Context: an optimization exercise on an open-source flow, tuned for small area. The choices shown serve that exercise and are no tape-out recipe.
Where RTL was checked, it was by simulation tests only, not by an equivalence proof against the original.
The series may have gaps, and a smaller design here may also do less where the tests do not look.
The RTL of runs 6 to 8 was laid out without a check of its function.

==> design.v <==
module pipelined_cordic(
    input Clk, Rst,
    input signed[15:0] x_in, y_in, 
    output reg signed[15:0] magnitude,
    output reg signed[15:0] angle
);
reg signed [15:0] x[0:15], y[0:15], theta[0:15], x_out[0:15], y_out[0:15], theta_out[0:15];
wire signed [15:0] atan_out [0:15];
reg [3:0] stage;  
assign atan_out[0] = 16'b0011001001000100;
assign atan_out[1] = 16'b0001110110101100;
assign atan_out[2] = 16'b0000111110101101;
assign atan_out[3] = 16'b0000011111110101;
assign atan_out[4] = 16'b0000001111111110;
assign atan_out[5] = 16'b0000001000000000;
assign atan_out[6] = 16'b0000000100000000;
assign atan_out[7] = 16'b0000000010000000;
assign atan_out[8] = 16'b0000000001000000;
assign atan_out[9] = 16'b0000000000100000;
assign atan_out[10] = 16'b0000000000010000;
assign atan_out[11] = 16'b0000000000001000;
assign atan_out[12] = 16'b0000000000000100;
assign atan_out[13] = 16'b0000000000000010;
assign atan_out[14] = 16'b0000000000000001;
assign atan_out[15] = 16'b0000000000000000;
genvar i;
generate
    for (i = 0; i < 16; i = i + 1) begin : stages
        always @(posedge Clk or posedge Rst) begin
            if (Rst)
                begin
                    x[i] <= 0;
                    y[i] <= 0;
                    theta[i] <= 0;
                end
            else 
                begin
                    if (i == 0) begin
                        x[i] <= x_in;
                        y[i] <= y_in;
                        theta[i] <= 16'd0;
                    end else begin
                        x[i] <= x_out[i-1];
                        y[i] <= y_out[i-1];
                        theta[i] <= theta_out[i-1];
                    end
                end
        end
        always @(*) begin
            if (y[i][15] == 0) begin
                x_out[i] = x[i] + (y[i] >>> (i));
                y_out[i] = y[i] - (x[i] >>> (i));
                theta_out[i] = theta[i] + atan_out[i];
            end else begin
                x_out[i] = x[i] - (y[i] >>> (i));
                y_out[i] = y[i] + (x[i] >>> (i));
                theta_out[i] = theta[i] - atan_out[i];
            end
        end
    end
endgenerate
always @(posedge Clk or posedge Rst) begin
    if (Rst) begin
        angle <= 0; 
        magnitude <= 0; 
    end else begin
        angle <= theta_out[15];  
        magnitude <= x_out[15];  
    end
end
endmodule
==> run.sh <==
#!/bin/bash
# synth_recipe.tcl (not shown) runs the flow's synth.tcl, then flattens the netlist and writes it again
# the make line also repeats each setting of config.mk as NAME=value (left out here)
make -C /OpenROAD-flow-scripts/flow DESIGN_CONFIG=/design/flow/config.mk WORK_HOME=/design/flow/orfs CLKGATE_MAP_FILE= SYNTH_SCRIPT=/design/flow/synth_recipe.tcl finish
==> config.mk <==
export PLATFORM = sky130hd
export DESIGN_NAME = pipelined_cordic
export DESIGN_NICKNAME = pipelined_cordic
export VERILOG_FILES = /design/flow/design.v
export SDC_FILE = /design/flow/constraint.sdc
export NUM_CORES = 4
export LEC_CHECK = 0
export CAP_MARGIN = 20
export CORE_MARGIN = 2
export CORE_UTILIZATION = 40
export PLACE_DENSITY = 0.6
export SLEW_MARGIN = 20
==> constraint.sdc <==
create_clock -name core_clock -period 4.5 [get_ports {Clk}]
set_input_delay 0.9000 -clock core_clock [delete_from_list [all_inputs] [get_ports {Clk}]]
set_output_delay 0.9000 -clock core_clock [all_outputs]
set_load 0.01 [all_outputs]
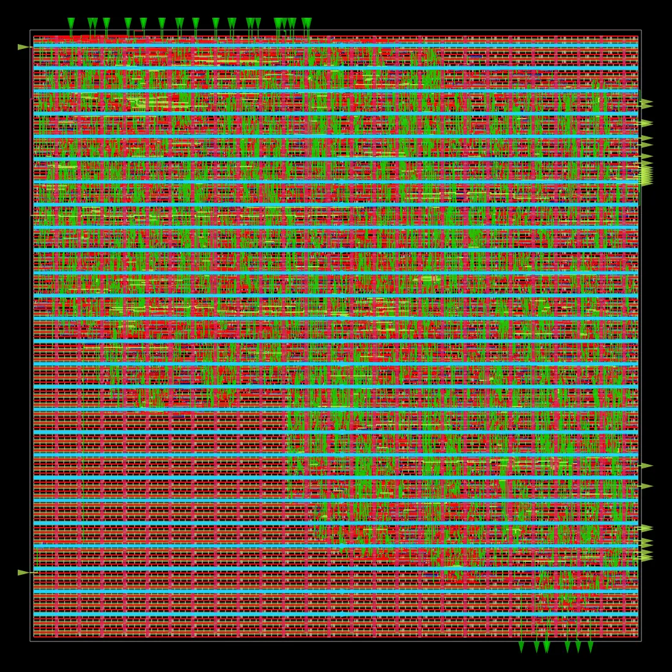
(run_1/layout.png)
area of the die: 0.134 mm^2
IO Pins: 66
Post-Layout Cell Count: 7390

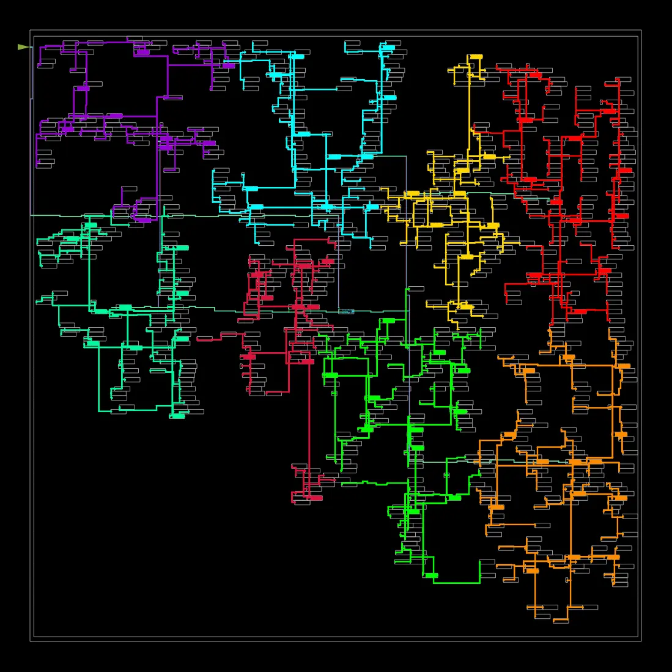
(run_1/clock_tree.png)
Inserted Clock Buffers: 87
CTS sink count: 750
H-tree levels: 3

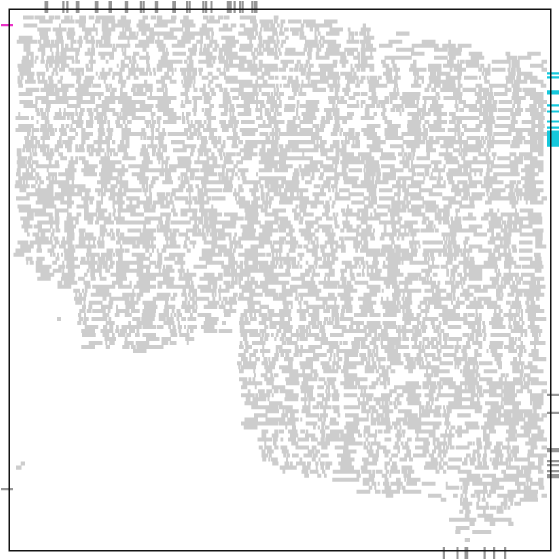
(run_1/io_placement.png)
Pins as bars across the die edge, other pins in grey.
- angle: cyan (pins 16; direction output; edge right)
- Clk: magenta (pins 1; direction input; edge left)
PortBufs: 65
DIE HEIGHT: 366 um
die width: 366 um

run 1: cell usage in the layout, fill, tap and decap left out, types with 28 or more instances in the layout:
cell type,Yosys,layout
ha_1,690,690
inv_1,346,345
o21a_1,76,76
a211oi_1,37,37
buf_4,2,29
clkdlybuf4s50_1,0,65
nor2b_1,82,82
nor2_1,442,442
mux2i_1,28,28
o21ai_0,235,235
o31ai_1,33,33
a31oi_1,46,46
nor3_1,178,178
o21bai_1,60,60
nand3_1,86,86
o21ai_1,38,38
nand2b_1,73,73
clkbuf_16,0,87
a21oi_1,490,490
dfrtp_1,750,750
fa_1,46,46
o211ai_1,39,39
and2_1,33,33
xnor2_1,447,447
xor2_1,221,221
or3_1,30,30
nor4_1,51,51
nand2_1,250,250
and3_1,52,52
a21o_1,175,175
run 1: final timing paths:
check	startpoint	to	slack [ns]	depth (start not counted)
worst max-delay path	y[5][5]	x[6][14]	1.0	13
worst min-delay path	theta[9][1]	theta[10][1]	0.34	0
worst max register to register	y[5][5]	x[6][14]	1.0	13
worst min register to register	theta[9][1]	theta[10][1]	0.34	0
max in group asynchronous	Rst	y[12][13]	2.71	3
min in group asynchronous	Rst	theta[4][2]	0.65	2
==> run_results.csv, run 1 <==
group,metric,value,unit
run_status,status,"timing/DRC/antenna clean",
drt,wire_per_inst,16.5,um
setup_path,critPathMaxStageDelay,0.49,ns
drt,route.met2.wl,62600,um
synthesis,synthCells,5456,
grt,antenna_found_initial,0,
synthesis,yosys.area_share.xor_xnor,11.2,%
drt,m1WireLength,52800,um
timing,drv_slew,0,
synthesis,synth_area_per_cell,9.58,um^2
drt,drc,0,
final_layout,nNonClkBuffers,99,
synthesis,yosys-top-cells-count,"dfrtp_1, ha_1, a21oi_1",
final_layout,n_fill_cell,12273,
setup_path,crit_slowest_cell,"or4_1",
setup_path,cp_num_buf_inv,1,
final_layout,final-seq-area,0.0188,mm^2
drt,antenna_left,0,
final_layout,utilization,44.9,%
timing,period_share,77.9,%
final_layout,design.seq.count,750,
grt,use_met2,33.6,%
cts,path_clk_slew,0.06,ns
timing,hold_ws,0.337,ns
setup_path,crit_family,"simple AND/OR/NAND/NOR gates",
synthesis,yosysSeqAreaShare,35.9,%
drt,drt_iter0_drc,2203,
drt,vias,39237,
final_layout,top_register,"x",
floorplanning,num_tap_cells,1742,
cts,tritoncts,"built",
timing,fin_skew,0.0237,ns
setup_path,setup.worst_path.end_class,"flip-flop",
final_layout,buf_share,1.66,%
timing,max_freq,285,MHz
grt,first_global_vias,38378,
setup_path,critPathMaxFanout,5,
synthesis,yosysMostFrequentCell,"dfrtp_1",
final_layout,nets,6347,
final_layout,clkbuf_count,113,
drt,wl_met3,3200,um
cts,insertion_delay,0.69,ns
grt,met1_usage,22.1,%
synthesis,yosys_warnings,7,
drt,postRouteWirelength,122000,um
final_layout,n_all_inverters,349,
grt,grt_max_degree,143,
final_layout,seq_area_share,32.3,%
placement,finalWeightedCongestion,0.906,
final_layout,drive_above_1_share,4.46,%
grt,use_met3,2.19,%
timing,tightest_slew,0.913,ns
floorplanning,core,0.130,mm^2
flow_run,max_cap_violations,0,
placement,post-place-ws,0.981,ns
timing,setup_viol,0,
grt,busiest_layer,"met2",
==> run_1/clk_routes.png <==
Bar = 100 um.
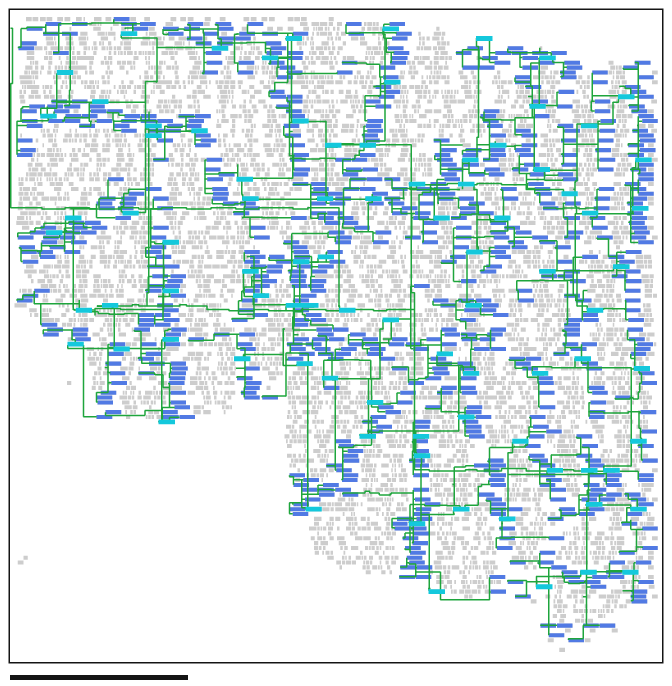

==> run 2: a larger rewrite; changed files in full <==
==> design.v <==
module pipelined_cordic(
    input Clk, Rst,
    input signed [15:0] x_in, y_in,
    output signed [15:0] magnitude,
    output signed [15:0] angle
);
reg [14:0] x0;
reg [15:0] y0;
reg [14:0] x1;
reg [15:0] y1;
reg [0:0] d1;
reg [14:0] x2;
reg [14:0] y2;
reg [1:0] d2;
reg [14:0] x3;
reg [13:0] y3;
reg [2:0] d3;
reg [14:0] x4;
reg [12:0] y4;
reg [3:0] d4;
reg [14:0] x5;
reg [11:0] y5;
reg [4:0] d5;
reg [14:0] x6;
reg [10:0] y6;
reg [5:0] d6;
reg [14:0] x7;
reg [9:0] y7;
reg [6:0] d7;
reg [14:0] x8;  
reg [8:0] y8;
reg [7:0] d8;
reg [14:0] x9;  
reg [7:0] y9;
reg [8:0] d9;
reg [14:0] x10;  
reg [6:0] y10;
reg [9:0] d10;
reg [14:0] x11;  
reg [5:0] y11;
reg [10:0] d11;
reg [14:0] x12;  
reg [5:0] y12;
reg [11:0] d12;
reg [14:0] x13;  
reg [4:0] y13;
reg [12:0] d13;
reg [14:0] x14;  
reg [4:0] y14;
reg [13:0] d14;
reg [14:0] x15;  
reg [4:0] y15;
reg [14:0] d15;
always @(posedge Clk) begin
    x0 <= x_in[14:0];
    y0 <= y_in;
end
wire s0 = y0[15];
wire [14:0] u0 = y0[14:0] ^ {15{s0}};
wire [14:0] xn0 = x0 + u0 + {14'd0, s0};
wire [15:0] xs0 = x0 >> 0;
wire [15:0] yn0 = y0[15:0] + (xs0 ^ {16{~s0}}) + {15'd0, ~s0};
wire [14:0] xo0 = xn0;
wire [0:0] dn0 = ~s0;
wire s1 = y1[15];
wire [13:0] u1 = y1[14:1] ^ {14{s1}};
wire [14:0] xn1 = x1 + {1'd0, u1} + {14'd0, s1};
wire [14:0] xs1 = x1 >> 1;
wire [14:0] yn1 = y1[14:0] + (xs1 ^ {15{~s1}}) + {14'd0, ~s1};
wire [14:0] xo1 = xn1;
wire [1:0] dn1 = {~s1, d1};
wire s2 = y2[14];
wire [11:0] u2 = y2[13:2] ^ {12{s2}};
wire [14:0] xn2 = x2 + {3'd0, u2} + {14'd0, s2};
wire [13:0] xs2 = x2 >> 2;
wire [13:0] yn2 = y2[13:0] + (xs2 ^ {14{~s2}}) + {13'd0, ~s2};
wire [14:0] xo2 = xn2;
wire [2:0] dn2 = {~s2, d2};
wire s3 = y3[13];
wire [9:0] u3 = y3[12:3] ^ {10{s3}};
wire [14:0] xn3 = x3 + {5'd0, u3} + {14'd0, s3};
wire [12:0] xs3 = x3 >> 3;
wire [12:0] yn3 = y3[12:0] + (xs3 ^ {13{~s3}}) + {12'd0, ~s3};
wire [14:0] xo3 = xn3;
wire [3:0] dn3 = {~s3, d3};
wire s4 = y4[12];
wire [7:0] u4 = y4[11:4] ^ {8{s4}};
wire [14:0] xn4 = x4 + {7'd0, u4} + {14'd0, s4};
wire [11:0] xs4 = x4 >> 4;
wire [11:0] yn4 = y4[11:0] + (xs4 ^ {12{~s4}}) + {11'd0, ~s4};
wire [14:0] xo4 = xn4;
wire [4:0] dn4 = {~s4, d4};
wire s5 = y5[11];
wire [5:0] u5 = y5[10:5] ^ {6{s5}};
wire [14:0] xn5 = x5 + {9'd0, u5} + {14'd0, s5};
wire [10:0] xs5 = x5 >> 5;
wire [10:0] yn5 = y5[10:0] + (xs5 ^ {11{~s5}}) + {10'd0, ~s5};
wire [14:0] xo5 = xn5;
wire [5:0] dn5 = {~s5, d5};
wire s6 = y6[10];
wire [3:0] u6 = y6[9:6] ^ {4{s6}};
wire [14:0] xn6 = x6 + {11'd0, u6} + {14'd0, s6};
wire [9:0] xs6 = x6 >> 6;
wire [9:0] yn6 = y6[9:0] + (xs6 ^ {10{~s6}}) + {9'd0, ~s6};
wire [14:0] xo6 = xn6;
wire [6:0] dn6 = {~s6, d6};
wire s7 = y7[9];
wire [1:0] u7 = y7[8:7] ^ {2{s7}};
wire [14:0] xn7 = x7 + {13'd0, u7} + {14'd0, s7};
wire [8:0] xs7 = x7 >> 7;
wire [8:0] yn7 = y7[8:0] + (xs7 ^ {9{~s7}}) + {8'd0, ~s7};
wire [14:0] xo7 = xn7;
wire [7:0] dn7 = {~s7, d7};
wire s8 = y8[8];
wire [2:0] c8 = 3'd0;
wire [8:0] cs8 = {1'b0, x8[7:0]} + {6'd0, c8};
wire cy8 = cs8[8];
wire [7:0] xs8 = x8 >> 8;
wire [7:0] yn8 = y8[7:0] + (xs8 ^ {8{~s8}}) + {7'd0, cy8 ^ ~s8};
wire [14:0] xo8 = x8;
wire [8:0] dn8 = {~s8, d8};
wire s9 = y9[7];
wire [2:0] c9 = ({3'd0,~d9[8]});
wire [9:0] cs9 = {1'b0, x9[8:0]} + {7'd0, c9};
wire cy9 = cs9[9];
wire [6:0] xs9 = x9 >> 9;
wire [6:0] yn9 = y9[6:0] + (xs9 ^ {7{~s9}}) + {6'd0, cy9 ^ ~s9};
wire [14:0] xo9 = x9;
wire [9:0] dn9 = {~s9, d9};
wire s10 = y10[6];
wire [2:0] c10 = ({3'd0,~d10[8]} + {3'd0,~d10[9]});
wire [10:0] cs10 = {1'b0, x10[9:0]} + {8'd0, c10};
wire cy10 = cs10[10];
wire [5:0] xs10 = x10 >> 10;
wire [5:0] yn10 = y10[5:0] + (xs10 ^ {6{~s10}}) + {5'd0, cy10 ^ ~s10};
wire [14:0] xo10 = x10;
wire [10:0] dn10 = {~s10, d10};
wire s11 = y11[5];
wire [2:0] c11 = ({3'd0,~d11[8]} + {3'd0,~d11[9]} + {3'd0,~d11[10]});
wire [11:0] cs11 = {1'b0, x11[10:0]} + {9'd0, c11};
wire cy11 = cs11[11];
wire [5:0] xs11 = x11 >> 11;
wire [5:0] yn11 = y11[5:0] + (xs11 ^ {6{~s11}}) + {5'd0, cy11 ^ ~s11};
wire [14:0] xo11 = x11;
wire [11:0] dn11 = {~s11, d11};
wire s12 = y12[5];
wire [2:0] c12 = ({3'd0,~d12[8]} + {3'd0,~d12[9]} + {3'd0,~d12[10]} + {3'd0,~d12[11]});
wire [12:0] cs12 = {1'b0, x12[11:0]} + {10'd0, c12};
wire cy12 = cs12[12];
wire [4:0] xs12 = x12 >> 12;
wire [4:0] yn12 = y12[4:0] + (xs12 ^ {5{~s12}}) + {4'd0, cy12 ^ ~s12};
wire [14:0] xo12 = x12;
wire [12:0] dn12 = {~s12, d12};
wire s13 = y13[4];
wire [2:0] c13 = ({3'd0,~d13[8]} + {3'd0,~d13[9]} + {3'd0,~d13[10]} + {3'd0,~d13[11]} + {3'd0,~d13[12]});
wire [13:0] cs13 = {1'b0, x13[12:0]} + {11'd0, c13};
wire cy13 = cs13[13];
wire [4:0] xs13 = x13 >> 13;
wire [4:0] yn13 = y13[4:0] + (xs13 ^ {5{~s13}}) + {4'd0, cy13 ^ ~s13};
wire [14:0] xo13 = x13;
wire [13:0] dn13 = {~s13, d13};
wire s14 = y14[4];
wire [2:0] c14 = ({3'd0,~d14[8]} + {3'd0,~d14[9]} + {3'd0,~d14[10]} + {3'd0,~d14[11]} + {3'd0,~d14[12]} + {3'd0,~d14[13]});
wire [14:0] cs14 = {1'b0, x14[13:0]} + {12'd0, c14};
wire cy14 = cs14[14];
wire [4:0] xs14 = x14 >> 14;
wire [4:0] yn14 = y14[4:0] + (xs14 ^ {5{~s14}}) + {4'd0, cy14 ^ ~s14};
wire [14:0] xo14 = x14;
wire [14:0] dn14 = {~s14, d14};
always @(posedge Clk) begin
    x1 <= xo0; y1 <= yn0; d1 <= dn0;
    x2 <= xo1; y2 <= yn1; d2 <= dn1;
    x3 <= xo2; y3 <= yn2; d3 <= dn2;
    x4 <= xo3; y4 <= yn3; d4 <= dn3;
    x5 <= xo4; y5 <= yn4; d5 <= dn4;
    x6 <= xo5; y6 <= yn5; d6 <= dn5;
    x7 <= xo6; y7 <= yn6; d7 <= dn6;
    x8 <= xo7; y8 <= yn7; d8 <= dn7;
    x9 <= xo8; y9 <= yn8; d9 <= dn8;
    x10 <= xo9; y10 <= yn9; d10 <= dn9;
    x11 <= xo10; y11 <= yn10; d11 <= dn10;
end
always @(*) begin x12 = xo11; y12 = yn11; d12 = dn11; end
always @(posedge Clk) begin x13 <= xo12; y13 <= yn12; d13 <= dn12; end
always @(*) begin x14 = xo13; y14 = yn13; d14 = dn13; end
reg [14:0] xL13; reg [14:0] dL13; reg sL13;
always @(posedge Clk) begin xL13 <= xo14; dL13 <= dn14; sL13 <= yn14[4]; end
reg [15:0] tr;
always @(*) begin
    case (dL13[4:0])
    5'd0: tr = 16'h9071;
    5'd1: tr = 16'hF4F9;
    5'd2: tr = 16'hCBC9;
    5'd3: tr = 16'h3051;
    5'd4: tr = 16'hAFCB;
    5'd5: tr = 16'h1453;
    5'd6: tr = 16'hEB23;
    5'd7: tr = 16'h4FAB;
    5'd8: tr = 16'hA05B;
    5'd9: tr = 16'h04E3;
    5'd10: tr = 16'hDBB3;
    5'd11: tr = 16'h403B;
    5'd12: tr = 16'hBFB5;
    5'd13: tr = 16'h243D;
    5'd14: tr = 16'hFB0D;
    5'd15: tr = 16'h5F95;
    5'd16: tr = 16'h986D;
    5'd17: tr = 16'hFCF5;
    5'd18: tr = 16'hD3C5;
    5'd19: tr = 16'h384D;
    5'd20: tr = 16'hB7C7;
    5'd21: tr = 16'h1C4F;
    5'd22: tr = 16'hF31F;
    5'd23: tr = 16'h57A7;
    5'd24: tr = 16'hA857;
    5'd25: tr = 16'h0CDF;
    5'd26: tr = 16'hE3AF;
    5'd27: tr = 16'h4837;
    5'd28: tr = 16'hC7B1;
    5'd29: tr = 16'h2C39;
    5'd30: tr = 16'h0309;
    5'd31: tr = 16'h6791;
    endcase
end
wire [3:0] cf = {3'd0,sL13} + {3'd0,~dL13[8]} + {3'd0,~dL13[9]} + {3'd0,~dL13[10]} + {3'd0,~dL13[11]} + {3'd0,~dL13[12]} + {3'd0,~dL13[13]} + {3'd0,~dL13[14]};
wire [14:0] mag_c = xL13 + {11'd0, cf};
wire [15:0] ang_c = tr + {5'd0, dL13[5], dL13[6], dL13[7], dL13[8], dL13[9], dL13[10], dL13[11], dL13[12], dL13[13], dL13[14], 1'b0};
reg [14:0] mag14, mag15; reg [15:0] ang14, ang15;
always @(posedge Clk) begin
    mag14 <= mag_c; ang14 <= ang_c;
    mag15 <= mag14; ang15 <= ang14;
end
reg [4:0] cnt;
always @(posedge Clk or posedge Rst) begin
    if (Rst) cnt <= 5'd0;
    else if (!cnt[4]) cnt <= cnt + 5'd1;
end
reg [15:0] rom;
always @(*) begin
    case (cnt[3:0])
    4'd0: rom = 16'h0000;
    4'd1: rom = 16'h0001;
    4'd2: rom = 16'h0003;
    4'd3: rom = 16'h0007;
    4'd4: rom = 16'h000F;
    4'd5: rom = 16'h001F;
    4'd6: rom = 16'h003F;
    4'd7: rom = 16'h007F;
    4'd8: rom = 16'h00FF;
    4'd9: rom = 16'h01FF;
    4'd10: rom = 16'h03FF;
    4'd11: rom = 16'h07FD;
    4'd12: rom = 16'h0FF2;
    4'd13: rom = 16'h1F9F;
    4'd14: rom = 16'h3D4B;
    4'd15: rom = 16'h6F8F;
    endcase
end
reg [14:0] mag_r; reg [15:0] ang_r;
always @(posedge Clk or posedge Rst) begin
    if (Rst) begin
        mag_r <= 15'd0; ang_r <= 16'd0;
    end else if (cnt[4]) begin
        mag_r <= mag15; ang_r <= ang15;
    end else begin
        mag_r <= 15'd0; ang_r <= rom;
    end
end
assign magnitude = {1'b0, mag_r};
assign angle = ang_r;
endmodule
==> config.mk <==
export PLATFORM = sky130hd
export DESIGN_NAME = pipelined_cordic
export DESIGN_NICKNAME = pipelined_cordic
export VERILOG_FILES = /design/flow/design.v
export SDC_FILE = /design/flow/constraint.sdc
export NUM_CORES = 4
export LEC_CHECK = 0
export CAP_MARGIN = 20
export CORE_MARGIN = 2
export CORE_UTILIZATION = 40
export CTS_BUF_LIST = sky130_fd_sc_hd__clkbuf_4
export PLACE_DENSITY = 0.6
export SLEW_MARGIN = 20
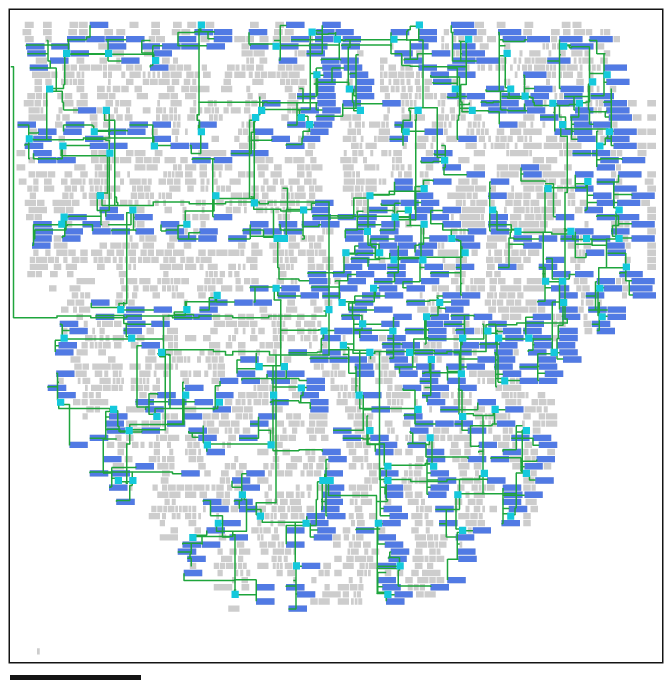
(run_2/clk_routes.png)
Bar = 50 um.
- clock wires: green (length 7210 um)
- flip-flops: blue (count 551)
- clock drivers: cyan (count 144)
- flops lie: spread over the die

==> run 2 against run 1 <==
- non-clock buffer count fell by 17
- worst setup slack lost 0.84 ns
- final cell count decreased by 55%
- sequential share of layout area increased by 8.4 points
- critical path type unchanged
- critical endpoint is now sL13
==> run_results.csv, run 2 <==
group,metric,value,unit
run_status,status,"timing/DRC/antenna clean",
synthesis,synthCells,2245,
setup_path,critPathMaxFanout,2,
synthesis,yosys_warnings,1,
setup_path,endpoint,"sL13",
timing,final_hold_viol_count,0,
setup_path,setup.worst_path.end_class,"flip-flop",
final_layout,largest_registers,"ang_r: 16 flops, y0: 16 flops, y1: 16 flops",
placement,dp_cells,3056,
final_layout,multi_input_area_share,45.0,%
setup_path,crit_family,"adder cells",
final_layout,antenna_cells,6,
final_layout,final-seq-area,0.0112,mm^2
synthesis,yosys-top-cells-count,"dfxtp_1, xnor2_1, ha_1",
cts,path_clk_slew,0.07,ns
grt,grtUsageTotal,14.8,%
final_layout,final_cell_mix,"dfxtp_1, xnor2_1, ha_1",
cts,ctsResizeCount,3,
grt,grt_max_degree,50,
final_layout,n_fill_cell,5564,
final_layout,clk_share,6.60,%
timing,drv_slew,0,
drt,wl_met3,1860,um
timing,period_share,96.5,%
cts,ctsLongestPathBuffers,3,
final_layout,design.seq.count,551,
synthesis,synth_adder_area_share,14.7,%
setup_path,crit_chain,"inv_2, fa_1, fa_2, ha_4, ha_4, a31oi_4, nor2b_1, o21ai_1, xnor2_1, fa_2, fa_2, a21o_1, a21oi_2, buf_4, xnor2_2, ha_2, nand3_2, a21oi_2, a211oi_2",
drt,route.met2.wl,22200,um
drt,drt_iter0_drc,583,
grt,first_global_vias,16368,
setup_path,worstRegToRegCells,19,
floorplanning,die-area,0.0621,mm^2
synthesis,synth_flop_cell,"dfxtp_1",
final_layout,buf_share,2.81,%
drt,drc,0,
setup_path,critPathRequiredTime,5.38,ns
grt,use_met2,25.5,%
synthesis,synth_top_family_by_area,"XOR/XNOR gates",
final_layout,synthToLayoutAreaGrowth,14.8,%
cts,insertion_delay,0.98,ns
placement,post-place-ws,-0.132,ns
cts,cts_buffers,144,
grt,busiest_layer,"met2",
synthesis,synth-seq-cells,551,
floorplanning,num_tap_cells,773,
floorplanning,rows,89,
setup_path,cp-start-kind,"flip-flop",
synthesis,synth_cell_type_count,74,
cts,postCtsSetupBuffers,2,
synthesis,yosys.area_share.xor_xnor,15.1,%
final_layout,final_cells,3326,
drt,top_layer,"met4",
setup_path,crit_slowest_cell,"fa_1",
synthesis,synth_compound_area_share,11.5,%
timing,max_freq,230,MHz
final_layout,mostFrequentLayoutCell,"dfxtp_1",
setup_path,crit_type,"flip-flop to flip-flop",
timing,fin_skew,0.0456,ns
worst_hold_path,hold_depth,0,
grt,use_met3,3.91,%
final_layout,drive_above_1_share,11.6,%
setup_path,critPathMaxStageDelay,0.49,ns
final_layout,n_all_inverters,106,
grt,grt-ovfl-total,0,
setup_path,worst-path-stages,19,
timing,hold_ws,0.295,ns
synthesis,ys_async_sr_fraction,6.53,%
synthesis,synth.area.mux_share,0.640,%
setup_path,r2r_slack,0.16,ns
final_layout,nNonClkBuffers,82,
setup_path,worstReg2RegEnd,"sL13",
drt,postRouteWirelength,45400,um
grt,met1_usage,17.3,%
synthesis,yosysSeqAreaShare,46.6,%
drt,antenna_left,0,
drt,wire_per_inst,13.6,um
floorplanning,pin_count,66,
drt,vias,15975,
setup_path,cp_num_buf_inv,2,
grt,grt_pass1_wl,75900,um
placement,post-dp-hpwl,34200,um
cts,tritoncts,"built",
flow_run,max_cap_violations,0,
drt,m1WireLength,20100,um
synthesis,syn-cell-area,0.0240,mm^2
final_layout,clkbuf_count,203,
synthesis,yosysMostFrequentCell,"dfxtp_1",
final_layout,seq_area_share,40.6,%
cts,cts_num_sinks,551,
timing,rsz0062_at_grt,"true",
placement,finalWeightedCongestion,0.837,
setup_path,r2r-start,"d13[11]",
timing,tightest_slew,0.946,ns
timing,setup_viol,0,
setup_path,crit_start,"d13[11]",
grt,antenna_found_initial,3,
floorplanning,core,0.0592,mm^2
cts,htreeDepth,4,
setup_path,cpMostUsedCell,"fa_2",
final_layout,nets,2729,
synthesis,synth_area_per_cell,10.7,um^2
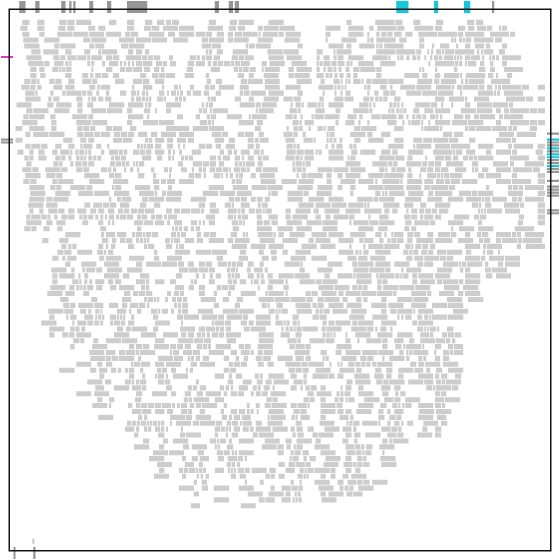
(run_2/io_placement.png)
Pins as bars across the die edge, other pins in grey.
- Clk: magenta (pins 1; direction input; edge left)
- angle: cyan (pins 16; direction output; edge 11 top, 5 right)
die width: 249 um
PortBufs: 63
DIE HEIGHT: 249 um

[run 2: cell count changes after synthesis, sizes merged, moves of 148 or more]
cell | before | now
a21oi | 490 | 133
dfrtp | 750 | 36
dfxtp | 0 | 515
ha | 690 | 224
inv | 347 | 106
nand2 | 250 | 90
nor2 | 443 | 91
nor3 | 179 | 31
o21ai | 273 | 81
xnor2 | 448 | 268
[run 2: worst min-delay path by stage]
stage / to / startpoint / slack (ns)
2_1_floorplan: ang15[10] / ang14[10] / 0.31
3_3_place_gp: mag15[5] / mag14[5] / 0.31
3_5_place_dp: d11[2] / d10[2] / 0.31
4_1_cts: ang_r[10] / Rst / 0.24
5_1_grt: d5[1] / d4[1] / 0.30
6_report: d5[1] / d4[1] / 0.30
[run 2: stage by stage]
step	util [%]	setup TNS (ns)
floorplan	-	0
global placement	43.2	0
detailed placement	43.2	-0.141
CTS	46.3	0
global route	46.6	-0.0664
finish	46.6	0
==> run_2/layer_met3.png <==
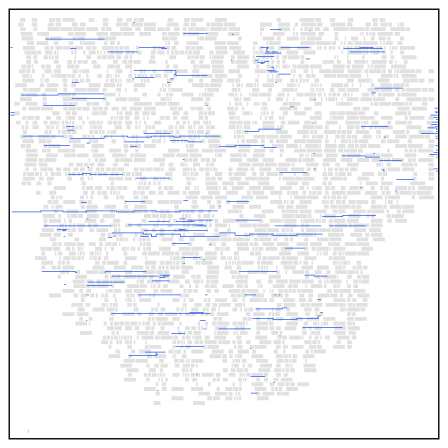

==> run 3, diff against run 2 <==
--- a/config.mk
+++ b/config.mk
@@ -8,6 +8,5 @@
 export CAP_MARGIN = 20
 export CORE_MARGIN = 2
 export CORE_UTILIZATION = 40
-export CTS_BUF_LIST = sky130_fd_sc_hd__clkbuf_4
 export PLACE_DENSITY = 0.6
 export SLEW_MARGIN = 20
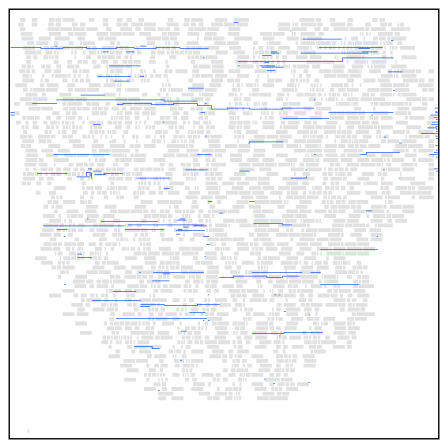
(run_3/layer_met3.png)
- longest straight run: 62.6 um
- main direction: horizontal
- nets with wire on the layer: 85
- share of all routed wire: 3.7%
- wire length on this layer: 1650 um
routed vias: 15420
GR Util met3: 2.70%

==> run 3 against run 2 <==
- fmax fell by 0.92%
- flip-flop and latch count unchanged
- first-iteration DRC count up 1.9%
- global-route usage decreased by 0.46 points
- critical path depth stayed put
- non-clock buffer count increased by 5
- die area unchanged
- cell area is 0.64% higher
- still clean on timing, DRC and antenna
- core utilization increased by 0.30 points
==> run_results.csv, run 3 <==
group,metric,value,unit
cts,path_clk_slew,0.06,ns
final_layout,drive_above_1_share,6.85,%
final_layout,antenna_cells,0,
final_layout,largest_registers,"ang_r: 16 flops, y0: 16 flops, y1: 16 flops",
final_layout,final_cells,3166,
drt,antenna_left,0,
grt,grt-ovfl-total,0,
timing,tightest_slew,0.935,ns
setup_path,critPathRequiredTime,5.06,ns
synthesis,yosysMostFrequentCell,"dfxtp_1",
final_layout,nets,2646,
synthesis,synth_cell_type_count,74,
timing,setup_viol,0,
timing,rsz0062_at_grt,"true",
timing,hold_ws,0.299,ns
timing,fin_skew,0.0279,ns
final_layout,mostFrequentLayoutCell,"dfxtp_1",
cts,ctsLongestPathBuffers,3,
cts,hold_buffers,0,
worst_hold_path,hp-class,"flip-flop to flip-flop",
drt,drt_iter0_drc,594,
cts,tritoncts,"built",
flow_run,max_cap_violations,0,
setup_path,worstReg2RegEnd,"sL13",
setup_path,crit_chain,"inv_2, fa_1, fa_2, ha_4, ha_4, a31oi_4, nor2b_1, o21ai_1, xnor2_1, fa_2, fa_2, a21o_1, a21oi_2, buf_4, xnor2_2, ha_2, nand3_2, a21oi_2, a211oi_2",
placement,finalWeightedCongestion,0.837,
synthesis,yosysTopAreaCellShare,42.9,%
synthesis,synth_edf_count,0,
cts,htreeDepth,2,
synthesis,syn-cell-area,0.0240,mm^2
timing,relSlewSlack,36.1,%
floorplanning,start_util,40.6,%
floorplanning,fp.dieW,249,um
setup_path,crit_family,"adder cells",
grt,antenna_found_initial,1,
synthesis,yosys-top-cells-area,"dfxtp_1, ha_1, xnor2_1",
timing,period_share,97.4,%
final_layout,utilization,46.9,%
setup_path,cp_num_buf_inv,2,
worst_hold_path,hold_start,"d9[1]",
floorplanning,die-area,0.0621,mm^2
floorplanning,core,0.0592,mm^2
floorplanning,dieHeight,249,um
synthesis,yosys-top-cells-count,"dfxtp_1, xnor2_1, ha_1",
synthesis,synthCells,2245,
setup_path,r2r_slack,0.12,ns
worst_hold_path,hold_depth,0,
setup_path,crit_slowest_cell,"fa_1",
drt,drc,0,
synthesis,synth-seq-cells,551,
grt,grt_pass1_wl,74700,um
setup_path,cpMostUsedCell,"fa_2",
setup_path,r2r-start,"d13[11]",
setup_path,crit_start,"d13[11]",
setup_path,setup.worst_path.end_class,"flip-flop",
timing,final.setup.tns,0,ns
placement,post-dp-hpwl,34200,um
setup_path,critPathMaxFanout,2,
synthesis,ys_async_sr_fraction,6.53,%
synthesis,synth.area.mux_share,0.640,%
synthesis,synth_flop_cell,"dfxtp_1",
drt,wire_per_inst,14.1,um
final_layout,final_cell_mix,"dfxtp_1, xnor2_1, ha_1",
setup_path,worstRegToRegCells,19,
run_status,status,"timing/DRC/antenna clean",
timing,final_hold_viol_count,0,
setup_path,crit_arrival,4.94,ns
setup_path,critPathMaxStageDelay,0.49,ns
grt,first_global_vias,15608,
timing,period_needed,4.38,ns
synthesis,synth_adder_area_share,14.7,%
placement,post-place-ws,-0.132,ns
synthesis,yosys_warnings,1,
grt,grtUsageTotal,14.4,%
cts,insertion_delay,0.64,ns
setup_path,crit_type,"flip-flop to flip-flop",
synthesis,synth_area_leader_cell,"dfxtp_1",
timing,max_freq,228,MHz
grt,grt_max_degree,50,
setup_path,worst-path-stages,19,
synthesis,synth_area_per_cell,10.7,um^2
synthesis,yosys.area_share.xor_xnor,15.1,%
placement,dp_cells,3056,
synthesis,synth_top_family_by_area,"XOR/XNOR gates",
timing,drv_slew,0,
drt,drt_first_pass_iters,5,
synthesis,synth_compound_area_share,11.5,%
floorplanning,rows,89,
placement,port_buffers,63,
synthesis,yosysSeqAreaShare,46.6,%
final_layout,synthToLayoutAreaGrowth,15.6,%
synthesis,synth-simple-area-share,9.00,%
drt,postRouteWirelength,44800,um
worst_hold_path,min_to,"d10[1]",
final_layout,final_area,0.0278,mm^2
setup_path,cp-start-kind,"flip-flop",
timing,setup_ws,0.119,ns
floorplanning,pin_count,66,
placement,dpl-instance-area,0.0256,mm^2
drt,via_per_inst,4.87,
setup_path,endpoint,"sL13",
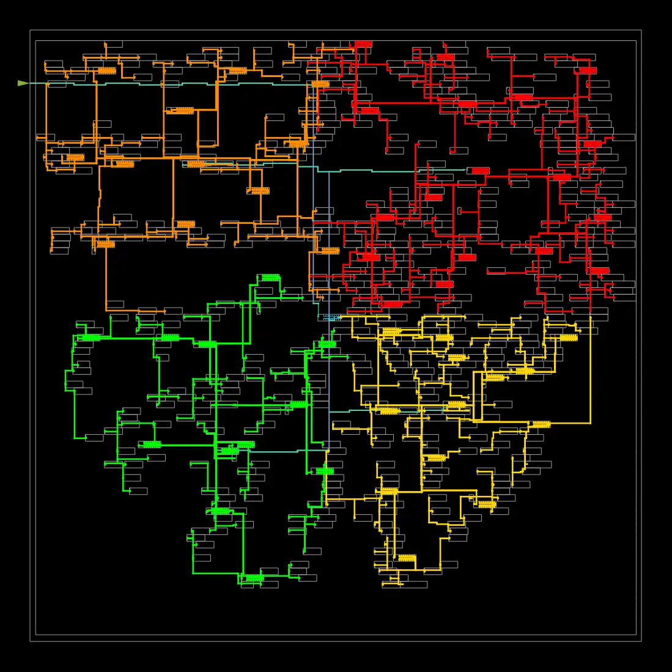
(run_3/clock_tree.png)
Inserted Clock Buffers: 56
CTS sink count: 551
Root Buffer: clkbuf_16
final sequential cell count: 551

[run 3: final cells by class]
type	instances	area (um^2)
inverters	106	398
well taps	773	967
repair buffers	87	815
flip-flops and latches	551	11200
fillers	5445	31500
clock inverters	19	345
multi-input cells	1549	12400
clock buffers	81	1630
[run 3: worst reg2reg max path, stage by stage (launching register included)]
cell	delay [ns]
dfxtp_2	0.33
inv_2	0.04
fa_1	0.49
fa_2	0.39
ha_4	0.26
ha_4	0.27
a31oi_4	0.07
nor2b_1	0.12
o21ai_1	0.09
xnor2_1	0.20
fa_2	0.43
fa_2	0.41
a21o_1	0.20
a21oi_2	0.16
buf_4	0.14
xnor2_2	0.10
ha_2	0.29
nand3_2	0.07
a21oi_2	0.06
a211oi_2	0.18
[run 3: repair_timing]
action | in CTS | in global routing
setup endpoints to repair | 2 | 2
gates cloned | 0 | 0
hold endpoints to repair | 0 | 0
buffers inserted | 8 | 2
resized for setup | 4 | 24
pin swaps | 1 | 18
[run 3: routing by layer]
layer	part of all wire (%)	track usage (%)	vias to the layer above
met5	0	0	-
met3	3.7	2.70	89
met4	2.6	4.49	0
met2	49	25.5	212
li1	-	-	7912
met1	45	17.6	7207
==> run_3/io_placement.png <==
Pins as bars across the die edge, other pins in grey.
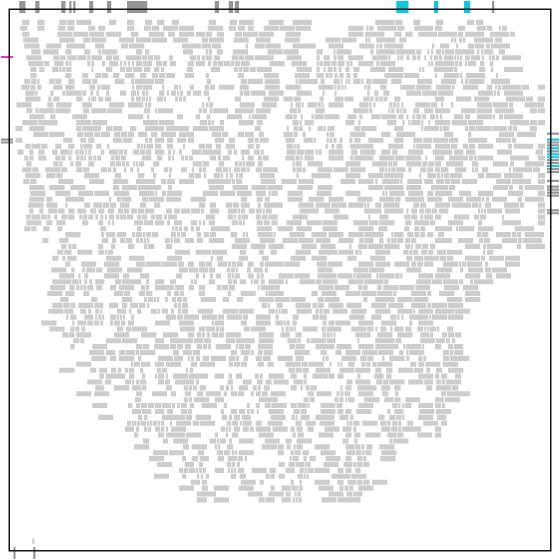

==> run 4, diff against run 3 <==
--- a/config.mk
+++ b/config.mk
@@ -8,5 +8,8 @@
 export CAP_MARGIN = 20
 export CORE_MARGIN = 2
 export CORE_UTILIZATION = 40
+export CTS_BUF_LIST = sky130_fd_sc_hd__clkbuf_8
+export CTS_CLUSTER_DIAMETER = 80
+export CTS_CLUSTER_SIZE = 16
 export PLACE_DENSITY = 0.6
 export SLEW_MARGIN = 20
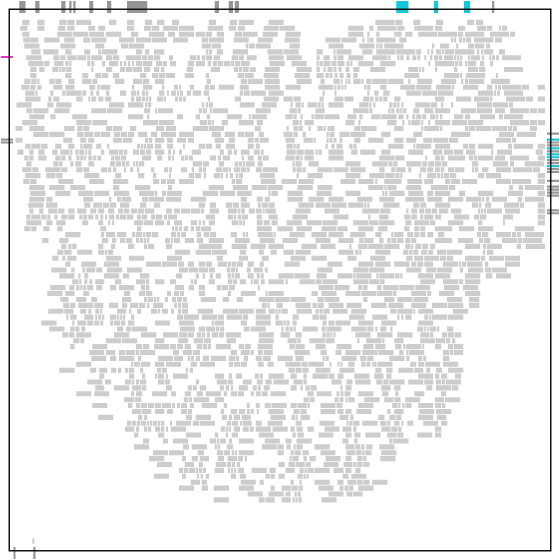
(run_4/io_placement.png)
Pins as bars across the die edge, other pins in grey.
- angle: cyan (pins 16; direction output; edge 11 top, 5 right)
- Clk: magenta (pins 1; direction input; edge left)

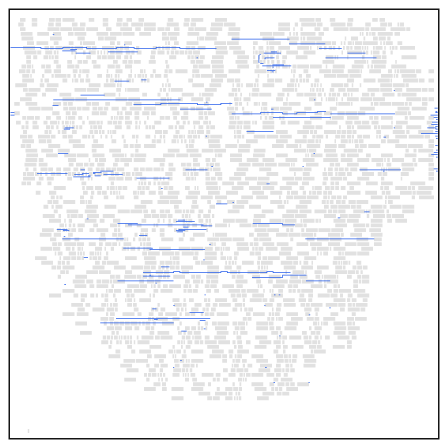
(run_4/layer_met3.png)
- nets with wire on the layer: 89
- main direction: horizontal
- share of all routed wire: 3.2%
- wire length on this layer: 1430 um

==> run 4 against run 3 <==
- clock skew barely moved
- critical path depth did not move
- flip-flop and latch count did not move
- die area did not move
- non-clock buffer count fell by 2
- critical path type unchanged
- final cell count fell by 1.6%
==> run_results.csv, run 4 <==
group,metric,value,unit
timing,fin_skew,0.0284,ns
synthesis,ys_async_sr_fraction,6.53,%
setup_path,crit_family,"adder cells",
flow_run,max_cap_violations,0,
setup_path,crit_arrival,4.82,ns
worst_hold_path,hold_start,"mag14[1]",
grt,antenna_found_initial,1,
floorplanning,fp.dieW,249,um
floorplanning,num_tap_cells,773,
cts,tritoncts,"built",
timing,tightest_slew,0.981,ns
final_layout,mostFrequentLayoutCell,"dfxtp_1",
setup_path,worstReg2RegEnd,"sL13",
timing,period_share,94.7,%
final_layout,n_all_inverters,106,
final_layout,final-seq-area,0.0112,mm^2
synthesis,synth_area_leader_cell,"dfxtp_1",
setup_path,endpoint,"sL13",
floorplanning,start_util,40.6,%
synthesis,synth_cell_type_count,74,
grt,first_global_vias,15395,
floorplanning,core,0.0592,mm^2
setup_path,critPathRequiredTime,5.06,ns
synthesis,synth_compound_area_share,11.5,%
setup_path,crit_type,"flip-flop to flip-flop",
synthesis,synth_adder_area_share,14.7,%
setup_path,cp-start-kind,"flip-flop",
setup_path,setup.worst_path.end_class,"flip-flop",
cts,ctsLongestPathBuffers,3,
setup_path,worstRegToRegCells,19,
synthesis,synth_top_family_by_area,"XOR/XNOR gates",
floorplanning,die-area,0.0621,mm^2
setup_path,crit_chain,"inv_1, fa_1, fa_2, ha_1, ha_1, a31oi_1, nor2b_1, o21ai_1, xnor2_1, fa_2, fa_2, a21o_1, a21oi_2, inv_2, buf_4, ha_1, nand2_1, a21oi_1, a211oi_1",
cts,cts_root_buf,"clkbuf_8",
timing,period_needed,4.26,ns
synthesis,synthCells,2245,
final_layout,largest_registers,"ang_r: 16 flops, y0: 16 flops, y1: 16 flops",
setup_path,critPathMaxFanout,4,
grt,busiest_layer,"met2",
final_layout,seq_area_share,42.5,%
final_layout,buf_share,3.02,%
final_layout,n_fill_cell,5597,
placement,port_buffers,63,
final_layout,largestClassByArea,"multi-input gates",
timing,final_hold_viol_count,0,
final_layout,multiInputGateArea,0.0123,mm^2
cts,cts_buffers,40,
timing,rsz0062_at_grt,"true",
floorplanning,dieHeight,249,um
synthesis,yosysTopAreaCellShare,42.9,%
placement,post-dp-hpwl,34200,um
drt,antenna_left,0,
floorplanning,pin_count,66,
cts,path_clk_slew,0.11,ns
grt,use_met3,2.41,%
synthesis,synth-simple-area-share,9.00,%
setup_path,r2r-start,"d13[11]",
drt,drt_first_pass_iters,5,
final_layout,clkbuf_count,42,
final_layout,design.seq.count,551,
final_layout,final_area,0.0264,mm^2
drt,wire_per_inst,14.1,um
cts,cts_num_sinks,551,
final_layout,synthToLayoutAreaGrowth,9.66,%
timing,setup_viol,0,
drt,drt_iter0_drc,684,
synthesis,yosys.area_share.xor_xnor,15.1,%
synthesis,yosys-top-cells-area,"dfxtp_1, ha_1, xnor2_1",
final_layout,nets,2628,
grt,grt_max_degree,50,
setup_path,crit_start,"d13[11]",
synthesis,yosysMostFrequentCell,"dfxtp_1",
timing,relSlewSlack,32.9,%
final_layout,final_cell_mix,"dfxtp_1, xnor2_1, ha_1",
grt,grtUsageTotal,14.2,%
drt,via_per_inst,4.90,
synthesis,yosys_warnings,1,
synthesis,synth-seq-cells,551,
cts,hold_buffers,0,
drt,vias,15256,
synthesis,syn-cell-area,0.0240,mm^2
worst_hold_path,hp-class,"flip-flop to flip-flop",
final_layout,nNonClkBuffers,85,
final_layout,nMultiInputCombCells,1549,
grt,use_met2,25.2,%
setup_path,critPathMaxStageDelay,0.51,ns
drt,postRouteWirelength,44000,um
setup_path,cp_num_buf_inv,3,
floorplanning,rows,89,
run_status,status,"timing/DRC/antenna clean",
final_layout,multi_input_area_share,46.8,%
synthesis,synth_flop_cell,"dfxtp_1",
synthesis,synth_area_per_cell,10.7,um^2
cts,htreeDepth,2,
setup_path,worst-path-stages,19,
grt,grt-ovfl-total,0,
grt,met1_usage,17.8,%
timing,max_freq,235,MHz
placement,dpl-instance-area,0.0256,mm^2
timing,drv_slew,0,
placement,finalWeightedCongestion,0.837,
synthesis,synth.area.mux_share,0.640,%
final_layout,drive_above_1_share,4.65,%
synthesis,yosysSeqAreaShare,46.6,%
grt,grt_pass1_wl,74000,um
cts,insertion_delay,0.64,ns
final_layout,antenna_cells,0,
setup_path,r2r_slack,0.24,ns
## run 4: timing repair
item,4_1_cts,5_1_grt
cloned,0,0
pin swaps,1,7
gates resized for setup,3,12
endpoints found under the setup margin,2,2
buffers inserted,8,0
## run 4: per-layer routing
| layer | vias to the layer above | routed length, um |
|---|---|---|
| met2 | 202 | 21400 |
| met1 | 7142 | 20200 |
| met5 | - | 0 |
| li1 | 7834 | - |
| met3 | 78 | 1430 |
| met4 | 0 | 1060 |
## run 4: worst min path at each step
stage                 to  slack [ns]  depth (start not counted)
6_report        mag15[1]        0.32                          0
5_1_grt         mag15[9]        0.32                          0
4_1_cts           d13[7]        0.31                          0
3_5_place_dp      d11[2]        0.31                          0
3_3_place_gp    mag15[5]        0.31                          0
2_1_floorplan  ang15[10]        0.31                          0
## run 4: through the flow
step	std cells	TNS, ns	hold WS (ns)	utilization, %	worst slack (ns)
floorplan	2245	0	0.310	-	0.150
finish	3116	0	0.317	44.5	0.239
detailed placement	3056	-0.141	0.312	43.2	-0.132
global placement	3056	0	0.310	43.2	0.0760
global route	3116	-0.0674	0.315	44.5	-0.0585
CTS	3116	0	0.312	44.4	0.00206
==> run_4/clock_tree.png <==
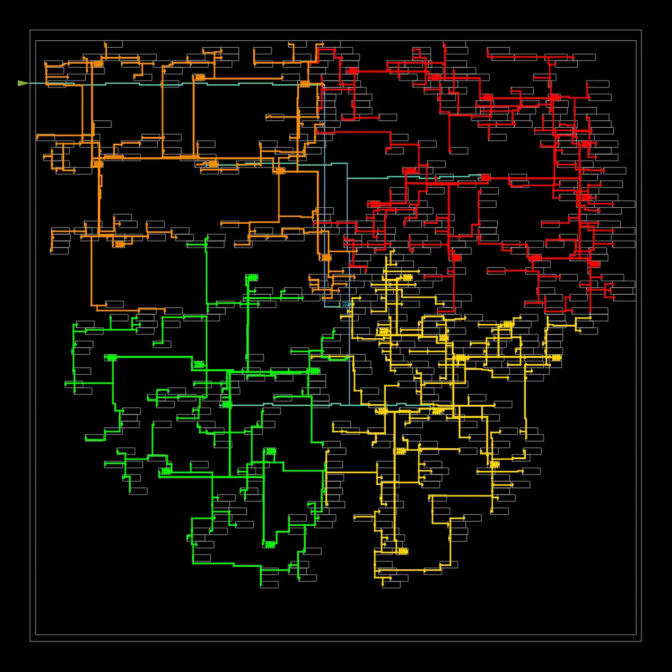

==> run 5, diff against run 4 <==
--- a/config.mk
+++ b/config.mk
@@ -8,8 +8,8 @@
 export CAP_MARGIN = 20
 export CORE_MARGIN = 2
 export CORE_UTILIZATION = 40
-export CTS_BUF_LIST = sky130_fd_sc_hd__clkbuf_8
-export CTS_CLUSTER_DIAMETER = 80
-export CTS_CLUSTER_SIZE = 16
+export CTS_BUF_LIST = sky130_fd_sc_hd__clkbuf_16
+export CTS_CLUSTER_DIAMETER = 100
+export CTS_CLUSTER_SIZE = 30
 export PLACE_DENSITY = 0.6
 export SLEW_MARGIN = 20
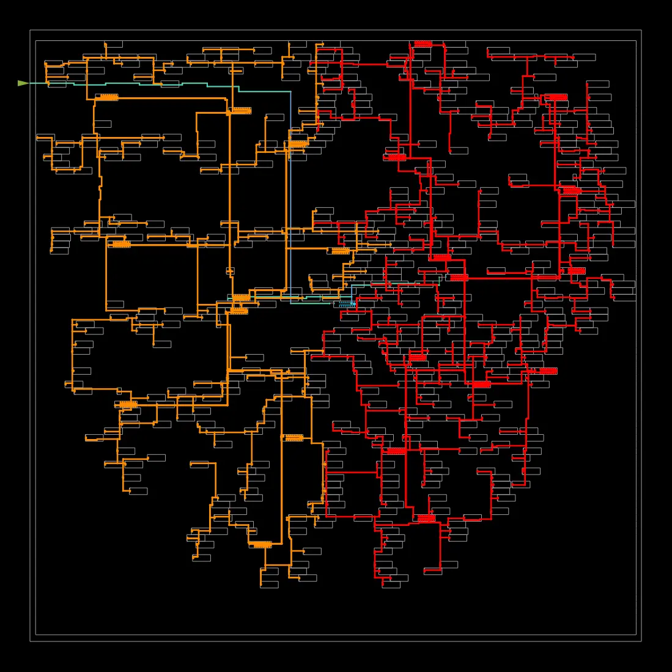
(run_5/clock_tree.png)
H-tree levels: 1
Inserted Clock Buffers: 23

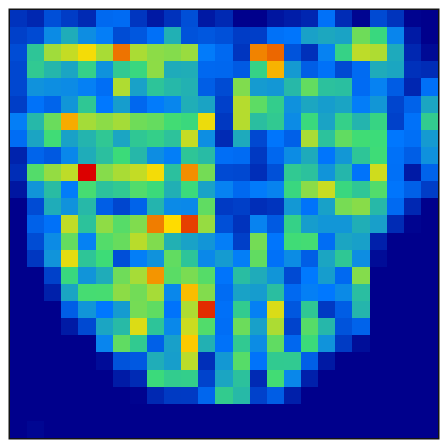
(run_5/metal_density.png)
The die is cut into 25 by 25 equal tiles; dark blue is low, red is high, scaled to the fullest tile. Values are wire area over tile area, all layers added.
- tiles over half the peak: 17%
- nearly empty tiles: 23%
- fullest tile: 0.40
- emptiest ninth of the die: bottom right
- mean over tiles: 0.11

==> run 5 against run 4 <==
- still clean on timing, DRC and antenna
- area after synthesis stayed put
- flip-flop and latch count did not move
- clock-buffer cell count fell by 19
- critical path type unchanged
- largest cell class unchanged
==> run_results.csv, run 5 <==
group,metric,value,unit
setup_path,worstRegToRegCells,25,
timing,max_freq,236,MHz
final_layout,nets,2612,
floorplanning,dieHeight,249,um
floorplanning,die-area,0.0621,mm^2
final_layout,design.seq.count,551,
setup_path,crit_start,"d11[8]",
final_layout,largest_registers,"ang_r: 16 flops, y0: 16 flops, y1: 16 flops",
setup_path,worst-path-stages,25,
drt,antenna_left,0,
synthesis,synth_cell_type_count,74,
setup_path,critPathMaxFanout,3,
synthesis,synth_area_per_cell,10.7,um^2
synthesis,synth_adder_area_share,14.7,%
timing,fin_skew,0.0186,ns
synthesis,yosysMostFrequentCell,"dfxtp_1",
placement,port_buffers,63,
floorplanning,num_tap_cells,773,
grt,grt-ovfl-total,0,
setup_path,critPathMaxStageDelay,0.40,ns
floorplanning,fp.dieW,249,um
cts,ctsLongestPathBuffers,3,
final_layout,final_area,0.0264,mm^2
cts,tritoncts,"built",
cts,insertion_delay,0.58,ns
setup_path,r2r_slack,0.26,ns
worst_hold_path,hold_depth,0,
timing,final_hold_viol_count,0,
final_layout,antenna_cells,0,
timing,period_share,94.3,%
synthesis,synth_edf_count,0,
drt,drt_first_pass_iters,4,
final_layout,final_cells,3100,
drt,drc,0,
synthesis,syn-cell-area,0.0240,mm^2
run_status,status,"timing/DRC/antenna clean",
drt,wire_per_inst,14.0,um
placement,dp_cells,3056,
grt,first_global_vias,15248,
final_layout,n_all_inverters,106,
synthesis,ys_async_sr_fraction,6.53,%
final_layout,multi_input_area_share,46.8,%
final_layout,mostFrequentLayoutCell,"dfxtp_1",
final_layout,clkbuf_count,23,
setup_path,crit_arrival,4.74,ns
worst_hold_path,min_to,"d11[0]",
timing,rsz0062_at_grt,"true",
timing,relSlewSlack,32.9,%
floorplanning,start_util,40.6,%
cts,path_clk_slew,0.11,ns
final_layout,n_fill_cell,5595,
setup_path,crit_family,"adder cells",
setup_path,setup.worst_path.end_class,"flip-flop",
cts,hold_buffers,0,
setup_path,cpMostUsedCell,"buf_4",
drt,postRouteWirelength,43500,um
grt,grtUsageTotal,13.9,%
synthesis,synth-seq-cells,551,
final_layout,utilization,44.6,%
synthesis,yosys-top-cells-area,"dfxtp_1, ha_1, xnor2_1",
worst_hold_path,hp-class,"flip-flop to flip-flop",
==> run 5: cell families after synthesis <==
| kind of cell | count (synthesis) |
|---|---|
| and+or+nand+nor | 428 |
| muxes | 14 |
| other | 1 |
| adders and majority gates | 261 |
| DFF | 551 |
| xor gates and xnor gates | 415 |
| AOI/OAI and AO/OA | 430 |
| buffers and inverters | 145 |
==> run 5: stage by stage <==
stage,setup TNS (ns),setup slack [ns]
after floorplan,0,0.150
after global placement,0,0.0760
after detailed placement,-0.141,-0.132
after CTS,0,0.0372
after global routing,0,0.00438
final,0,0.256
==> run 5: per-layer routing <==
layer	share of wire, %	up-vias	routed length [um]	track usage, %
met5	0	-	0	0
met2	49	164	21400	25.2
met4	2.2	0	967	3.29
met1	46	7131	20200	17.5
li1	-	7818	-	-
met3	2.4	63	1050	1.66
==> run 5: timing repair <==
action	4_1_cts	5_1_grt
resized for setup	5	17
setup endpoints to repair	2	2
pin swaps	1	9
buffers inserted	8	1
==> run_5/layout.png <==
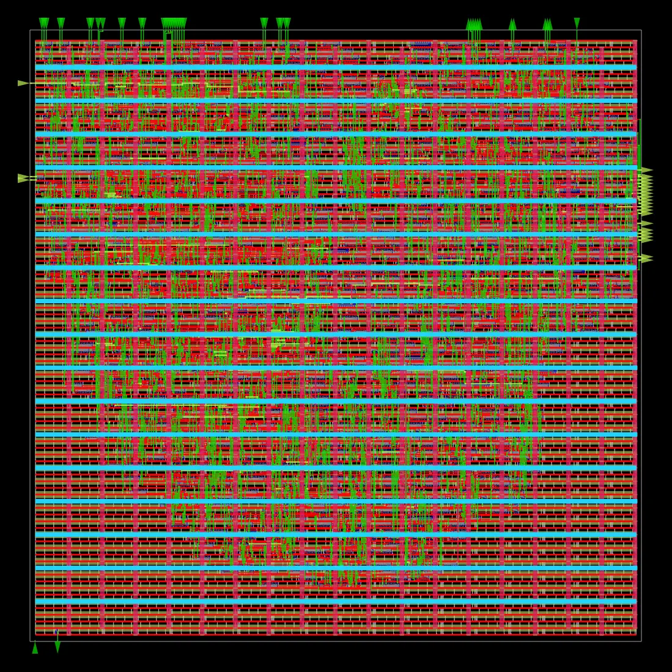

==> run 6: too many edits to list; what changed since run 5 <==
design.v: 271 -> 731 lines; modules unchanged: 0
  pipelined_cordic: edited, 271 -> 723 lines
  fa1: new, 4 lines
  ha1: new, 4 lines
==> module fa1 as of run 6 <==
module fa1(input a, input b, input c, output s, output co);
    assign s = a ^ b ^ c;
    assign co = (a & b) | (c & (a ^ b));
endmodule
==> module ha1 as of run 6 <==
module ha1(input a, input b, output s, output co);
    assign s = a ^ b;
    assign co = a & b;
endmodule
--- a/config.mk
+++ b/config.mk
@@ -9,7 +9,9 @@
 export CORE_MARGIN = 2
 export CORE_UTILIZATION = 40
-export CTS_BUF_LIST = sky130_fd_sc_hd__clkbuf_16
-export CTS_CLUSTER_DIAMETER = 100
-export CTS_CLUSTER_SIZE = 30
+export CTS_BUF_LIST = sky130_fd_sc_hd__clkbuf_8
+export CTS_CLUSTER_DIAMETER = 70
+export CTS_CLUSTER_SIZE = 19
 export PLACE_DENSITY = 0.6
 export SLEW_MARGIN = 20
+export SYNTH_HIERARCHICAL = 1
+export SYNTH_MINIMUM_KEEP_SIZE = 0
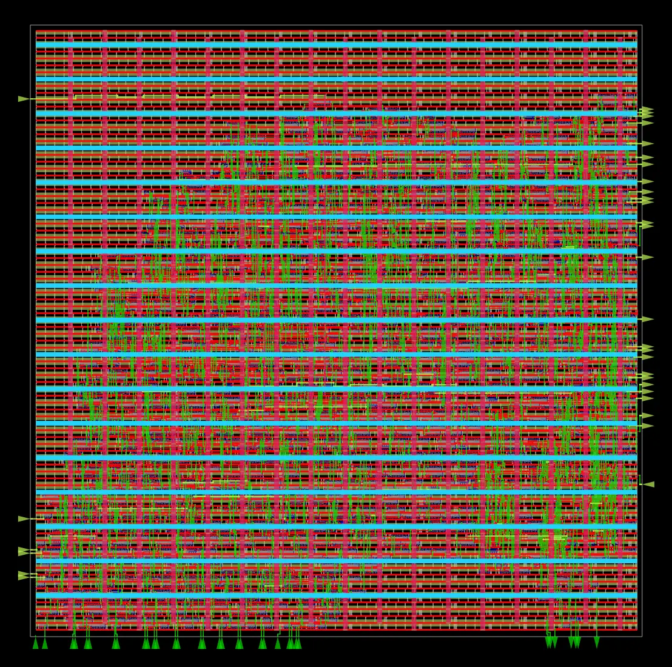
(run_6/layout.png)
final wirelength: 33200 um
area of the die: 0.0584 mm^2
Finished Cell Area: 0.0248 mm^2

==> run 6 against run 5 <==
- via count shrank 29%
- critical path type unchanged
- still clean on timing, DRC and antenna
- global-route usage down 1.7 points
- die area decreased by 5.9%
==> run_results.csv, run 6 <==
group,metric,value,unit
timing,max_freq,230,MHz
synthesis,synth_area_per_cell,13.9,um^2
placement,dp_cells,2409,
grt,use_met2,23.6,%
setup_path,cp-start-kind,"flip-flop",
setup_path,crit_slowest_cell,"fa_1",
timing,relSlewSlack,49.7,%
grt,grt-ovfl-total,0,
final_layout,clkbuf_count,44,
final_layout,n_fill_cell,5235,
setup_path,critPathMaxStageDelay,0.41,ns
timing,setup_ws,0.153,ns
timing,tightest_slew,0.754,ns
final_layout,largest_registers,"ang_r: 16 flops, y0: 16 flops, y1: 16 flops",
final_layout,antenna_cells,1,
synthesis,synth-seq-cells,561,
grt,met1_usage,13.4,%
timing,rsz0062_at_grt,"false",
grt,grtUsageTotal,12.1,%
placement,finalWeightedCongestion,0.765,
placement,post-dp-hpwl,26400,um
setup_path,cpMostUsedCell,"fa_1",
setup_path,setup.worst_path.end_class,"flip-flop",
final_layout,multiInputGateArea,0.0107,mm^2
final_layout,final_cells,2465,
timing,final.setup.tns,0,ns
final_layout,synthToLayoutAreaGrowth,9.67,%
synthesis,synth_top_family_by_area,"adder cells",
synthesis,yosys-top-cells-area,"dfxtp_1, fa_1, ha_1",
floorplanning,fp.dieW,242,um
synthesis,synth_area_leader_cell,"dfxtp_1",
floorplanning,rows,87,
synthesis,syn-cell-area,0.0226,mm^2
grt,busiest_layer,"met2",
setup_path,crit_chain,"xnor2_1, fa_1, fa_1, fa_1, fa_1, fa_1, fa_1, fa_1, fa_1, fa_1, xnor2_1",
grt,grt_max_degree,31,
grt,first_global_vias,12148,
synthesis,yosysSeqAreaShare,50.5,%
drt,route.met2.wl,18200,um
floorplanning,num_tap_cells,756,
final_layout,final-seq-area,0.0114,mm^2
cts,tritoncts,"built",
grt,grt_pass1_wl,58100,um
timing,period_share,96.6,%
synthesis,synth_cell_type_count,54,
worst_hold_path,hp-class,"flip-flop to flip-flop",
floorplanning,start_util,40.2,%
timing,fin_skew,0.0267,ns
timing,hold_ws,0.328,ns
timing,drv_slew,0,
placement,dpl-instance-area,0.0241,mm^2
floorplanning,dieHeight,242,um
final_layout,seq_area_share,46.0,%
synthesis,yosysTopAreaCellShare,46.5,%
drt,antenna_left,0,
placement,port_buffers,63,
drt,wire_per_inst,13.5,um
final_layout,nMultiInputCombCells,927,
placement,post-place-ws,0.0420,ns
cts,cts_buffers,38,
cts,cts_root_buf,"clkbuf_8",
final_layout,clk_share,2.82,%
drt,drt_iter0_drc,262,
synthesis,synth_compound_area_share,2.69,%
cts,cts_num_sinks,561,
synthesis,synth_flop_cell,"dfxtp_1",
synthesis,ys_async_sr_fraction,6.42,%
final_layout,buf_share,3.01,%
setup_path,critPathRequiredTime,5.00,ns
run_status,status,"timing/DRC/antenna clean",
final_layout,drive_above_1_share,8.31,%
final_layout,nNonClkBuffers,78,
drt,top_layer,"met4",
cts,htreeDepth,2,
synthesis,synth_edf_count,0,
final_layout,mostFrequentLayoutCell,"dfxtp_1",
flow_run,max_cap_violations,0,
drt,wl_met3,987,um
drt,m1WireLength,13400,um
final_layout,design.seq.count,561,
final_layout,utilization,44.1,%
setup_path,crit_family,"adder cells",
grt,antenna_found_initial,1,
synthesis,yosys-top-cells-count,"dfxtp_1, fa_1, xnor2_1",
cts,ctsLongestPathBuffers,3,
final_layout,largestClassByArea,"flip-flops and latches",
setup_path,cp_num_buf_inv,0,
synthesis,yosys_warnings,7,
drt,drc,0,
final_layout,n_all_inverters,87,
synthesis,yosysMostFrequentCell,"dfxtp_1",
timing,final_hold_viol_count,0,
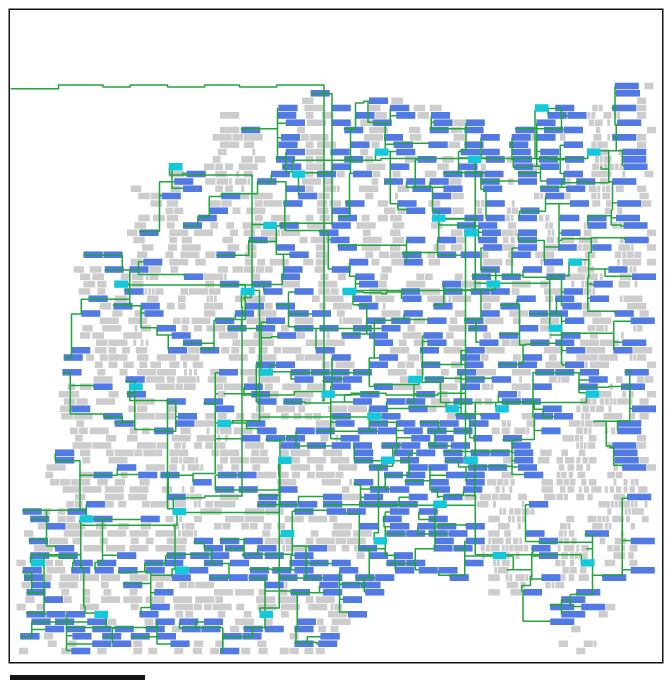
(run_6/clk_routes.png)
Bar = 50 um.
- clock wires: green (length 6070 um)
- flip-flops: blue (count 561)
- clock drivers: cyan (count 38)
- flops lie: spread over the die
- routed clock nets: 39

## run 6: changes by cell type in the layout (fill, tap and decap cells not counted), sizes merged, moves of 30 or more
| cell | delta |
|---|---|
| ha | -88 |
| a21oi | -108 |
| nor2 | -59 |
| xor2 | -56 |
| o21ai | -54 |
| mux2 | +57 |
| nand2 | -54 |
| xnor2 | -115 |
| fa | +191 |
| and2 | -30 |
| a21o | -52 |
| nand2b | -32 |
## run 6: final timing paths
| check | from | endpoint | slack (ns) | depth (start not counted) |
|---|---|---|---|---|
| min in group asynchronous | Rst | cnt[4] | 0.72 | 2 |
| setup reg to reg | x6[6] | y7[9] | 0.15 | 11 |
| max in group asynchronous | Rst | mag_r[11] | 3.11 | 3 |
| hold / removal | d9[6] | d10[6] | 0.33 | 0 |
| hold reg to reg | d9[6] | d10[6] | 0.33 | 0 |
| setup / recovery | x6[6] | y7[9] | 0.15 | 11 |
## run 6: what timing repair did
| action | CTS | global route |
|---|---|---|
| setup endpoints to repair | 0 | 15 |
| endpoints found under the hold margin | 0 | 0 |
| gates resized for setup | 0 | 5 |
| hold buffers | 0 | 0 |
==> run_6/clock_tree.png <==
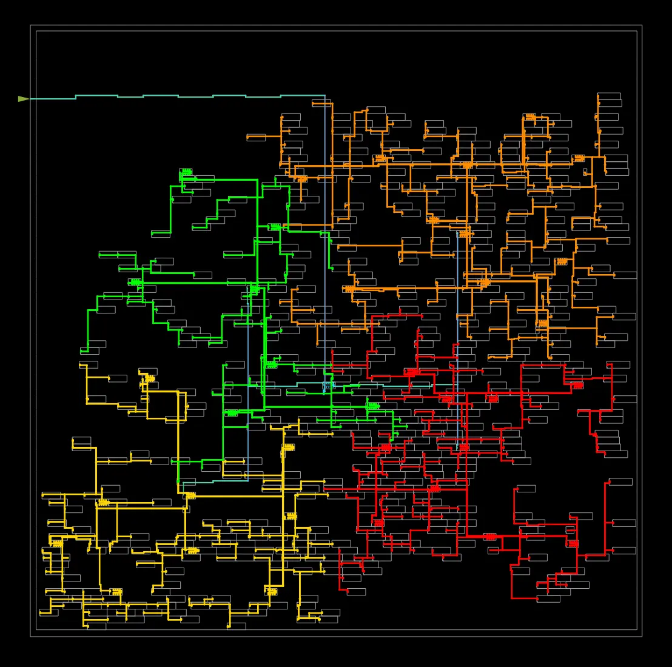

==> run 7, diff against run 6 <==
--- a/config.mk
+++ b/config.mk
@@ -9,8 +9,8 @@
 export CORE_MARGIN = 2
 export CORE_UTILIZATION = 40
 export CTS_BUF_LIST = sky130_fd_sc_hd__clkbuf_8
-export CTS_CLUSTER_DIAMETER = 70
-export CTS_CLUSTER_SIZE = 19
+export CTS_CLUSTER_DIAMETER = 80
+export CTS_CLUSTER_SIZE = 16
 export PLACE_DENSITY = 0.6
 export SLEW_MARGIN = 20
 export SYNTH_HIERARCHICAL = 1
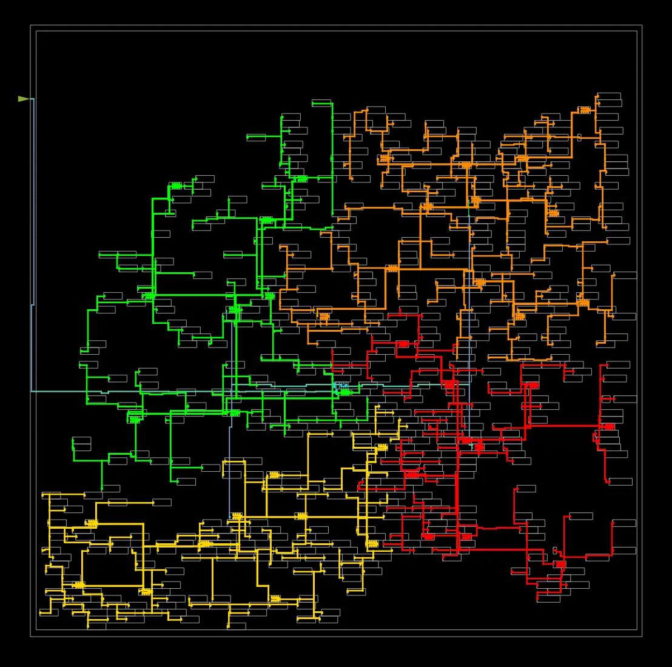
(run_7/clock_tree.png)
Root Buffer: clkbuf_8
CTS sink count: 561
final sequential cell count: 561
Inserted Clock Buffers: 42

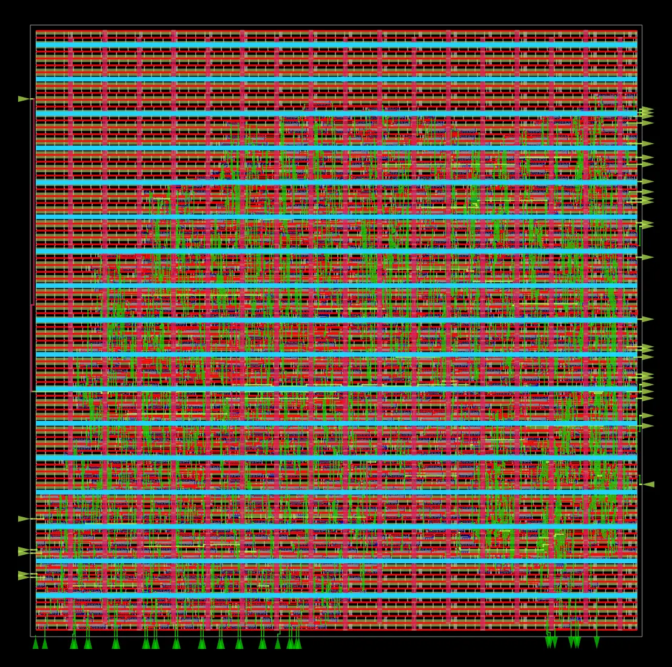
(run_7/layout.png)
fin util: 44.1%
row count: 87
die width: 242 um
final wirelength: 33200 um
Post-Layout Cell Count: 2465

==> run 7 against run 6 <==
- final cell count stayed put
- worst hold slack worse by 0.00079 ns
- clock skew increased by 0.0071 ns
- area after synthesis unchanged
- worst setup slack improved by 0.022 ns
- clock-buffer cell count fell by 1
- register-to-register slack improved by 0.02 ns
- critical path depth unchanged
- largest cell class unchanged
==> run_results.csv, run 7 <==
group,metric,value,unit
timing,drv_slew,0,
synthesis,synth-simple-area-share,3.00,%
grt,grt-ovfl-total,0,
synthesis,yosys.area_share.xor_xnor,9.46,%
flow_run,max_cap_violations,0,
cts,path_clk_slew,0.10,ns
synthesis,synth_area_per_cell,13.9,um^2
final_layout,largest_registers,"ang_r: 16 flops, y0: 16 flops, y1: 16 flops",
synthesis,synth_adder_area_share,27.7,%
setup_path,crit_slowest_cell,"fa_1",
final_layout,synthToLayoutAreaGrowth,9.58,%
drt,route.met2.wl,18200,um
setup_path,cp-start-kind,"flip-flop",
drt,top_layer,"met4",
setup_path,crit_arrival,4.82,ns
drt,drt_first_pass_iters,4,
grt,grt_max_degree,31,
cts,insertion_delay,0.63,ns
drt,via_per_inst,4.37,
cts,hold_buffers,0,
grt,busiest_layer,"met2",
cts,postCtsSetupBuffers,0,
synthesis,yosysTopAreaCellShare,46.5,%
timing,rsz0062_at_grt,"false",
setup_path,critPathMaxStageDelay,0.41,ns
timing,period_share,96.1,%
drt,wire_per_inst,13.5,um
setup_path,worstRegToRegCells,11,
synthesis,synth.area.mux_share,4.21,%
timing,max_freq,231,MHz
cts,htreeDepth,2,
floorplanning,core,0.0562,mm^2
cts,ctsLongestPathBuffers,3,
cts,ctsResizeCount,0,
timing,fin_skew,0.0338,ns
timing,relSlewSlack,49.8,%
final_layout,mostFrequentLayoutCell,"dfxtp_1",
setup_path,cpMostUsedCell,"fa_1",
final_layout,final_cell_mix,"dfxtp_1, fa_1, xnor2_1",
cts,tritoncts,"built",
final_layout,multiInputGateArea,0.0107,mm^2
placement,dp_cells,2409,
setup_path,crit_chain,"xnor2_1, fa_1, fa_1, fa_1, fa_1, fa_1, fa_1, fa_1, fa_1, fa_2, xnor2_2",
drt,vias,10767,
placement,port_buffers,63,
setup_path,worstReg2RegEnd,"y7[9]",
floorplanning,start_util,40.2,%
final_layout,nets,2095,
synthesis,ys_async_sr_fraction,6.42,%
drt,drc,0,
floorplanning,pin_count,66,
drt,antenna_left,0,
grt,first_global_vias,12189,
grt,antenna_found_initial,1,
placement,post-place-ws,0.0420,ns
setup_path,r2r_slack,0.18,ns
timing,hold_ws,0.328,ns
final_layout,final_area,0.0248,mm^2
setup_path,critPathRequiredTime,5.00,ns
drt,m1WireLength,13300,um
drt,drt_iter0_drc,289,
timing,final.setup.tns,0,ns
synthesis,synth_flop_cell,"dfxtp_1",
final_layout,n_fill_cell,5225,
synthesis,synth_top_family_by_area,"adder cells",
synthesis,yosys-top-cells-area,"dfxtp_1, fa_1, ha_1",
synthesis,yosysSeqAreaShare,50.5,%
placement,post-dp-hpwl,26400,um
timing,final_hold_viol_count,0,
setup_path,crit_start,"x6[6]",
synthesis,synth_compound_area_share,2.69,%
synthesis,yosysMostFrequentCell,"dfxtp_1",
synthesis,synthCells,1627,
timing,period_needed,4.32,ns
setup_path,setup.worst_path.end_class,"flip-flop",
placement,finalWeightedCongestion,0.765,
setup_path,critPathMaxFanout,2,
placement,dpl-instance-area,0.0241,mm^2
grt,use_met2,23.7,%
final_layout,drive_above_1_share,8.26,%
worst_hold_path,hp-class,"flip-flop to flip-flop",
synthesis,yosys_warnings,7,
grt,grtUsageTotal,12.2,%
synthesis,syn-cell-area,0.0226,mm^2
run_status,status,"timing/DRC/antenna clean",
setup_path,endpoint,"y7[9]",
setup_path,r2r-start,"x6[6]",
synthesis,synth_area_leader_cell,"dfxtp_1",
timing,tightest_slew,0.752,ns
final_layout,final-seq-area,0.0114,mm^2
synthesis,synth_edf_count,0,
timing,setup_ws,0.175,ns
drt,wl_met3,1030,um
synthesis,synth_cell_type_count,54,
grt,grt_pass1_wl,58300,um
grt,met1_usage,13.4,%
grt,use_met3,2.12,%
floorplanning,die-area,0.0584,mm^2
setup_path,crit_type,"flip-flop to flip-flop",
synthesis,yosys-top-cells-count,"dfxtp_1, fa_1, xnor2_1",
synthesis,synth-seq-cells,561,
timing,setup_viol,0,
[run 7: how the worst min path moves through the flow]
stage	startpoint	to	slack [ns]	cells after the start
2_1_floorplan	d9[0]	d10[0]	0.31	0
3_3_place_gp	d12[2]	d13[2]	0.31	0
3_5_place_dp	d9[8]	d10[8]	0.31	0
4_1_cts	ya[6]	y1[6]	0.33	0
5_1_grt	d10[9]	d11[9]	0.34	0
6_report	d5[2]	d6[2]	0.33	0
[run 7: layout make-up]
class / instances / share of cell area (%)
inverter: 87 / 1.32
tap: 756 / 3.82
timing repair buffer: 78 / 3.02
clock buffer: 43 / 2.39
sequential: 561 / 46.1
antenna: 2 / 0.0202
multi-input combinational: 927 / 43.1
clock inverter: 11 / 0.303
[run 7: critical path: cells and delay by family (launching register included)]
family / cells / cell delay [ns]
adder cells (fa/ha/maj): 9 / 3.56
flip-flops: 1 / 0.35
XOR/XNOR: 2 / 0.29
==> run_7/metal_density.png <==
The die is cut into 24 by 24 equal tiles; dark blue is low, red is high, scaled to the fullest tile. Values are wire area over tile area, all layers added.
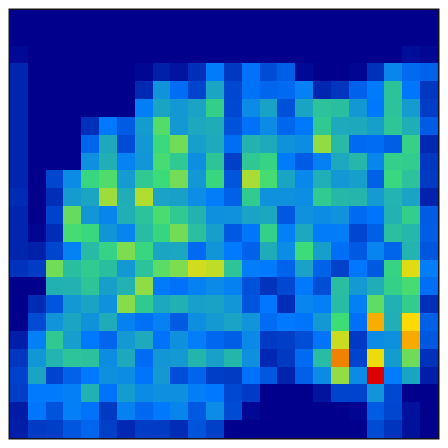

==> run 8, diff against run 7 <==
==> flow/run.sh (new file) <==
#!/bin/bash
# Standard layout; the port buffers use the smallest buffer cell.
set -euo pipefail
export BUFFER_PORTS_ARGS="-buffer_cell sky130_fd_sc_hd__buf_1"
bash standard.sh > standard.log 2>&1
==> standard.sh (new file) <==
#!/bin/bash
# synth_recipe.tcl (not shown) runs the flow's synth.tcl, then flattens the netlist and writes it again
# the make line also repeats each setting of config.mk as NAME=value (left out here)
make -C /OpenROAD-flow-scripts/flow DESIGN_CONFIG=/design/flow/config.mk WORK_HOME=/design/flow/orfs CLKGATE_MAP_FILE= SYNTH_SCRIPT=/design/flow/synth_recipe.tcl "${@:-finish}"
removed: run.sh
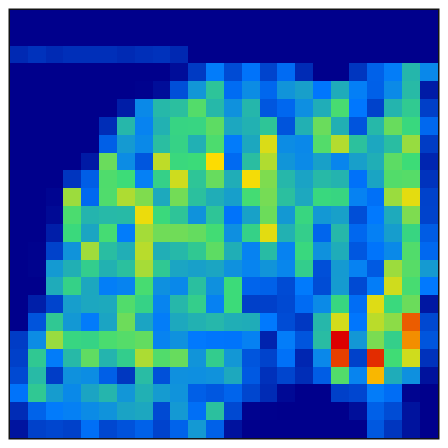
(run_8/metal_density.png)
The die is cut into 24 by 24 equal tiles; dark blue is low, red is high, scaled to the fullest tile. Values are wire area over tile area, all layers added.
- nearly empty tiles: 24%
- densest ninth of the die: middle
- tiles over half the peak: 14%
- mean over tiles: 0.088
- fullest tile: 0.34
Routed wire per std cell: 13.4 um
Total GRT Usage: 12.0%
final wirelength: 33100 um
routed vias: 10849

==> run 8 against run 7 <==
- wire length down 0.19%
- fmax grew 1.0%
- final cell count hardly changed
- clock skew fell by 0.0055 ns
- sequential share of layout area rose by 0.76 points
- area after synthesis unchanged
==> run_results.csv, run 8 <==
group,metric,value,unit
cts,tritoncts,"built",
setup_path,critPathMaxFanout,2,
final_layout,final_cell_mix,"dfxtp_1, fa_1, xnor2_1",
grt,grt_pass1_wl,57800,um
final_layout,mostFrequentLayoutCell,"dfxtp_1",
synthesis,synth.area.mux_share,4.21,%
synthesis,synthCells,1627,
synthesis,yosys.area_share.xor_xnor,9.46,%
cts,path_clk_slew,0.10,ns
synthesis,yosys-top-cells-count,"dfxtp_1, fa_1, xnor2_1",
final_layout,antenna_cells,0,
timing,fin_skew,0.0282,ns
final_layout,buf_share,1.45,%
setup_path,critPathRequiredTime,4.99,ns
placement,post-dp-hpwl,26300,um
synthesis,synth_flop_cell,"dfxtp_1",
final_layout,nNonClkBuffers,78,
drt,drc,0,
setup_path,worstRegToRegCells,11,
timing,final_hold_viol_count,0,
timing,period_share,95.2,%
drt,via_per_inst,4.40,
synthesis,syn-cell-area,0.0226,mm^2
synthesis,yosys-top-cells-area,"dfxtp_1, fa_1, ha_1",
grt,first_global_vias,12229,
cts,insertion_delay,0.62,ns
grt,grt-ovfl-total,0,
setup_path,r2r-start,"x6[6]",
synthesis,synth-simple-area-share,3.00,%
drt,antenna_left,0,
final_layout,drive_above_1_share,8.19,%
floorplanning,rows,87,
placement,finalWeightedCongestion,0.765,
cts,ctsLongestPathBuffers,3,
setup_path,r2r_slack,0.22,ns
synthesis,synth_cell_type_count,54,
final_layout,synthToLayoutAreaGrowth,7.82,%
cts,postCtsSetupBuffers,0,
synthesis,yosys_warnings,7,
cts,hold_buffers,0,
drt,drt_first_pass_iters,6,
synthesis,synth_area_leader_cell,"dfxtp_1",
final_layout,multi_input_area_share,43.7,%
final_layout,final-seq-area,0.0114,mm^2
cts,cts_buffers,42,
placement,port_buffers,63,
timing,tightest_slew,0.695,ns
final_layout,nMultiInputCombCells,927,
flow_run,max_cap_violations,0,
floorplanning,num_tap_cells,756,
final_layout,multiInputGateArea,0.0107,mm^2
run_status,status,"timing/DRC/antenna clean",
timing,setup_ws,0.218,ns
floorplanning,start_util,40.2,%
cts,ctsResizeCount,1,
synthesis,yosysMostFrequentCell,"dfxtp_1",
setup_path,worstReg2RegEnd,"y7[9]",
synthesis,synth_top_family_by_area,"adder cells",
worst_hold_path,hold_depth,0,
worst_hold_path,min_to,"d9[0]",
synthesis,yosysTopAreaCellShare,46.5,%
floorplanning,pin_count,66,
setup_path,crit_type,"flip-flop to flip-flop",
placement,post-place-ws,0.0205,ns
setup_path,crit_start,"x6[6]",
floorplanning,core,0.0562,mm^2
timing,period_needed,4.28,ns
worst_hold_path,hp-class,"flip-flop to flip-flop",
synthesis,synth-seq-cells,561,
final_layout,nets,2095,
synthesis,synth_edf_count,0,
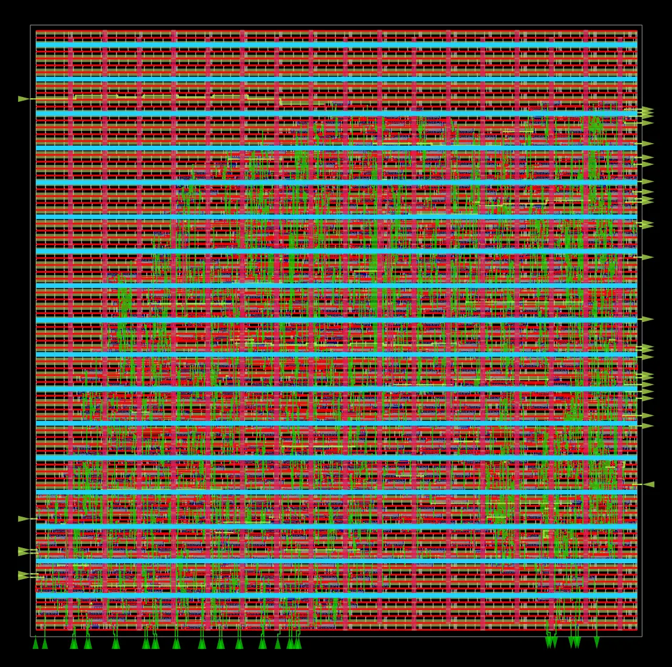
(run_8/layout.png)
Post-Layout Cell Count: 2466
Finished Cell Area: 0.0244 mm^2
fin util: 43.4%
DIE HEIGHT: 242 um

-- run 8: cell counts after synthesis --
No cell type changed its count.
-- run 8: worst max-delay path by stage --
stage / endpoint / slack (ns) / cells after the start
2_1_floorplan: y2[14] / -0.02 / 14
3_3_place_gp: y2[14] / 0.14 / 11
3_5_place_dp: y2[14] / 0.02 / 11
4_1_cts: y2[14] / 0.06 / 11
5_1_grt: y2[14] / 0.02 / 11
6_report: y7[9] / 0.22 / 11
-- run 8: through the flow --
stage | std cells | cell area, um^2
after global placement | 2409 | 23700
after CTS | 2466 | 24400
after global routing | 2466 | 24400
after floorplan | 1627 | 22600
after detailed placement | 2409 | 23700
final | 2466 | 24400
-- run 8: worst max-delay path: stages, from the launching register on --
cell	delay, ns
dfxtp_2	0.35
xnor2_1	0.14
fa_1	0.41
fa_1	0.38
fa_1	0.40
fa_2	0.36
fa_1	0.39
fa_1	0.39
fa_1	0.40
fa_1	0.40
fa_1	0.39
xnor2_1	0.14
-- run 8: routing by layer --
layer	global-route usage [%]	part of all wire (%)	vias to the layer above
li1	-	-	5340
met3	2.06	3.1	64
met2	23.3	54	113
met5	0	0	-
met4	4.43	3.0	0
met1	13.1	40	5332
==> run_8/io_placement.png <==
Pins as bars across the die edge, other pins in grey.
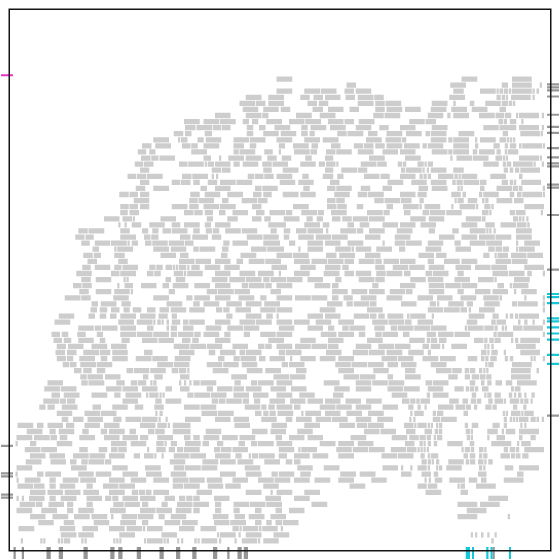

## Run 9: large edit since run 8, in outline
design.v: 731 -> 737 lines; modules unchanged: 2
  pipelined_cordic: edited, 723 -> 729 lines
==> run.sh (new file) <==
#!/bin/bash
# synth_recipe.tcl (not shown) runs the flow's synth.tcl, then flattens the netlist and writes it again
# the make line also repeats each setting of config.mk as NAME=value (left out here)
make -C /OpenROAD-flow-scripts/flow DESIGN_CONFIG=/design/flow/config.mk WORK_HOME=/design/flow/orfs CLKGATE_MAP_FILE= SYNTH_SCRIPT=/design/flow/synth_recipe.tcl finish
removed: flow/run.sh
removed: standard.sh
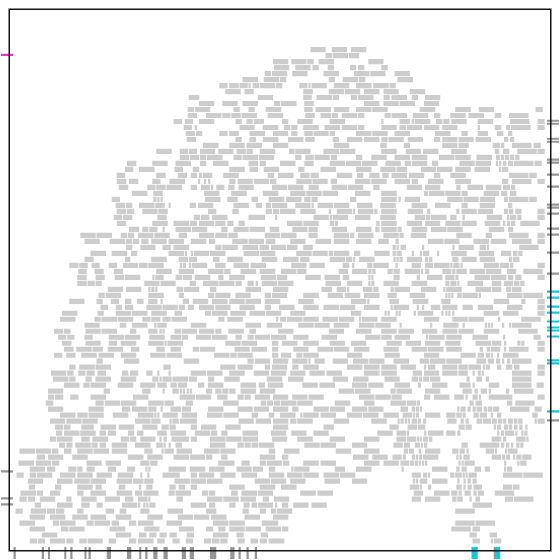
(run_9/io_placement.png)
Pins as bars across the die edge, other pins in grey.
- Clk: magenta (pins 1; direction input; edge left)
- angle: cyan (pins 16; direction output; edge 11 right, 5 bottom)
- all pins by edge: 35 bottom, 27 right, 4 left
die width: 245 um
DIE HEIGHT: 245 um

==> run 9 against run 8 <==
- synthesized cell count up 4.2%
- global-route usage up 0.10 points
- flip-flop and latch count up 4
- sequential share of layout area down 1.7 points
- area after synthesis up 2.9%
- fmax down 1.6%
- clock-buffer cell count unchanged
- critical path type unchanged
- highest routed layer unchanged
==> run_results.csv, run 9 <==
group,metric,value,unit
cts,insertion_delay,0.65,ns
synthesis,yosys-top-cells-area,"dfxtp_1, fa_1, ha_1",
grt,busiest_layer,"met2",
placement,dp_cells,2485,
cts,cts_num_sinks,565,
synthesis,syn-cell-area,0.0232,mm^2
grt,first_global_vias,12530,
placement,post-place-ws,-0.0230,ns
synthesis,yosys_warnings,7,
final_layout,drive_above_1_share,9.02,%
timing,rsz0062_at_grt,"false",
timing,period_needed,4.35,ns
setup_path,crit_slowest_cell,"fa_1",
placement,dpl-instance-area,0.0247,mm^2
timing,relSlewSlack,34.5,%
setup_path,critPathMaxStageDelay,0.41,ns
synthesis,synthCells,1695,
cts,ctsLongestPathBuffers,3,
worst_hold_path,hold_start,"d7[3]",
grt,grt_max_degree,39,
setup_path,crit_chain,"xnor2_1, fa_1, fa_1, fa_1, fa_1, fa_1, fa_1, fa_1, fa_1, fa_1, xnor2_1",
setup_path,r2r-start,"y6[10]",
synthesis,synth_area_leader_cell,"dfxtp_1",
final_layout,largest_registers,"ang_r: 16 flops, y0: 16 flops, y1: 16 flops",
cts,tritoncts,"built",
synthesis,yosysTopAreaCellShare,45.6,%
timing,period_share,96.7,%
synthesis,yosysMostFrequentCell,"dfxtp_1",
final_layout,final_area,0.0254,mm^2
setup_path,worstReg2RegEnd,"y7[9]",
setup_path,cp_num_buf_inv,0,
setup_path,endpoint,"y7[9]",
setup_path,worst-path-stages,11,
synthesis,synth-seq-cells,565,
timing,fin_skew,0.0474,ns
floorplanning,start_util,40.4,%
synthesis,synth_area_per_cell,13.7,um^2
cts,cts_root_buf,"clkbuf_8",
drt,antenna_left,0,
final_layout,final_cell_mix,"dfxtp_1, fa_1, xnor2_1",
flow_run,max_cap_violations,0,
drt,top_layer,"met4",
synthesis,ys_async_sr_fraction,6.37,%
synthesis,yosys-top-cells-count,"dfxtp_1, fa_1, xnor2_1",
grt,grt_pass1_wl,59300,um
setup_path,cpMostUsedCell,"fa_1",
grt,antenna_found_initial,0,
drt,wire_per_inst,13.4,um
setup_path,crit_arrival,4.85,ns
cts,hold_buffers,0,
drt,route.met2.wl,18300,um
drt,m1WireLength,13700,um
floorplanning,die-area,0.0601,mm^2
worst_hold_path,hold_depth,0,
timing,final.setup.tns,0,ns
worst_hold_path,hp-class,"flip-flop to flip-flop",
grt,grt-ovfl-total,0,
timing,final_hold_viol_count,0,
setup_path,worstRegToRegCells,11,
synthesis,synth_flop_cell,"dfxtp_1",
synthesis,synth_cell_type_count,60,
timing,setup_ws,0.148,ns
cts,htreeDepth,2,
final_layout,antenna_cells,0,
placement,finalWeightedCongestion,0.747,
final_layout,synthToLayoutAreaGrowth,9.44,%
floorplanning,rows,88,
setup_path,crit_family,"adder cells",
setup_path,critPathRequiredTime,5.00,ns
worst_hold_path,min_to,"d8[3]",
grt,grtUsageTotal,12.1,%
final_layout,mostFrequentLayoutCell,"dfxtp_1",
synthesis,synth_edf_count,0,
cts,cts_buffers,42,
grt,met1_usage,13.3,%
drt,drt_iter0_drc,275,
setup_path,crit_start,"y6[10]",
setup_path,critPathMaxFanout,4,
timing,setup_viol,0,
drt,via_per_inst,4.41,
placement,post-dp-hpwl,27200,um
drt,wl_met3,1070,um
placement,port_buffers,63,
timing,hold_ws,0.310,ns
grt,use_met2,23.2,%
synthesis,yosysSeqAreaShare,49.4,%
floorplanning,pin_count,66,
drt,drc,0,
drt,vias,11207,
cts,path_clk_slew,0.11,ns
setup_path,setup.worst_path.end_class,"flip-flop",
timing,max_freq,230,MHz
grt,use_met3,2.42,%
floorplanning,core,0.0576,mm^2
timing,tightest_slew,0.982,ns
drt,drt_first_pass_iters,4,
timing,drv_slew,0,
setup_path,cp-start-kind,"flip-flop",
final_layout,nets,2163,
run_status,status,"timing/DRC/antenna clean",
setup_path,r2r_slack,0.15,ns
setup_path,crit_type,"flip-flop to flip-flop",
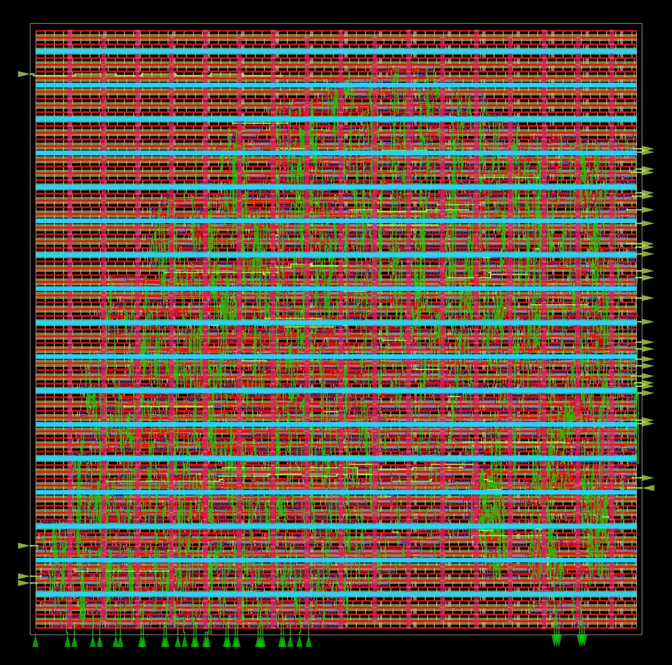
(run_9/layout.png)
Post-Layout Cell Count: 2539
final wirelength: 34000 um
fin util: 44.2%

## run 9: cell types whose count changed after synthesis, sizes merged, moves of 5 or more
cell and change:
inv +17, fa +16, ha -15, mux2 +14, a21oi +12, and2 +9, and3 -6, nand2 +5
nand3 -5, nor3 +5
## run 9: cells by family after synthesis
| family | count (synthesis) | synth area share (%) |
|---|---|---|
| flops | 565 | 49.4 |
| fa+ha+maj | 365 | 27.5 |
| xor+xnor | 244 | 9.19 |
| buf+inv | 157 | 2.65 |
| simple gates | 156 | 3.52 |
| compound gates | 107 | 2.94 |
| mux | 100 | 4.73 |
| other cells | 1 | 0.0161 |
## run 9: cell type report
class                   instances  area [um^2]
flip-flops and latches        565        11500
clock inverters                11          106
fillers                      5157        32100
clock buffers                  43          592
well taps                     765          957
multi-input cells             973        11200
repair buffers                 79          754
inverters                     103          387
## run 9: what timing repair did
item,4_1_cts,5_1_grt
buffers inserted,0,0
resized for setup,2,6
endpoints found under the setup margin,1,21
endpoints found under the hold margin,0,0
==> run_9/metal_density.png <==
The die is cut into 25 by 25 equal tiles; dark blue is low, red is high, scaled to the fullest tile. Values are wire area over tile area, all layers added.
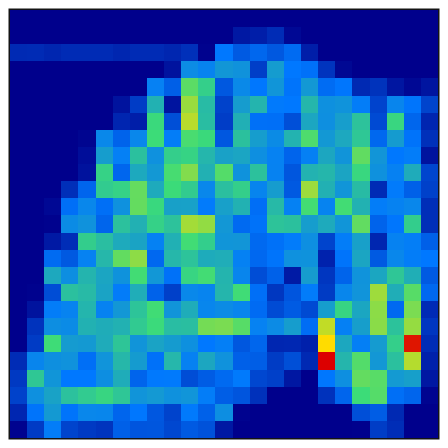

--- run 10: outline of the changes from run 9 ---
design.v: 737 -> 758 lines; modules unchanged: 2
  pipelined_cordic: edited, 729 -> 750 lines
==> flow/run.sh (new file) <==
#!/bin/bash
# Standard layout; the port buffers use the smallest buffer cell and the
# clock tree is built without dummy loads.
set -euo pipefail
export BUFFER_PORTS_ARGS="-buffer_cell sky130_fd_sc_hd__buf_1"
export CTS_ARGS="-sink_clustering_enable -repair_clock_nets -sink_clustering_size 16 -sink_clustering_max_diameter 80 -buf_list sky130_fd_sc_hd__clkbuf_8 -dont_use_dummy_load"
bash standard.sh > standard.log 2>&1
==> standard.sh (new file) <==
#!/bin/bash
# synth_recipe.tcl (not shown) runs the flow's synth.tcl, then flattens the netlist and writes it again
# the make line also repeats each setting of config.mk as NAME=value (left out here)
make -C /OpenROAD-flow-scripts/flow DESIGN_CONFIG=/design/flow/config.mk WORK_HOME=/design/flow/orfs CLKGATE_MAP_FILE= SYNTH_SCRIPT=/design/flow/synth_recipe.tcl "${@:-finish}"
removed: run.sh
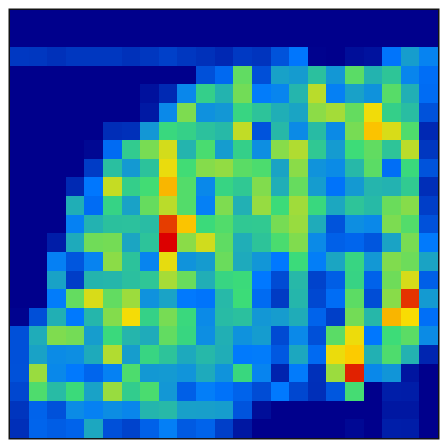
(run_10/metal_density.png)
The die is cut into 23 by 23 equal tiles; dark blue is low, red is high, scaled to the fullest tile. Values are wire area over tile area, all layers added.
- densest ninth of the die: middle
- mean over tiles: 0.083
- nearly empty tiles: 23%
- tiles over half the peak: 20%
- fullest tile: 0.29
final wirelength: 29500 um
Routed wire per std cell: 12.9 um

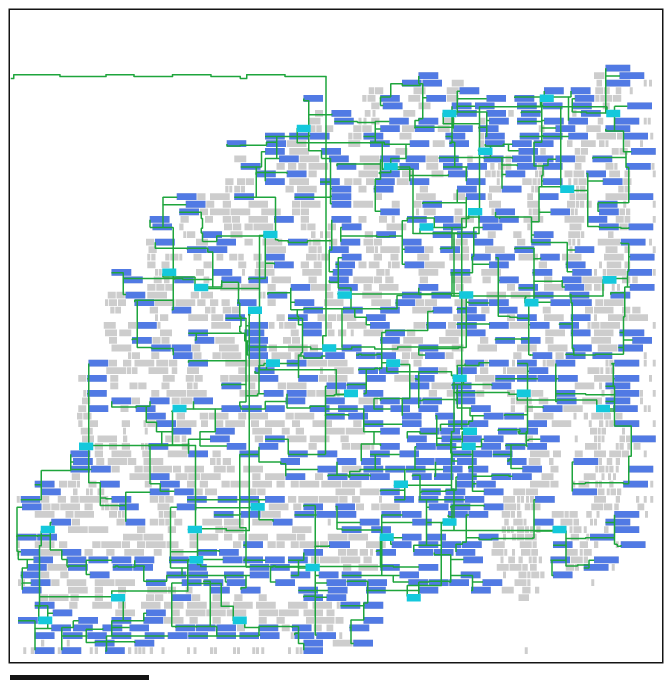
(run_10/clk_routes.png)
Bar = 50 um.
- flip-flops: blue (count 561)
- clock drivers: cyan (count 41)
- clock wires: green (length 6120 um)
- flops lie: spread over the die
- routed clock nets: 42
clock latency (worst-skew pair): 0.64 ns

==> run 10 against run 9 <==
- still clean on timing, DRC and antenna
- worst hold slack got worse by 0.020 ns
- clock skew increased by 0.075 ns
- final cell count decreased by 9.7%
- non-clock buffer count increased by 1
- first-iteration DRC count decreased by 19%
- register-to-register slack about the same
- global-route usage decreased by 0.56 points
- area after synthesis decreased by 8.7%
- synthesized cell count decreased by 10%
- die area decreased by 8.5%
- critical path type unchanged
- critical endpoint is now mag_r[14]
==> run_results.csv, run 10 <==
group,metric,value,unit
placement,post-dp-hpwl,23100,um
setup_path,setup.worst_path.end_class,"flip-flop",
synthesis,synth_compound_area_share,1.57,%
drt,vias,9883,
final_layout,largest_registers,"ang_r: 16 flops, y0: 16 flops, y1: 16 flops",
cts,cts_buffers,41,
synthesis,synth.area.mux_share,0.295,%
timing,drv_slew,0,
timing,rsz0062_at_grt,"false",
placement,dp_cells,2250,
synthesis,synthCells,1520,
floorplanning,dieHeight,234,um
floorplanning,die-area,0.0549,mm^2
setup_path,critPathMaxStageDelay,0.53,ns
synthesis,yosys-top-cells-area,"dfxtp_1, fa_1, xnor2_1",
synthesis,synth-simple-area-share,4.48,%
final_layout,nets,1938,
synthesis,synth_flop_cell,"dfxtp_1",
synthesis,synth_adder_area_share,24.9,%
drt,drc,0,
grt,antenna_found_initial,0,
setup_path,crit_type,"flip-flop to flip-flop",
final_layout,mostFrequentLayoutCell,"dfxtp_1",
setup_path,r2r_slack,0.16,ns
setup_path,worstRegToRegCells,15,
final_layout,utilization,43.5,%
cts,hold_buffers,0,
grt,grt_max_degree,50,
grt,busiest_layer,"met2",
synthesis,yosys_warnings,7,
drt,drt_iter0_drc,224,
setup_path,crit_arrival,4.88,ns
placement,post-place-ws,-0.0547,ns
cts,cts_num_sinks,561,
worst_hold_path,hp-class,"flip-flop to flip-flop",
timing,setup_viol,0,
timing,final_hold_viol_count,0,
synthesis,synth_cell_type_count,55,
placement,dpl-instance-area,0.0223,mm^2
synthesis,yosysMostFrequentCell,"dfxtp_1",
final_layout,final_area,0.0229,mm^2
synthesis,synth_top_family_by_area,"adder cells",
run_status,status,"timing/DRC/antenna clean",
timing,period_share,96.5,%
drt,antenna_left,0,
setup_path,cp_num_buf_inv,1,
setup_path,critPathMaxFanout,4,
timing,relSlewSlack,50.6,%
timing,setup_ws,0.156,ns
drt,wl_met3,1040,um
final_layout,final_cell_mix,"dfxtp_1, xnor2_1, fa_1",
grt,use_met3,2.27,%
timing,final.setup.tns,0,ns
synthesis,yosys-top-cells-count,"dfxtp_1, fa_1, xnor2_1",
final_layout,drive_above_1_share,4.93,%
grt,use_met2,22.5,%
synthesis,synth_edf_count,0,
synthesis,synth_area_per_cell,14.0,um^2
setup_path,crit_family,"adder cells",
setup_path,cp-start-kind,"flip-flop",
grt,grt_pass1_wl,51100,um
timing,hold_ws,0.290,ns
grt,met1_usage,12.5,%
cts,cts_root_buf,"clkbuf_8",
grt,first_global_vias,11002,
floorplanning,fp.dieW,234,um
setup_path,crit_start,"d15[10]",
synthesis,syn-cell-area,0.0212,mm^2
floorplanning,pin_count,66,
floorplanning,start_util,40.4,%
synthesis,yosysSeqAreaShare,53.7,%
synthesis,synth-seq-cells,561,
drt,route.met2.wl,15900,um
setup_path,critPathRequiredTime,5.03,ns
cts,path_clk_slew,0.10,ns
setup_path,r2r-start,"d15[10]",
setup_path,cpMostUsedCell,"fa_1",
flow_run,max_cap_violations,0,
timing,max_freq,230,MHz
placement,port_buffers,63,
setup_path,worstReg2RegEnd,"mag_r[14]",
floorplanning,rows,84,
placement,finalWeightedCongestion,0.771,
final_layout,synthToLayoutAreaGrowth,7.75,%
worst_hold_path,hold_start,"d7[5]",
final_layout,final_cells,2292,
cts,tritoncts,"built",
timing,fin_skew,0.122,ns
synthesis,synth_area_leader_cell,"dfxtp_1",
grt,grt-ovfl-total,0,
final_layout,n_fill_cell,4779,
drt,top_layer,"met4",
synthesis,ys_async_sr_fraction,6.42,%
timing,tightest_slew,0.741,ns
timing,period_needed,4.34,ns
synthesis,yosysTopAreaCellShare,49.5,%
synthesis,yosys.area_share.xor_xnor,13.1,%
setup_path,crit_chain,"fa_1, inv_1, fa_1, ha_2, fa_1, fa_2, fa_2, fa_1, ha_2, ha_2, and4_4, and3_4, nand4_1, xnor2_1, and2_1",
cts,ctsLongestPathBuffers,3,
drt,m1WireLength,12000,um
worst_hold_path,hold_depth,0,
drt,via_per_inst,4.31,
setup_path,crit_slowest_cell,"fa_1",
worst_hold_path,min_to,"d8[5]",
floorplanning,core,0.0526,mm^2
[run 10: kinds of logic (layout without fill, tap and decap cells)]
group,count (synthesis),count (layout)
simple gates,182,182
xor+xnor,318,318
compound gates,55,55
other cells,1,2
buf+inv,98,181
mux,6,6
flops,561,561
fa+ha+maj,299,299
[run 10: worst max path at each step]
| stage | end | slack [ns] | cells after the start |
|---|---|---|---|
| floorplan | y7[9] | 0.02 | 13 |
| global route | mag_r[14] | 0.0009 | 15 |
| global placement | mag_r[14] | 0.01 | 15 |
| finish | mag_r[14] | 0.16 | 15 |
| detailed placement | mag_r[14] | -0.05 | 15 |
| CTS | mag_r[14] | 0.04 | 15 |
[run 10: timing repair]
| action | 4_1_cts | 5_1_grt |
|---|---|---|
| setup buffers | 0 | 1 |
| endpoints found under the setup margin | 4 | 11 |
| pin swaps | 0 | 7 |
| gates resized for setup | 2 | 9 |
[run 10: cell type report]
| class | count | area (um^2) | share of cell area [%] |
|---|---|---|---|
| clock buffer | 41 | 564 | 2.47 |
| inverter | 60 | 225 | 0.984 |
| multi-input combinational | 862 | 9450 | 41.3 |
| sequential | 561 | 11400 | 49.9 |
| tap | 688 | 861 | 3.76 |
| timing repair buffer | 80 | 368 | 1.61 |
==> run_10/layer_met3.png <==
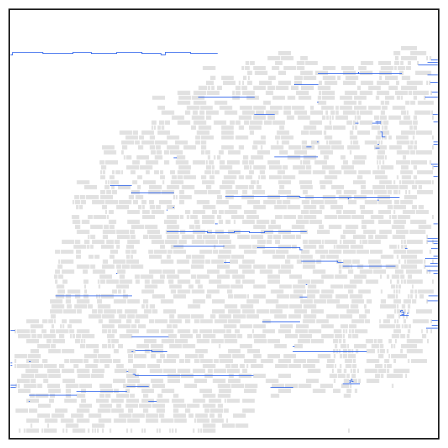

==> run 11, diff against run 10 <==
==> run.sh (new file) <==
#!/bin/bash
# synth_recipe.tcl (not shown) runs the flow's synth.tcl, then flattens the netlist and writes it again
# the make line also repeats each setting of config.mk as NAME=value (left out here)
make -C /OpenROAD-flow-scripts/flow DESIGN_CONFIG=/design/flow/config.mk WORK_HOME=/design/flow/orfs CLKGATE_MAP_FILE= SYNTH_SCRIPT=/design/flow/synth_recipe.tcl finish
removed: flow/run.sh
removed: standard.sh
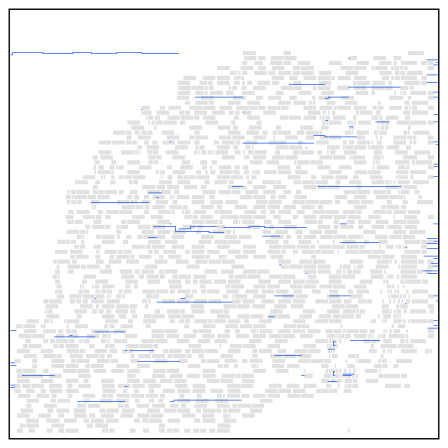
(run_11/layer_met3.png)
- share of all routed wire: 3.1%
- longest straight run: 45.5 um
- wire length on this layer: 903 um

==> run 11 against run 10 <==
- flip-flop and latch count unchanged
- critical path type unchanged
- highest routed layer unchanged
==> run_results.csv, run 11 <==
group,metric,value,unit
run_status,status,"timing/DRC/antenna clean",
timing,setup_ws,0.177,ns
synthesis,synthCells,1520,
final_layout,seq_area_share,48.8,%
final_layout,synthToLayoutAreaGrowth,10.1,%
synthesis,synth_cell_type_count,55,
final_layout,final_cell_mix,"dfxtp_1, xnor2_1, fa_1",
cts,postCtsSetupBuffers,0,
cts,path_clk_slew,0.11,ns
timing,drv_slew,0,
floorplanning,rows,84,
final_layout,antenna_cells,0,
cts,hold_buffers,0,
setup_path,endpoint,"mag_r[14]",
setup_path,worstReg2RegEnd,"mag_r[14]",
synthesis,yosys_warnings,7,
synthesis,yosys-top-cells-count,"dfxtp_1, fa_1, xnor2_1",
grt,antenna_found_initial,0,
final_layout,final-seq-area,0.0114,mm^2
final_layout,drive_above_1_share,5.20,%
floorplanning,pin_count,66,
grt,grt-ovfl-total,0,
cts,ctsResizeCount,1,
grt,met1_usage,13.0,%
drt,route.met2.wl,15800,um
timing,period_needed,4.32,ns
drt,antenna_left,0,
synthesis,synth_edf_count,0,
drt,drc,0,
grt,busiest_layer,"met2",
floorplanning,die-area,0.0549,mm^2
synthesis,synth_flop_cell,"dfxtp_1",
placement,finalWeightedCongestion,0.758,
final_layout,utilization,44.5,%
flow_run,max_cap_violations,0,
timing,final_hold_viol_count,0,
synthesis,synth_area_leader_cell,"dfxtp_1",
timing,setup_viol,0,
timing,max_freq,231,MHz
final_layout,design.seq.count,561,
placement,post-place-ws,-0.0148,ns
synthesis,yosys-top-cells-area,"dfxtp_1, fa_1, xnor2_1",
timing,period_share,96.1,%
grt,use_met2,22.3,%
cts,cts_root_buf,"clkbuf_8",
setup_path,crit_slowest_cell,"fa_1",
synthesis,yosysMostFrequentCell,"dfxtp_1",
final_layout,largest_registers,"ang_r: 16 flops, y0: 16 flops, y1: 16 flops",
setup_path,cp-start-kind,"flip-flop",
drt,via_per_inst,4.33,
synthesis,syn-cell-area,0.0212,mm^2
setup_path,crit_type,"flip-flop to flip-flop",
drt,wire_per_inst,12.8,um
final_layout,final_area,0.0234,mm^2
final_layout,mostFrequentLayoutCell,"dfxtp_1",
setup_path,r2r_slack,0.18,ns
final_layout,n_all_inverters,60,
setup_path,r2r-start,"s15",
synthesis,ys_async_sr_fraction,6.42,%
floorplanning,fp.dieW,234,um
setup_path,critPathMaxStageDelay,0.49,ns
cts,tritoncts,"built",
drt,drt_iter0_drc,270,
timing,fin_skew,0.0387,ns
synthesis,synth_area_per_cell,14.0,um^2
floorplanning,num_tap_cells,688,
cts,ctsLongestPathBuffers,3,
final_layout,clkbuf_count,44,
final_layout,nMultiInputCombCells,862,
final_layout,n_fill_cell,4801,
final_layout,final_cells,2304,
setup_path,crit_family,"adder cells",
synthesis,synth-seq-cells,561,
placement,port_buffers,63,
grt,grtUsageTotal,11.7,%
setup_path,cp_num_buf_inv,2,
grt,grt_max_degree,50,
placement,dp_cells,2252,
final_layout,clk_share,2.84,%
floorplanning,start_util,40.4,%
floorplanning,dieHeight,234,um
placement,post-dp-hpwl,23100,um
setup_path,worst-path-stages,16,
drt,m1WireLength,12100,um
timing,relSlewSlack,50.0,%
drt,wl_met3,902,um
timing,rsz0062_at_grt,"true",
final_layout,nNonClkBuffers,81,
timing,hold_ws,0.317,ns
drt,postRouteWirelength,29600,um
placement,dpl-instance-area,0.0227,mm^2
setup_path,critPathRequiredTime,5.03,ns
drt,drt_first_pass_iters,4,
grt,grt_pass1_wl,51800,um
setup_path,crit_start,"s15",
grt,first_global_vias,10830,
synthesis,yosysSeqAreaShare,53.7,%
final_layout,multiInputGateArea,0.00944,mm^2
drt,vias,9982,
drt,top_layer,"met4",
cts,cts_num_sinks,561,
timing,tightest_slew,0.749,ns
setup_path,critPathMaxFanout,4,
synthesis,yosysTopAreaCellShare,49.5,%
floorplanning,core,0.0526,mm^2
final_layout,nets,1939,
timing,final.setup.tns,0,ns
setup_path,worstRegToRegCells,16,
setup_path,setup.worst_path.end_class,"flip-flop",
cts,insertion_delay,0.62,ns
final_layout,multi_input_area_share,40.4,%
final_layout,buf_share,3.28,%
worst_hold_path,hp-class,"flip-flop to flip-flop",
setup_path,crit_chain,"inv_1, fa_1, inv_1, fa_1, ha_2, fa_1, fa_2, fa_2, fa_2, ha_1, ha_1, and4_1, and3_4, nand4_1, xnor2_1, and2_1",
final_layout,largestClassByArea,"flip-flops and latches",
setup_path,crit_arrival,4.85,ns
grt,use_met3,2.09,%
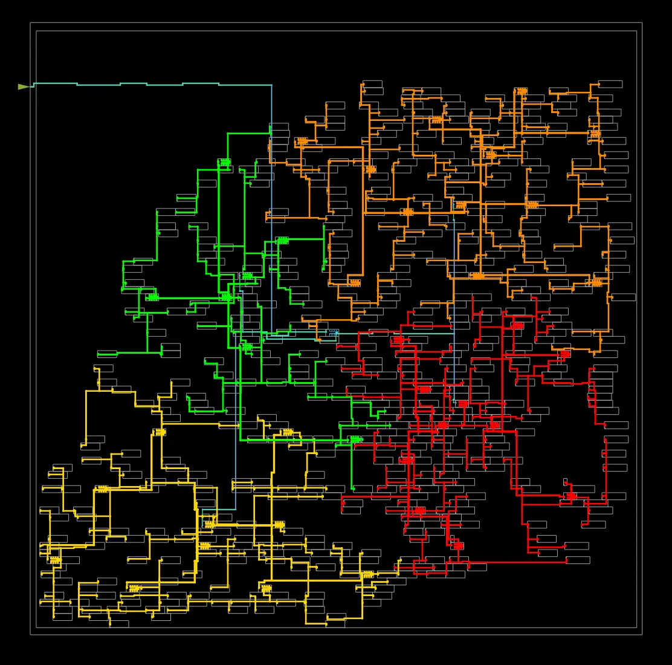
(run_11/clock_tree.png)
Inserted Clock Buffers: 41
H-tree levels: 2

## run 11: changes by cell type in the layout (fill, tap and decap cells not counted), sizes merged
cell / previous run / this run
inv: 60 / 65
clkdlybuf4s50: 0 / 63
buf: 80 / 18
clkbuf: 41 / 44
clkinv: 0 / 2
clkinvlp: 0 / 1
## run 11: worst min-delay path by stage
stage	cells after the start	startpoint	endpoint	slack, ns
after floorplan	0	d9[0]	d10[0]	0.31
after global placement	0	d12[3]	d13[3]	0.31
after detailed placement	0	d10[0]	d11[0]	0.31
after CTS	0	d9[1]	d10[1]	0.32
after global routing	0	d12[2]	d13[2]	0.33
final	0	d12[2]	d13[2]	0.32
## run 11: kinds of logic (layout without fill, tap and decap cells)
| logic type | after synthesis | after routing | synth area share (%) |
|---|---|---|---|
| other cells | 1 | 2 | 0.0177 |
| simple gates | 182 | 182 | 4.48 |
| fa+ha+maj | 299 | 299 | 24.9 |
| buf+inv | 98 | 193 | 1.88 |
| flops | 561 | 561 | 53.7 |
| compound gates | 55 | 55 | 1.57 |
| mux | 6 | 6 | 0.295 |
| xor+xnor | 318 | 318 | 13.1 |
==> run_11/io_placement.png <==
Pins as bars across the die edge, other pins in grey.
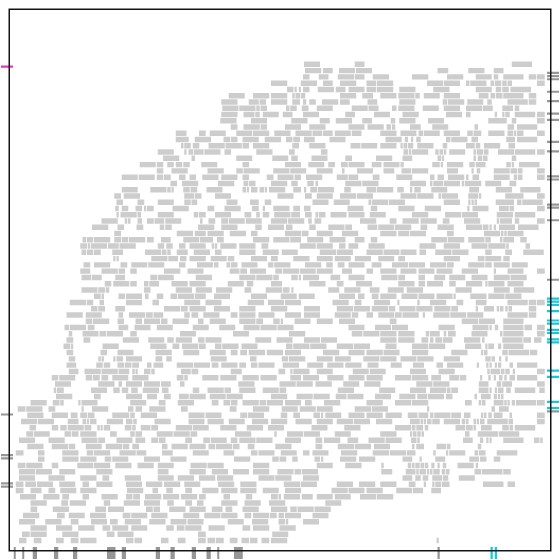

## Run 12: large edit since run 11, in outline
design.v: 758 -> 719 lines; modules unchanged: 2
  pipelined_cordic: edited, 750 -> 711 lines
==> flow/run.sh (new file) <==
#!/bin/bash
# Standard layout; the port buffers use the smallest buffer cell and the
# clock tree is built without dummy loads.
set -euo pipefail
export BUFFER_PORTS_ARGS="-buffer_cell sky130_fd_sc_hd__buf_1"
export CTS_ARGS="-sink_clustering_enable -repair_clock_nets -sink_clustering_size 16 -sink_clustering_max_diameter 80 -buf_list sky130_fd_sc_hd__clkbuf_8 -dont_use_dummy_load"
bash standard.sh > standard.log 2>&1
==> standard.sh (new file) <==
#!/bin/bash
# synth_recipe.tcl (not shown) runs the flow's synth.tcl, then flattens the netlist and writes it again
# the make line also repeats each setting of config.mk as NAME=value (left out here)
make -C /OpenROAD-flow-scripts/flow DESIGN_CONFIG=/design/flow/config.mk WORK_HOME=/design/flow/orfs CLKGATE_MAP_FILE= SYNTH_SCRIPT=/design/flow/synth_recipe.tcl "${@:-finish}"
removed: run.sh
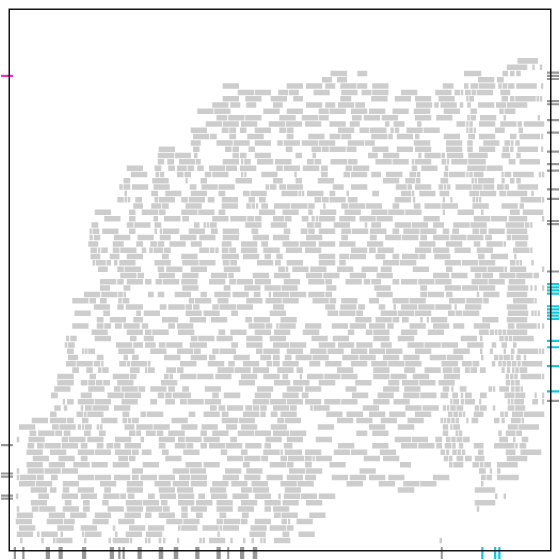
(run_12/io_placement.png)
Pins as bars across the die edge, other pins in grey.
- Clk: magenta (pins 1; direction input; edge left)
- angle: cyan (pins 16; direction output; edge 13 right, 3 bottom)
- all pins by edge: 31 bottom, 29 right, 6 left
die width: 233 um
DIE HEIGHT: 233 um

==> run 12 against run 11 <==
- wire length shrank 2.7%
- synthesized cell count shrank 2.4%
- clock skew grew 0.041 ns
- final cell count shrank 2.1%
- worst setup slack lost 0.039 ns
- largest cell class unchanged
- register-to-register slack lost 0.04 ns
- first-iteration DRC count grew 41%
- critical path depth shrank 5
- still clean on timing, DRC and antenna
==> run_results.csv, run 12 <==
group,metric,value,unit
run_status,status,"timing/DRC/antenna clean",
placement,post-dp-hpwl,22600,um
grt,use_met2,22.2,%
drt,route.met2.wl,15600,um
cts,cts_buffers,40,
placement,dp_cells,2215,
timing,final.setup.tns,0,ns
synthesis,synth_flop_cell,"dfxtp_1",
timing,final_hold_viol_count,0,
timing,setup_viol,0,
final_layout,clkbuf_count,40,
cts,hold_buffers,0,
drt,top_layer,"met4",
timing,period_needed,4.36,ns
drt,vias,9774,
setup_path,cpMostUsedCell,"fa_1",
worst_hold_path,hp-class,"flip-flop to flip-flop",
final_layout,n_all_inverters,60,
timing,drv_slew,0,
final_layout,buf_share,1.86,%
placement,dpl-instance-area,0.0220,mm^2
synthesis,synth_edf_count,0,
placement,port_buffers,63,
grt,grt_max_degree,41,
synthesis,yosys-top-cells-area,"dfxtp_1, fa_1, xnor2_1",
setup_path,crit_type,"flip-flop to flip-flop",
final_layout,largest_registers,"ang_r: 16 flops, y0: 16 flops, y1: 16 flops",
setup_path,cp-start-kind,"flip-flop",
drt,via_per_inst,4.33,
cts,cts_root_buf,"clkbuf_8",
synthesis,synth_adder_area_share,25.0,%
final_layout,synthToLayoutAreaGrowth,8.05,%
final_layout,final-seq-area,0.0112,mm^2
final_layout,n_fill_cell,4740,
final_layout,final_cell_mix,"dfxtp_1, xnor2_1, fa_1",
grt,grtUsageTotal,11.6,%
synthesis,synth_area_per_cell,14.1,um^2
timing,hold_ws,0.310,ns
grt,met1_usage,12.5,%
cts,ctsResizeCount,1,
synthesis,synth_cell_type_count,54,
synthesis,yosys.area_share.xor_xnor,13.1,%
cts,cts_num_sinks,552,
placement,post-place-ws,-0.0162,ns
cts,htreeDepth,2,
flow_run,max_cap_violations,0,
setup_path,cp_num_buf_inv,0,
final_layout,nNonClkBuffers,87,
synthesis,yosysSeqAreaShare,53.7,%
drt,wire_per_inst,12.8,um
drt,drt_first_pass_iters,4,
cts,path_clk_slew,0.10,ns
final_layout,multi_input_area_share,41.2,%
placement,finalWeightedCongestion,0.822,
cts,insertion_delay,0.62,ns
drt,drt_iter0_drc,382,
setup_path,crit_chain,"xnor2_1, fa_1, fa_1, fa_1, fa_1, fa_1, fa_1, fa_1, fa_1, fa_1, xnor2_1",
floorplanning,core,0.0515,mm^2
final_layout,antenna_cells,0,
cts,ctsLongestPathBuffers,3,
synthesis,synth_compound_area_share,1.94,%
drt,postRouteWirelength,28800,um
floorplanning,rows,83,
drt,drc,0,
setup_path,crit_slowest_cell,"fa_1",
setup_path,critPathMaxFanout,3,
final_layout,final_area,0.0226,mm^2
timing,setup_ws,0.138,ns
synthesis,yosys_warnings,7,
timing,relSlewSlack,60.4,%
final_layout,seq_area_share,49.7,%
synthesis,synth-simple-area-share,4.28,%
synthesis,synth_top_family_by_area,"adder cells",
setup_path,critPathRequiredTime,4.95,ns
synthesis,syn-cell-area,0.0209,mm^2
grt,first_global_vias,10659,
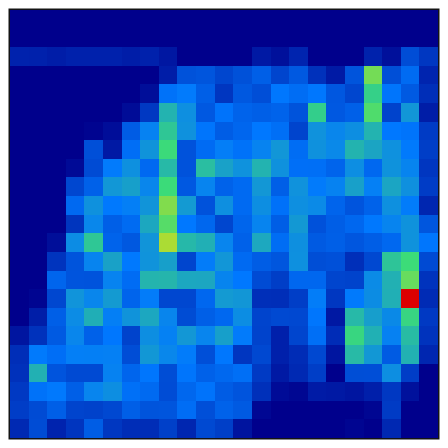
(run_12/metal_density.png)
The die is cut into 23 by 23 equal tiles; dark blue is low, red is high, scaled to the fullest tile. Values are wire area over tile area, all layers added.
- densest ninth of the die: middle
- mean over tiles: 0.083
- emptiest ninth of the die: top left
- fullest tile: 0.49
- nearly empty tiles: 24%

run 12: cell types whose count changed after synthesis, moves of 3 or more:
| cell | change |
|---|---|
| a21oi_1 | +14 |
| and4_1 | +3 |
| dfxtp_1 | -9 |
| ha_1 | -5 |
| nand2_1 | -15 |
| nand4_1 | -6 |
| nor2_1 | -10 |
| nor2b_1 | +9 |
| o21ai_0 | -10 |
| o21ai_1 | +3 |
| o31ai_1 | -4 |
| xnor2_1 | -3 |
run 12: worst paths after layout:
check | start | end | slack, ns | depth (start not counted)
min in group asynchronous | Rst | mag_r[1] | 0.34 | 3
min | x11[14] | x12[14] | 0.31 | 0
min reg2reg | x11[14] | x12[14] | 0.31 | 0
max | y6[10] | y7[9] | 0.14 | 11
max in group asynchronous | Rst | cnt[4] | 3.78 | 3
max reg2reg | y6[10] | y7[9] | 0.14 | 11

## re-timing with driven ports
In the flow no input, the clock included, has a driving cell. The finished layouts below were timed again as built, in two steps. Step 1 assumes that a clkbuf_16 drives the clock port and a buf_2 every other input. Step 2 times the ports against the registers' clock, not the clock port: input delays grow and output delays shrink by t, the midpoint of the rising clock arrivals with the driver on. Slacks: ideal / step 1 / step 2; pairs: ideal / step 1.
| run | t, ns | setup slack, ns | slew at the worst register clock pin (ns) | worst data-port slew with drivers (ns) |
|---|---|---|---|---|
| run 1 | 0.751 | 0.996 / 0.996 / 0.996 | 0.06 / 0.06 | 0.05 |
| run 2 | 1.000 | 0.159 / 0.159 / 0.159 | 0.07 / 0.07 | 0.04 |
| run 3 | 0.681 | 0.119 / 0.119 / 0.119 | 0.06 / 0.06 | 0.04 |
| run 4 | 0.679 | 0.239 / 0.239 / 0.239 | 0.11 / 0.11 | 0.04 |
| run 5 | 0.629 | 0.256 / 0.256 / 0.256 | 0.11 / 0.11 | 0.04 |
| run 6 | 0.661 | 0.153 / 0.153 / 0.153 | 0.12 / 0.12 | 0.03 |
| run 7 | 0.659 | 0.175 / 0.175 / 0.175 | 0.11 / 0.11 | 0.03 |
| run 8 | 0.659 | 0.218 / 0.218 / 0.218 | 0.11 / 0.11 | 0.04 |
| run 9 | 0.677 | 0.148 / 0.148 / 0.148 | 0.11 / 0.11 | 0.03 |
| run 10 | 0.626 | 0.156 / 0.156 / 0.156 | 0.10 / 0.10 | 0.03 |
| run 11 | 0.653 | 0.177 / 0.177 / 0.177 | 0.11 / 0.11 | 0.03 |
| run 12 | 0.635 | 0.138 / 0.138 / 0.138 | 0.10 / 0.10 | 0.03 |
After both steps setup and hold are still met in every run listed.
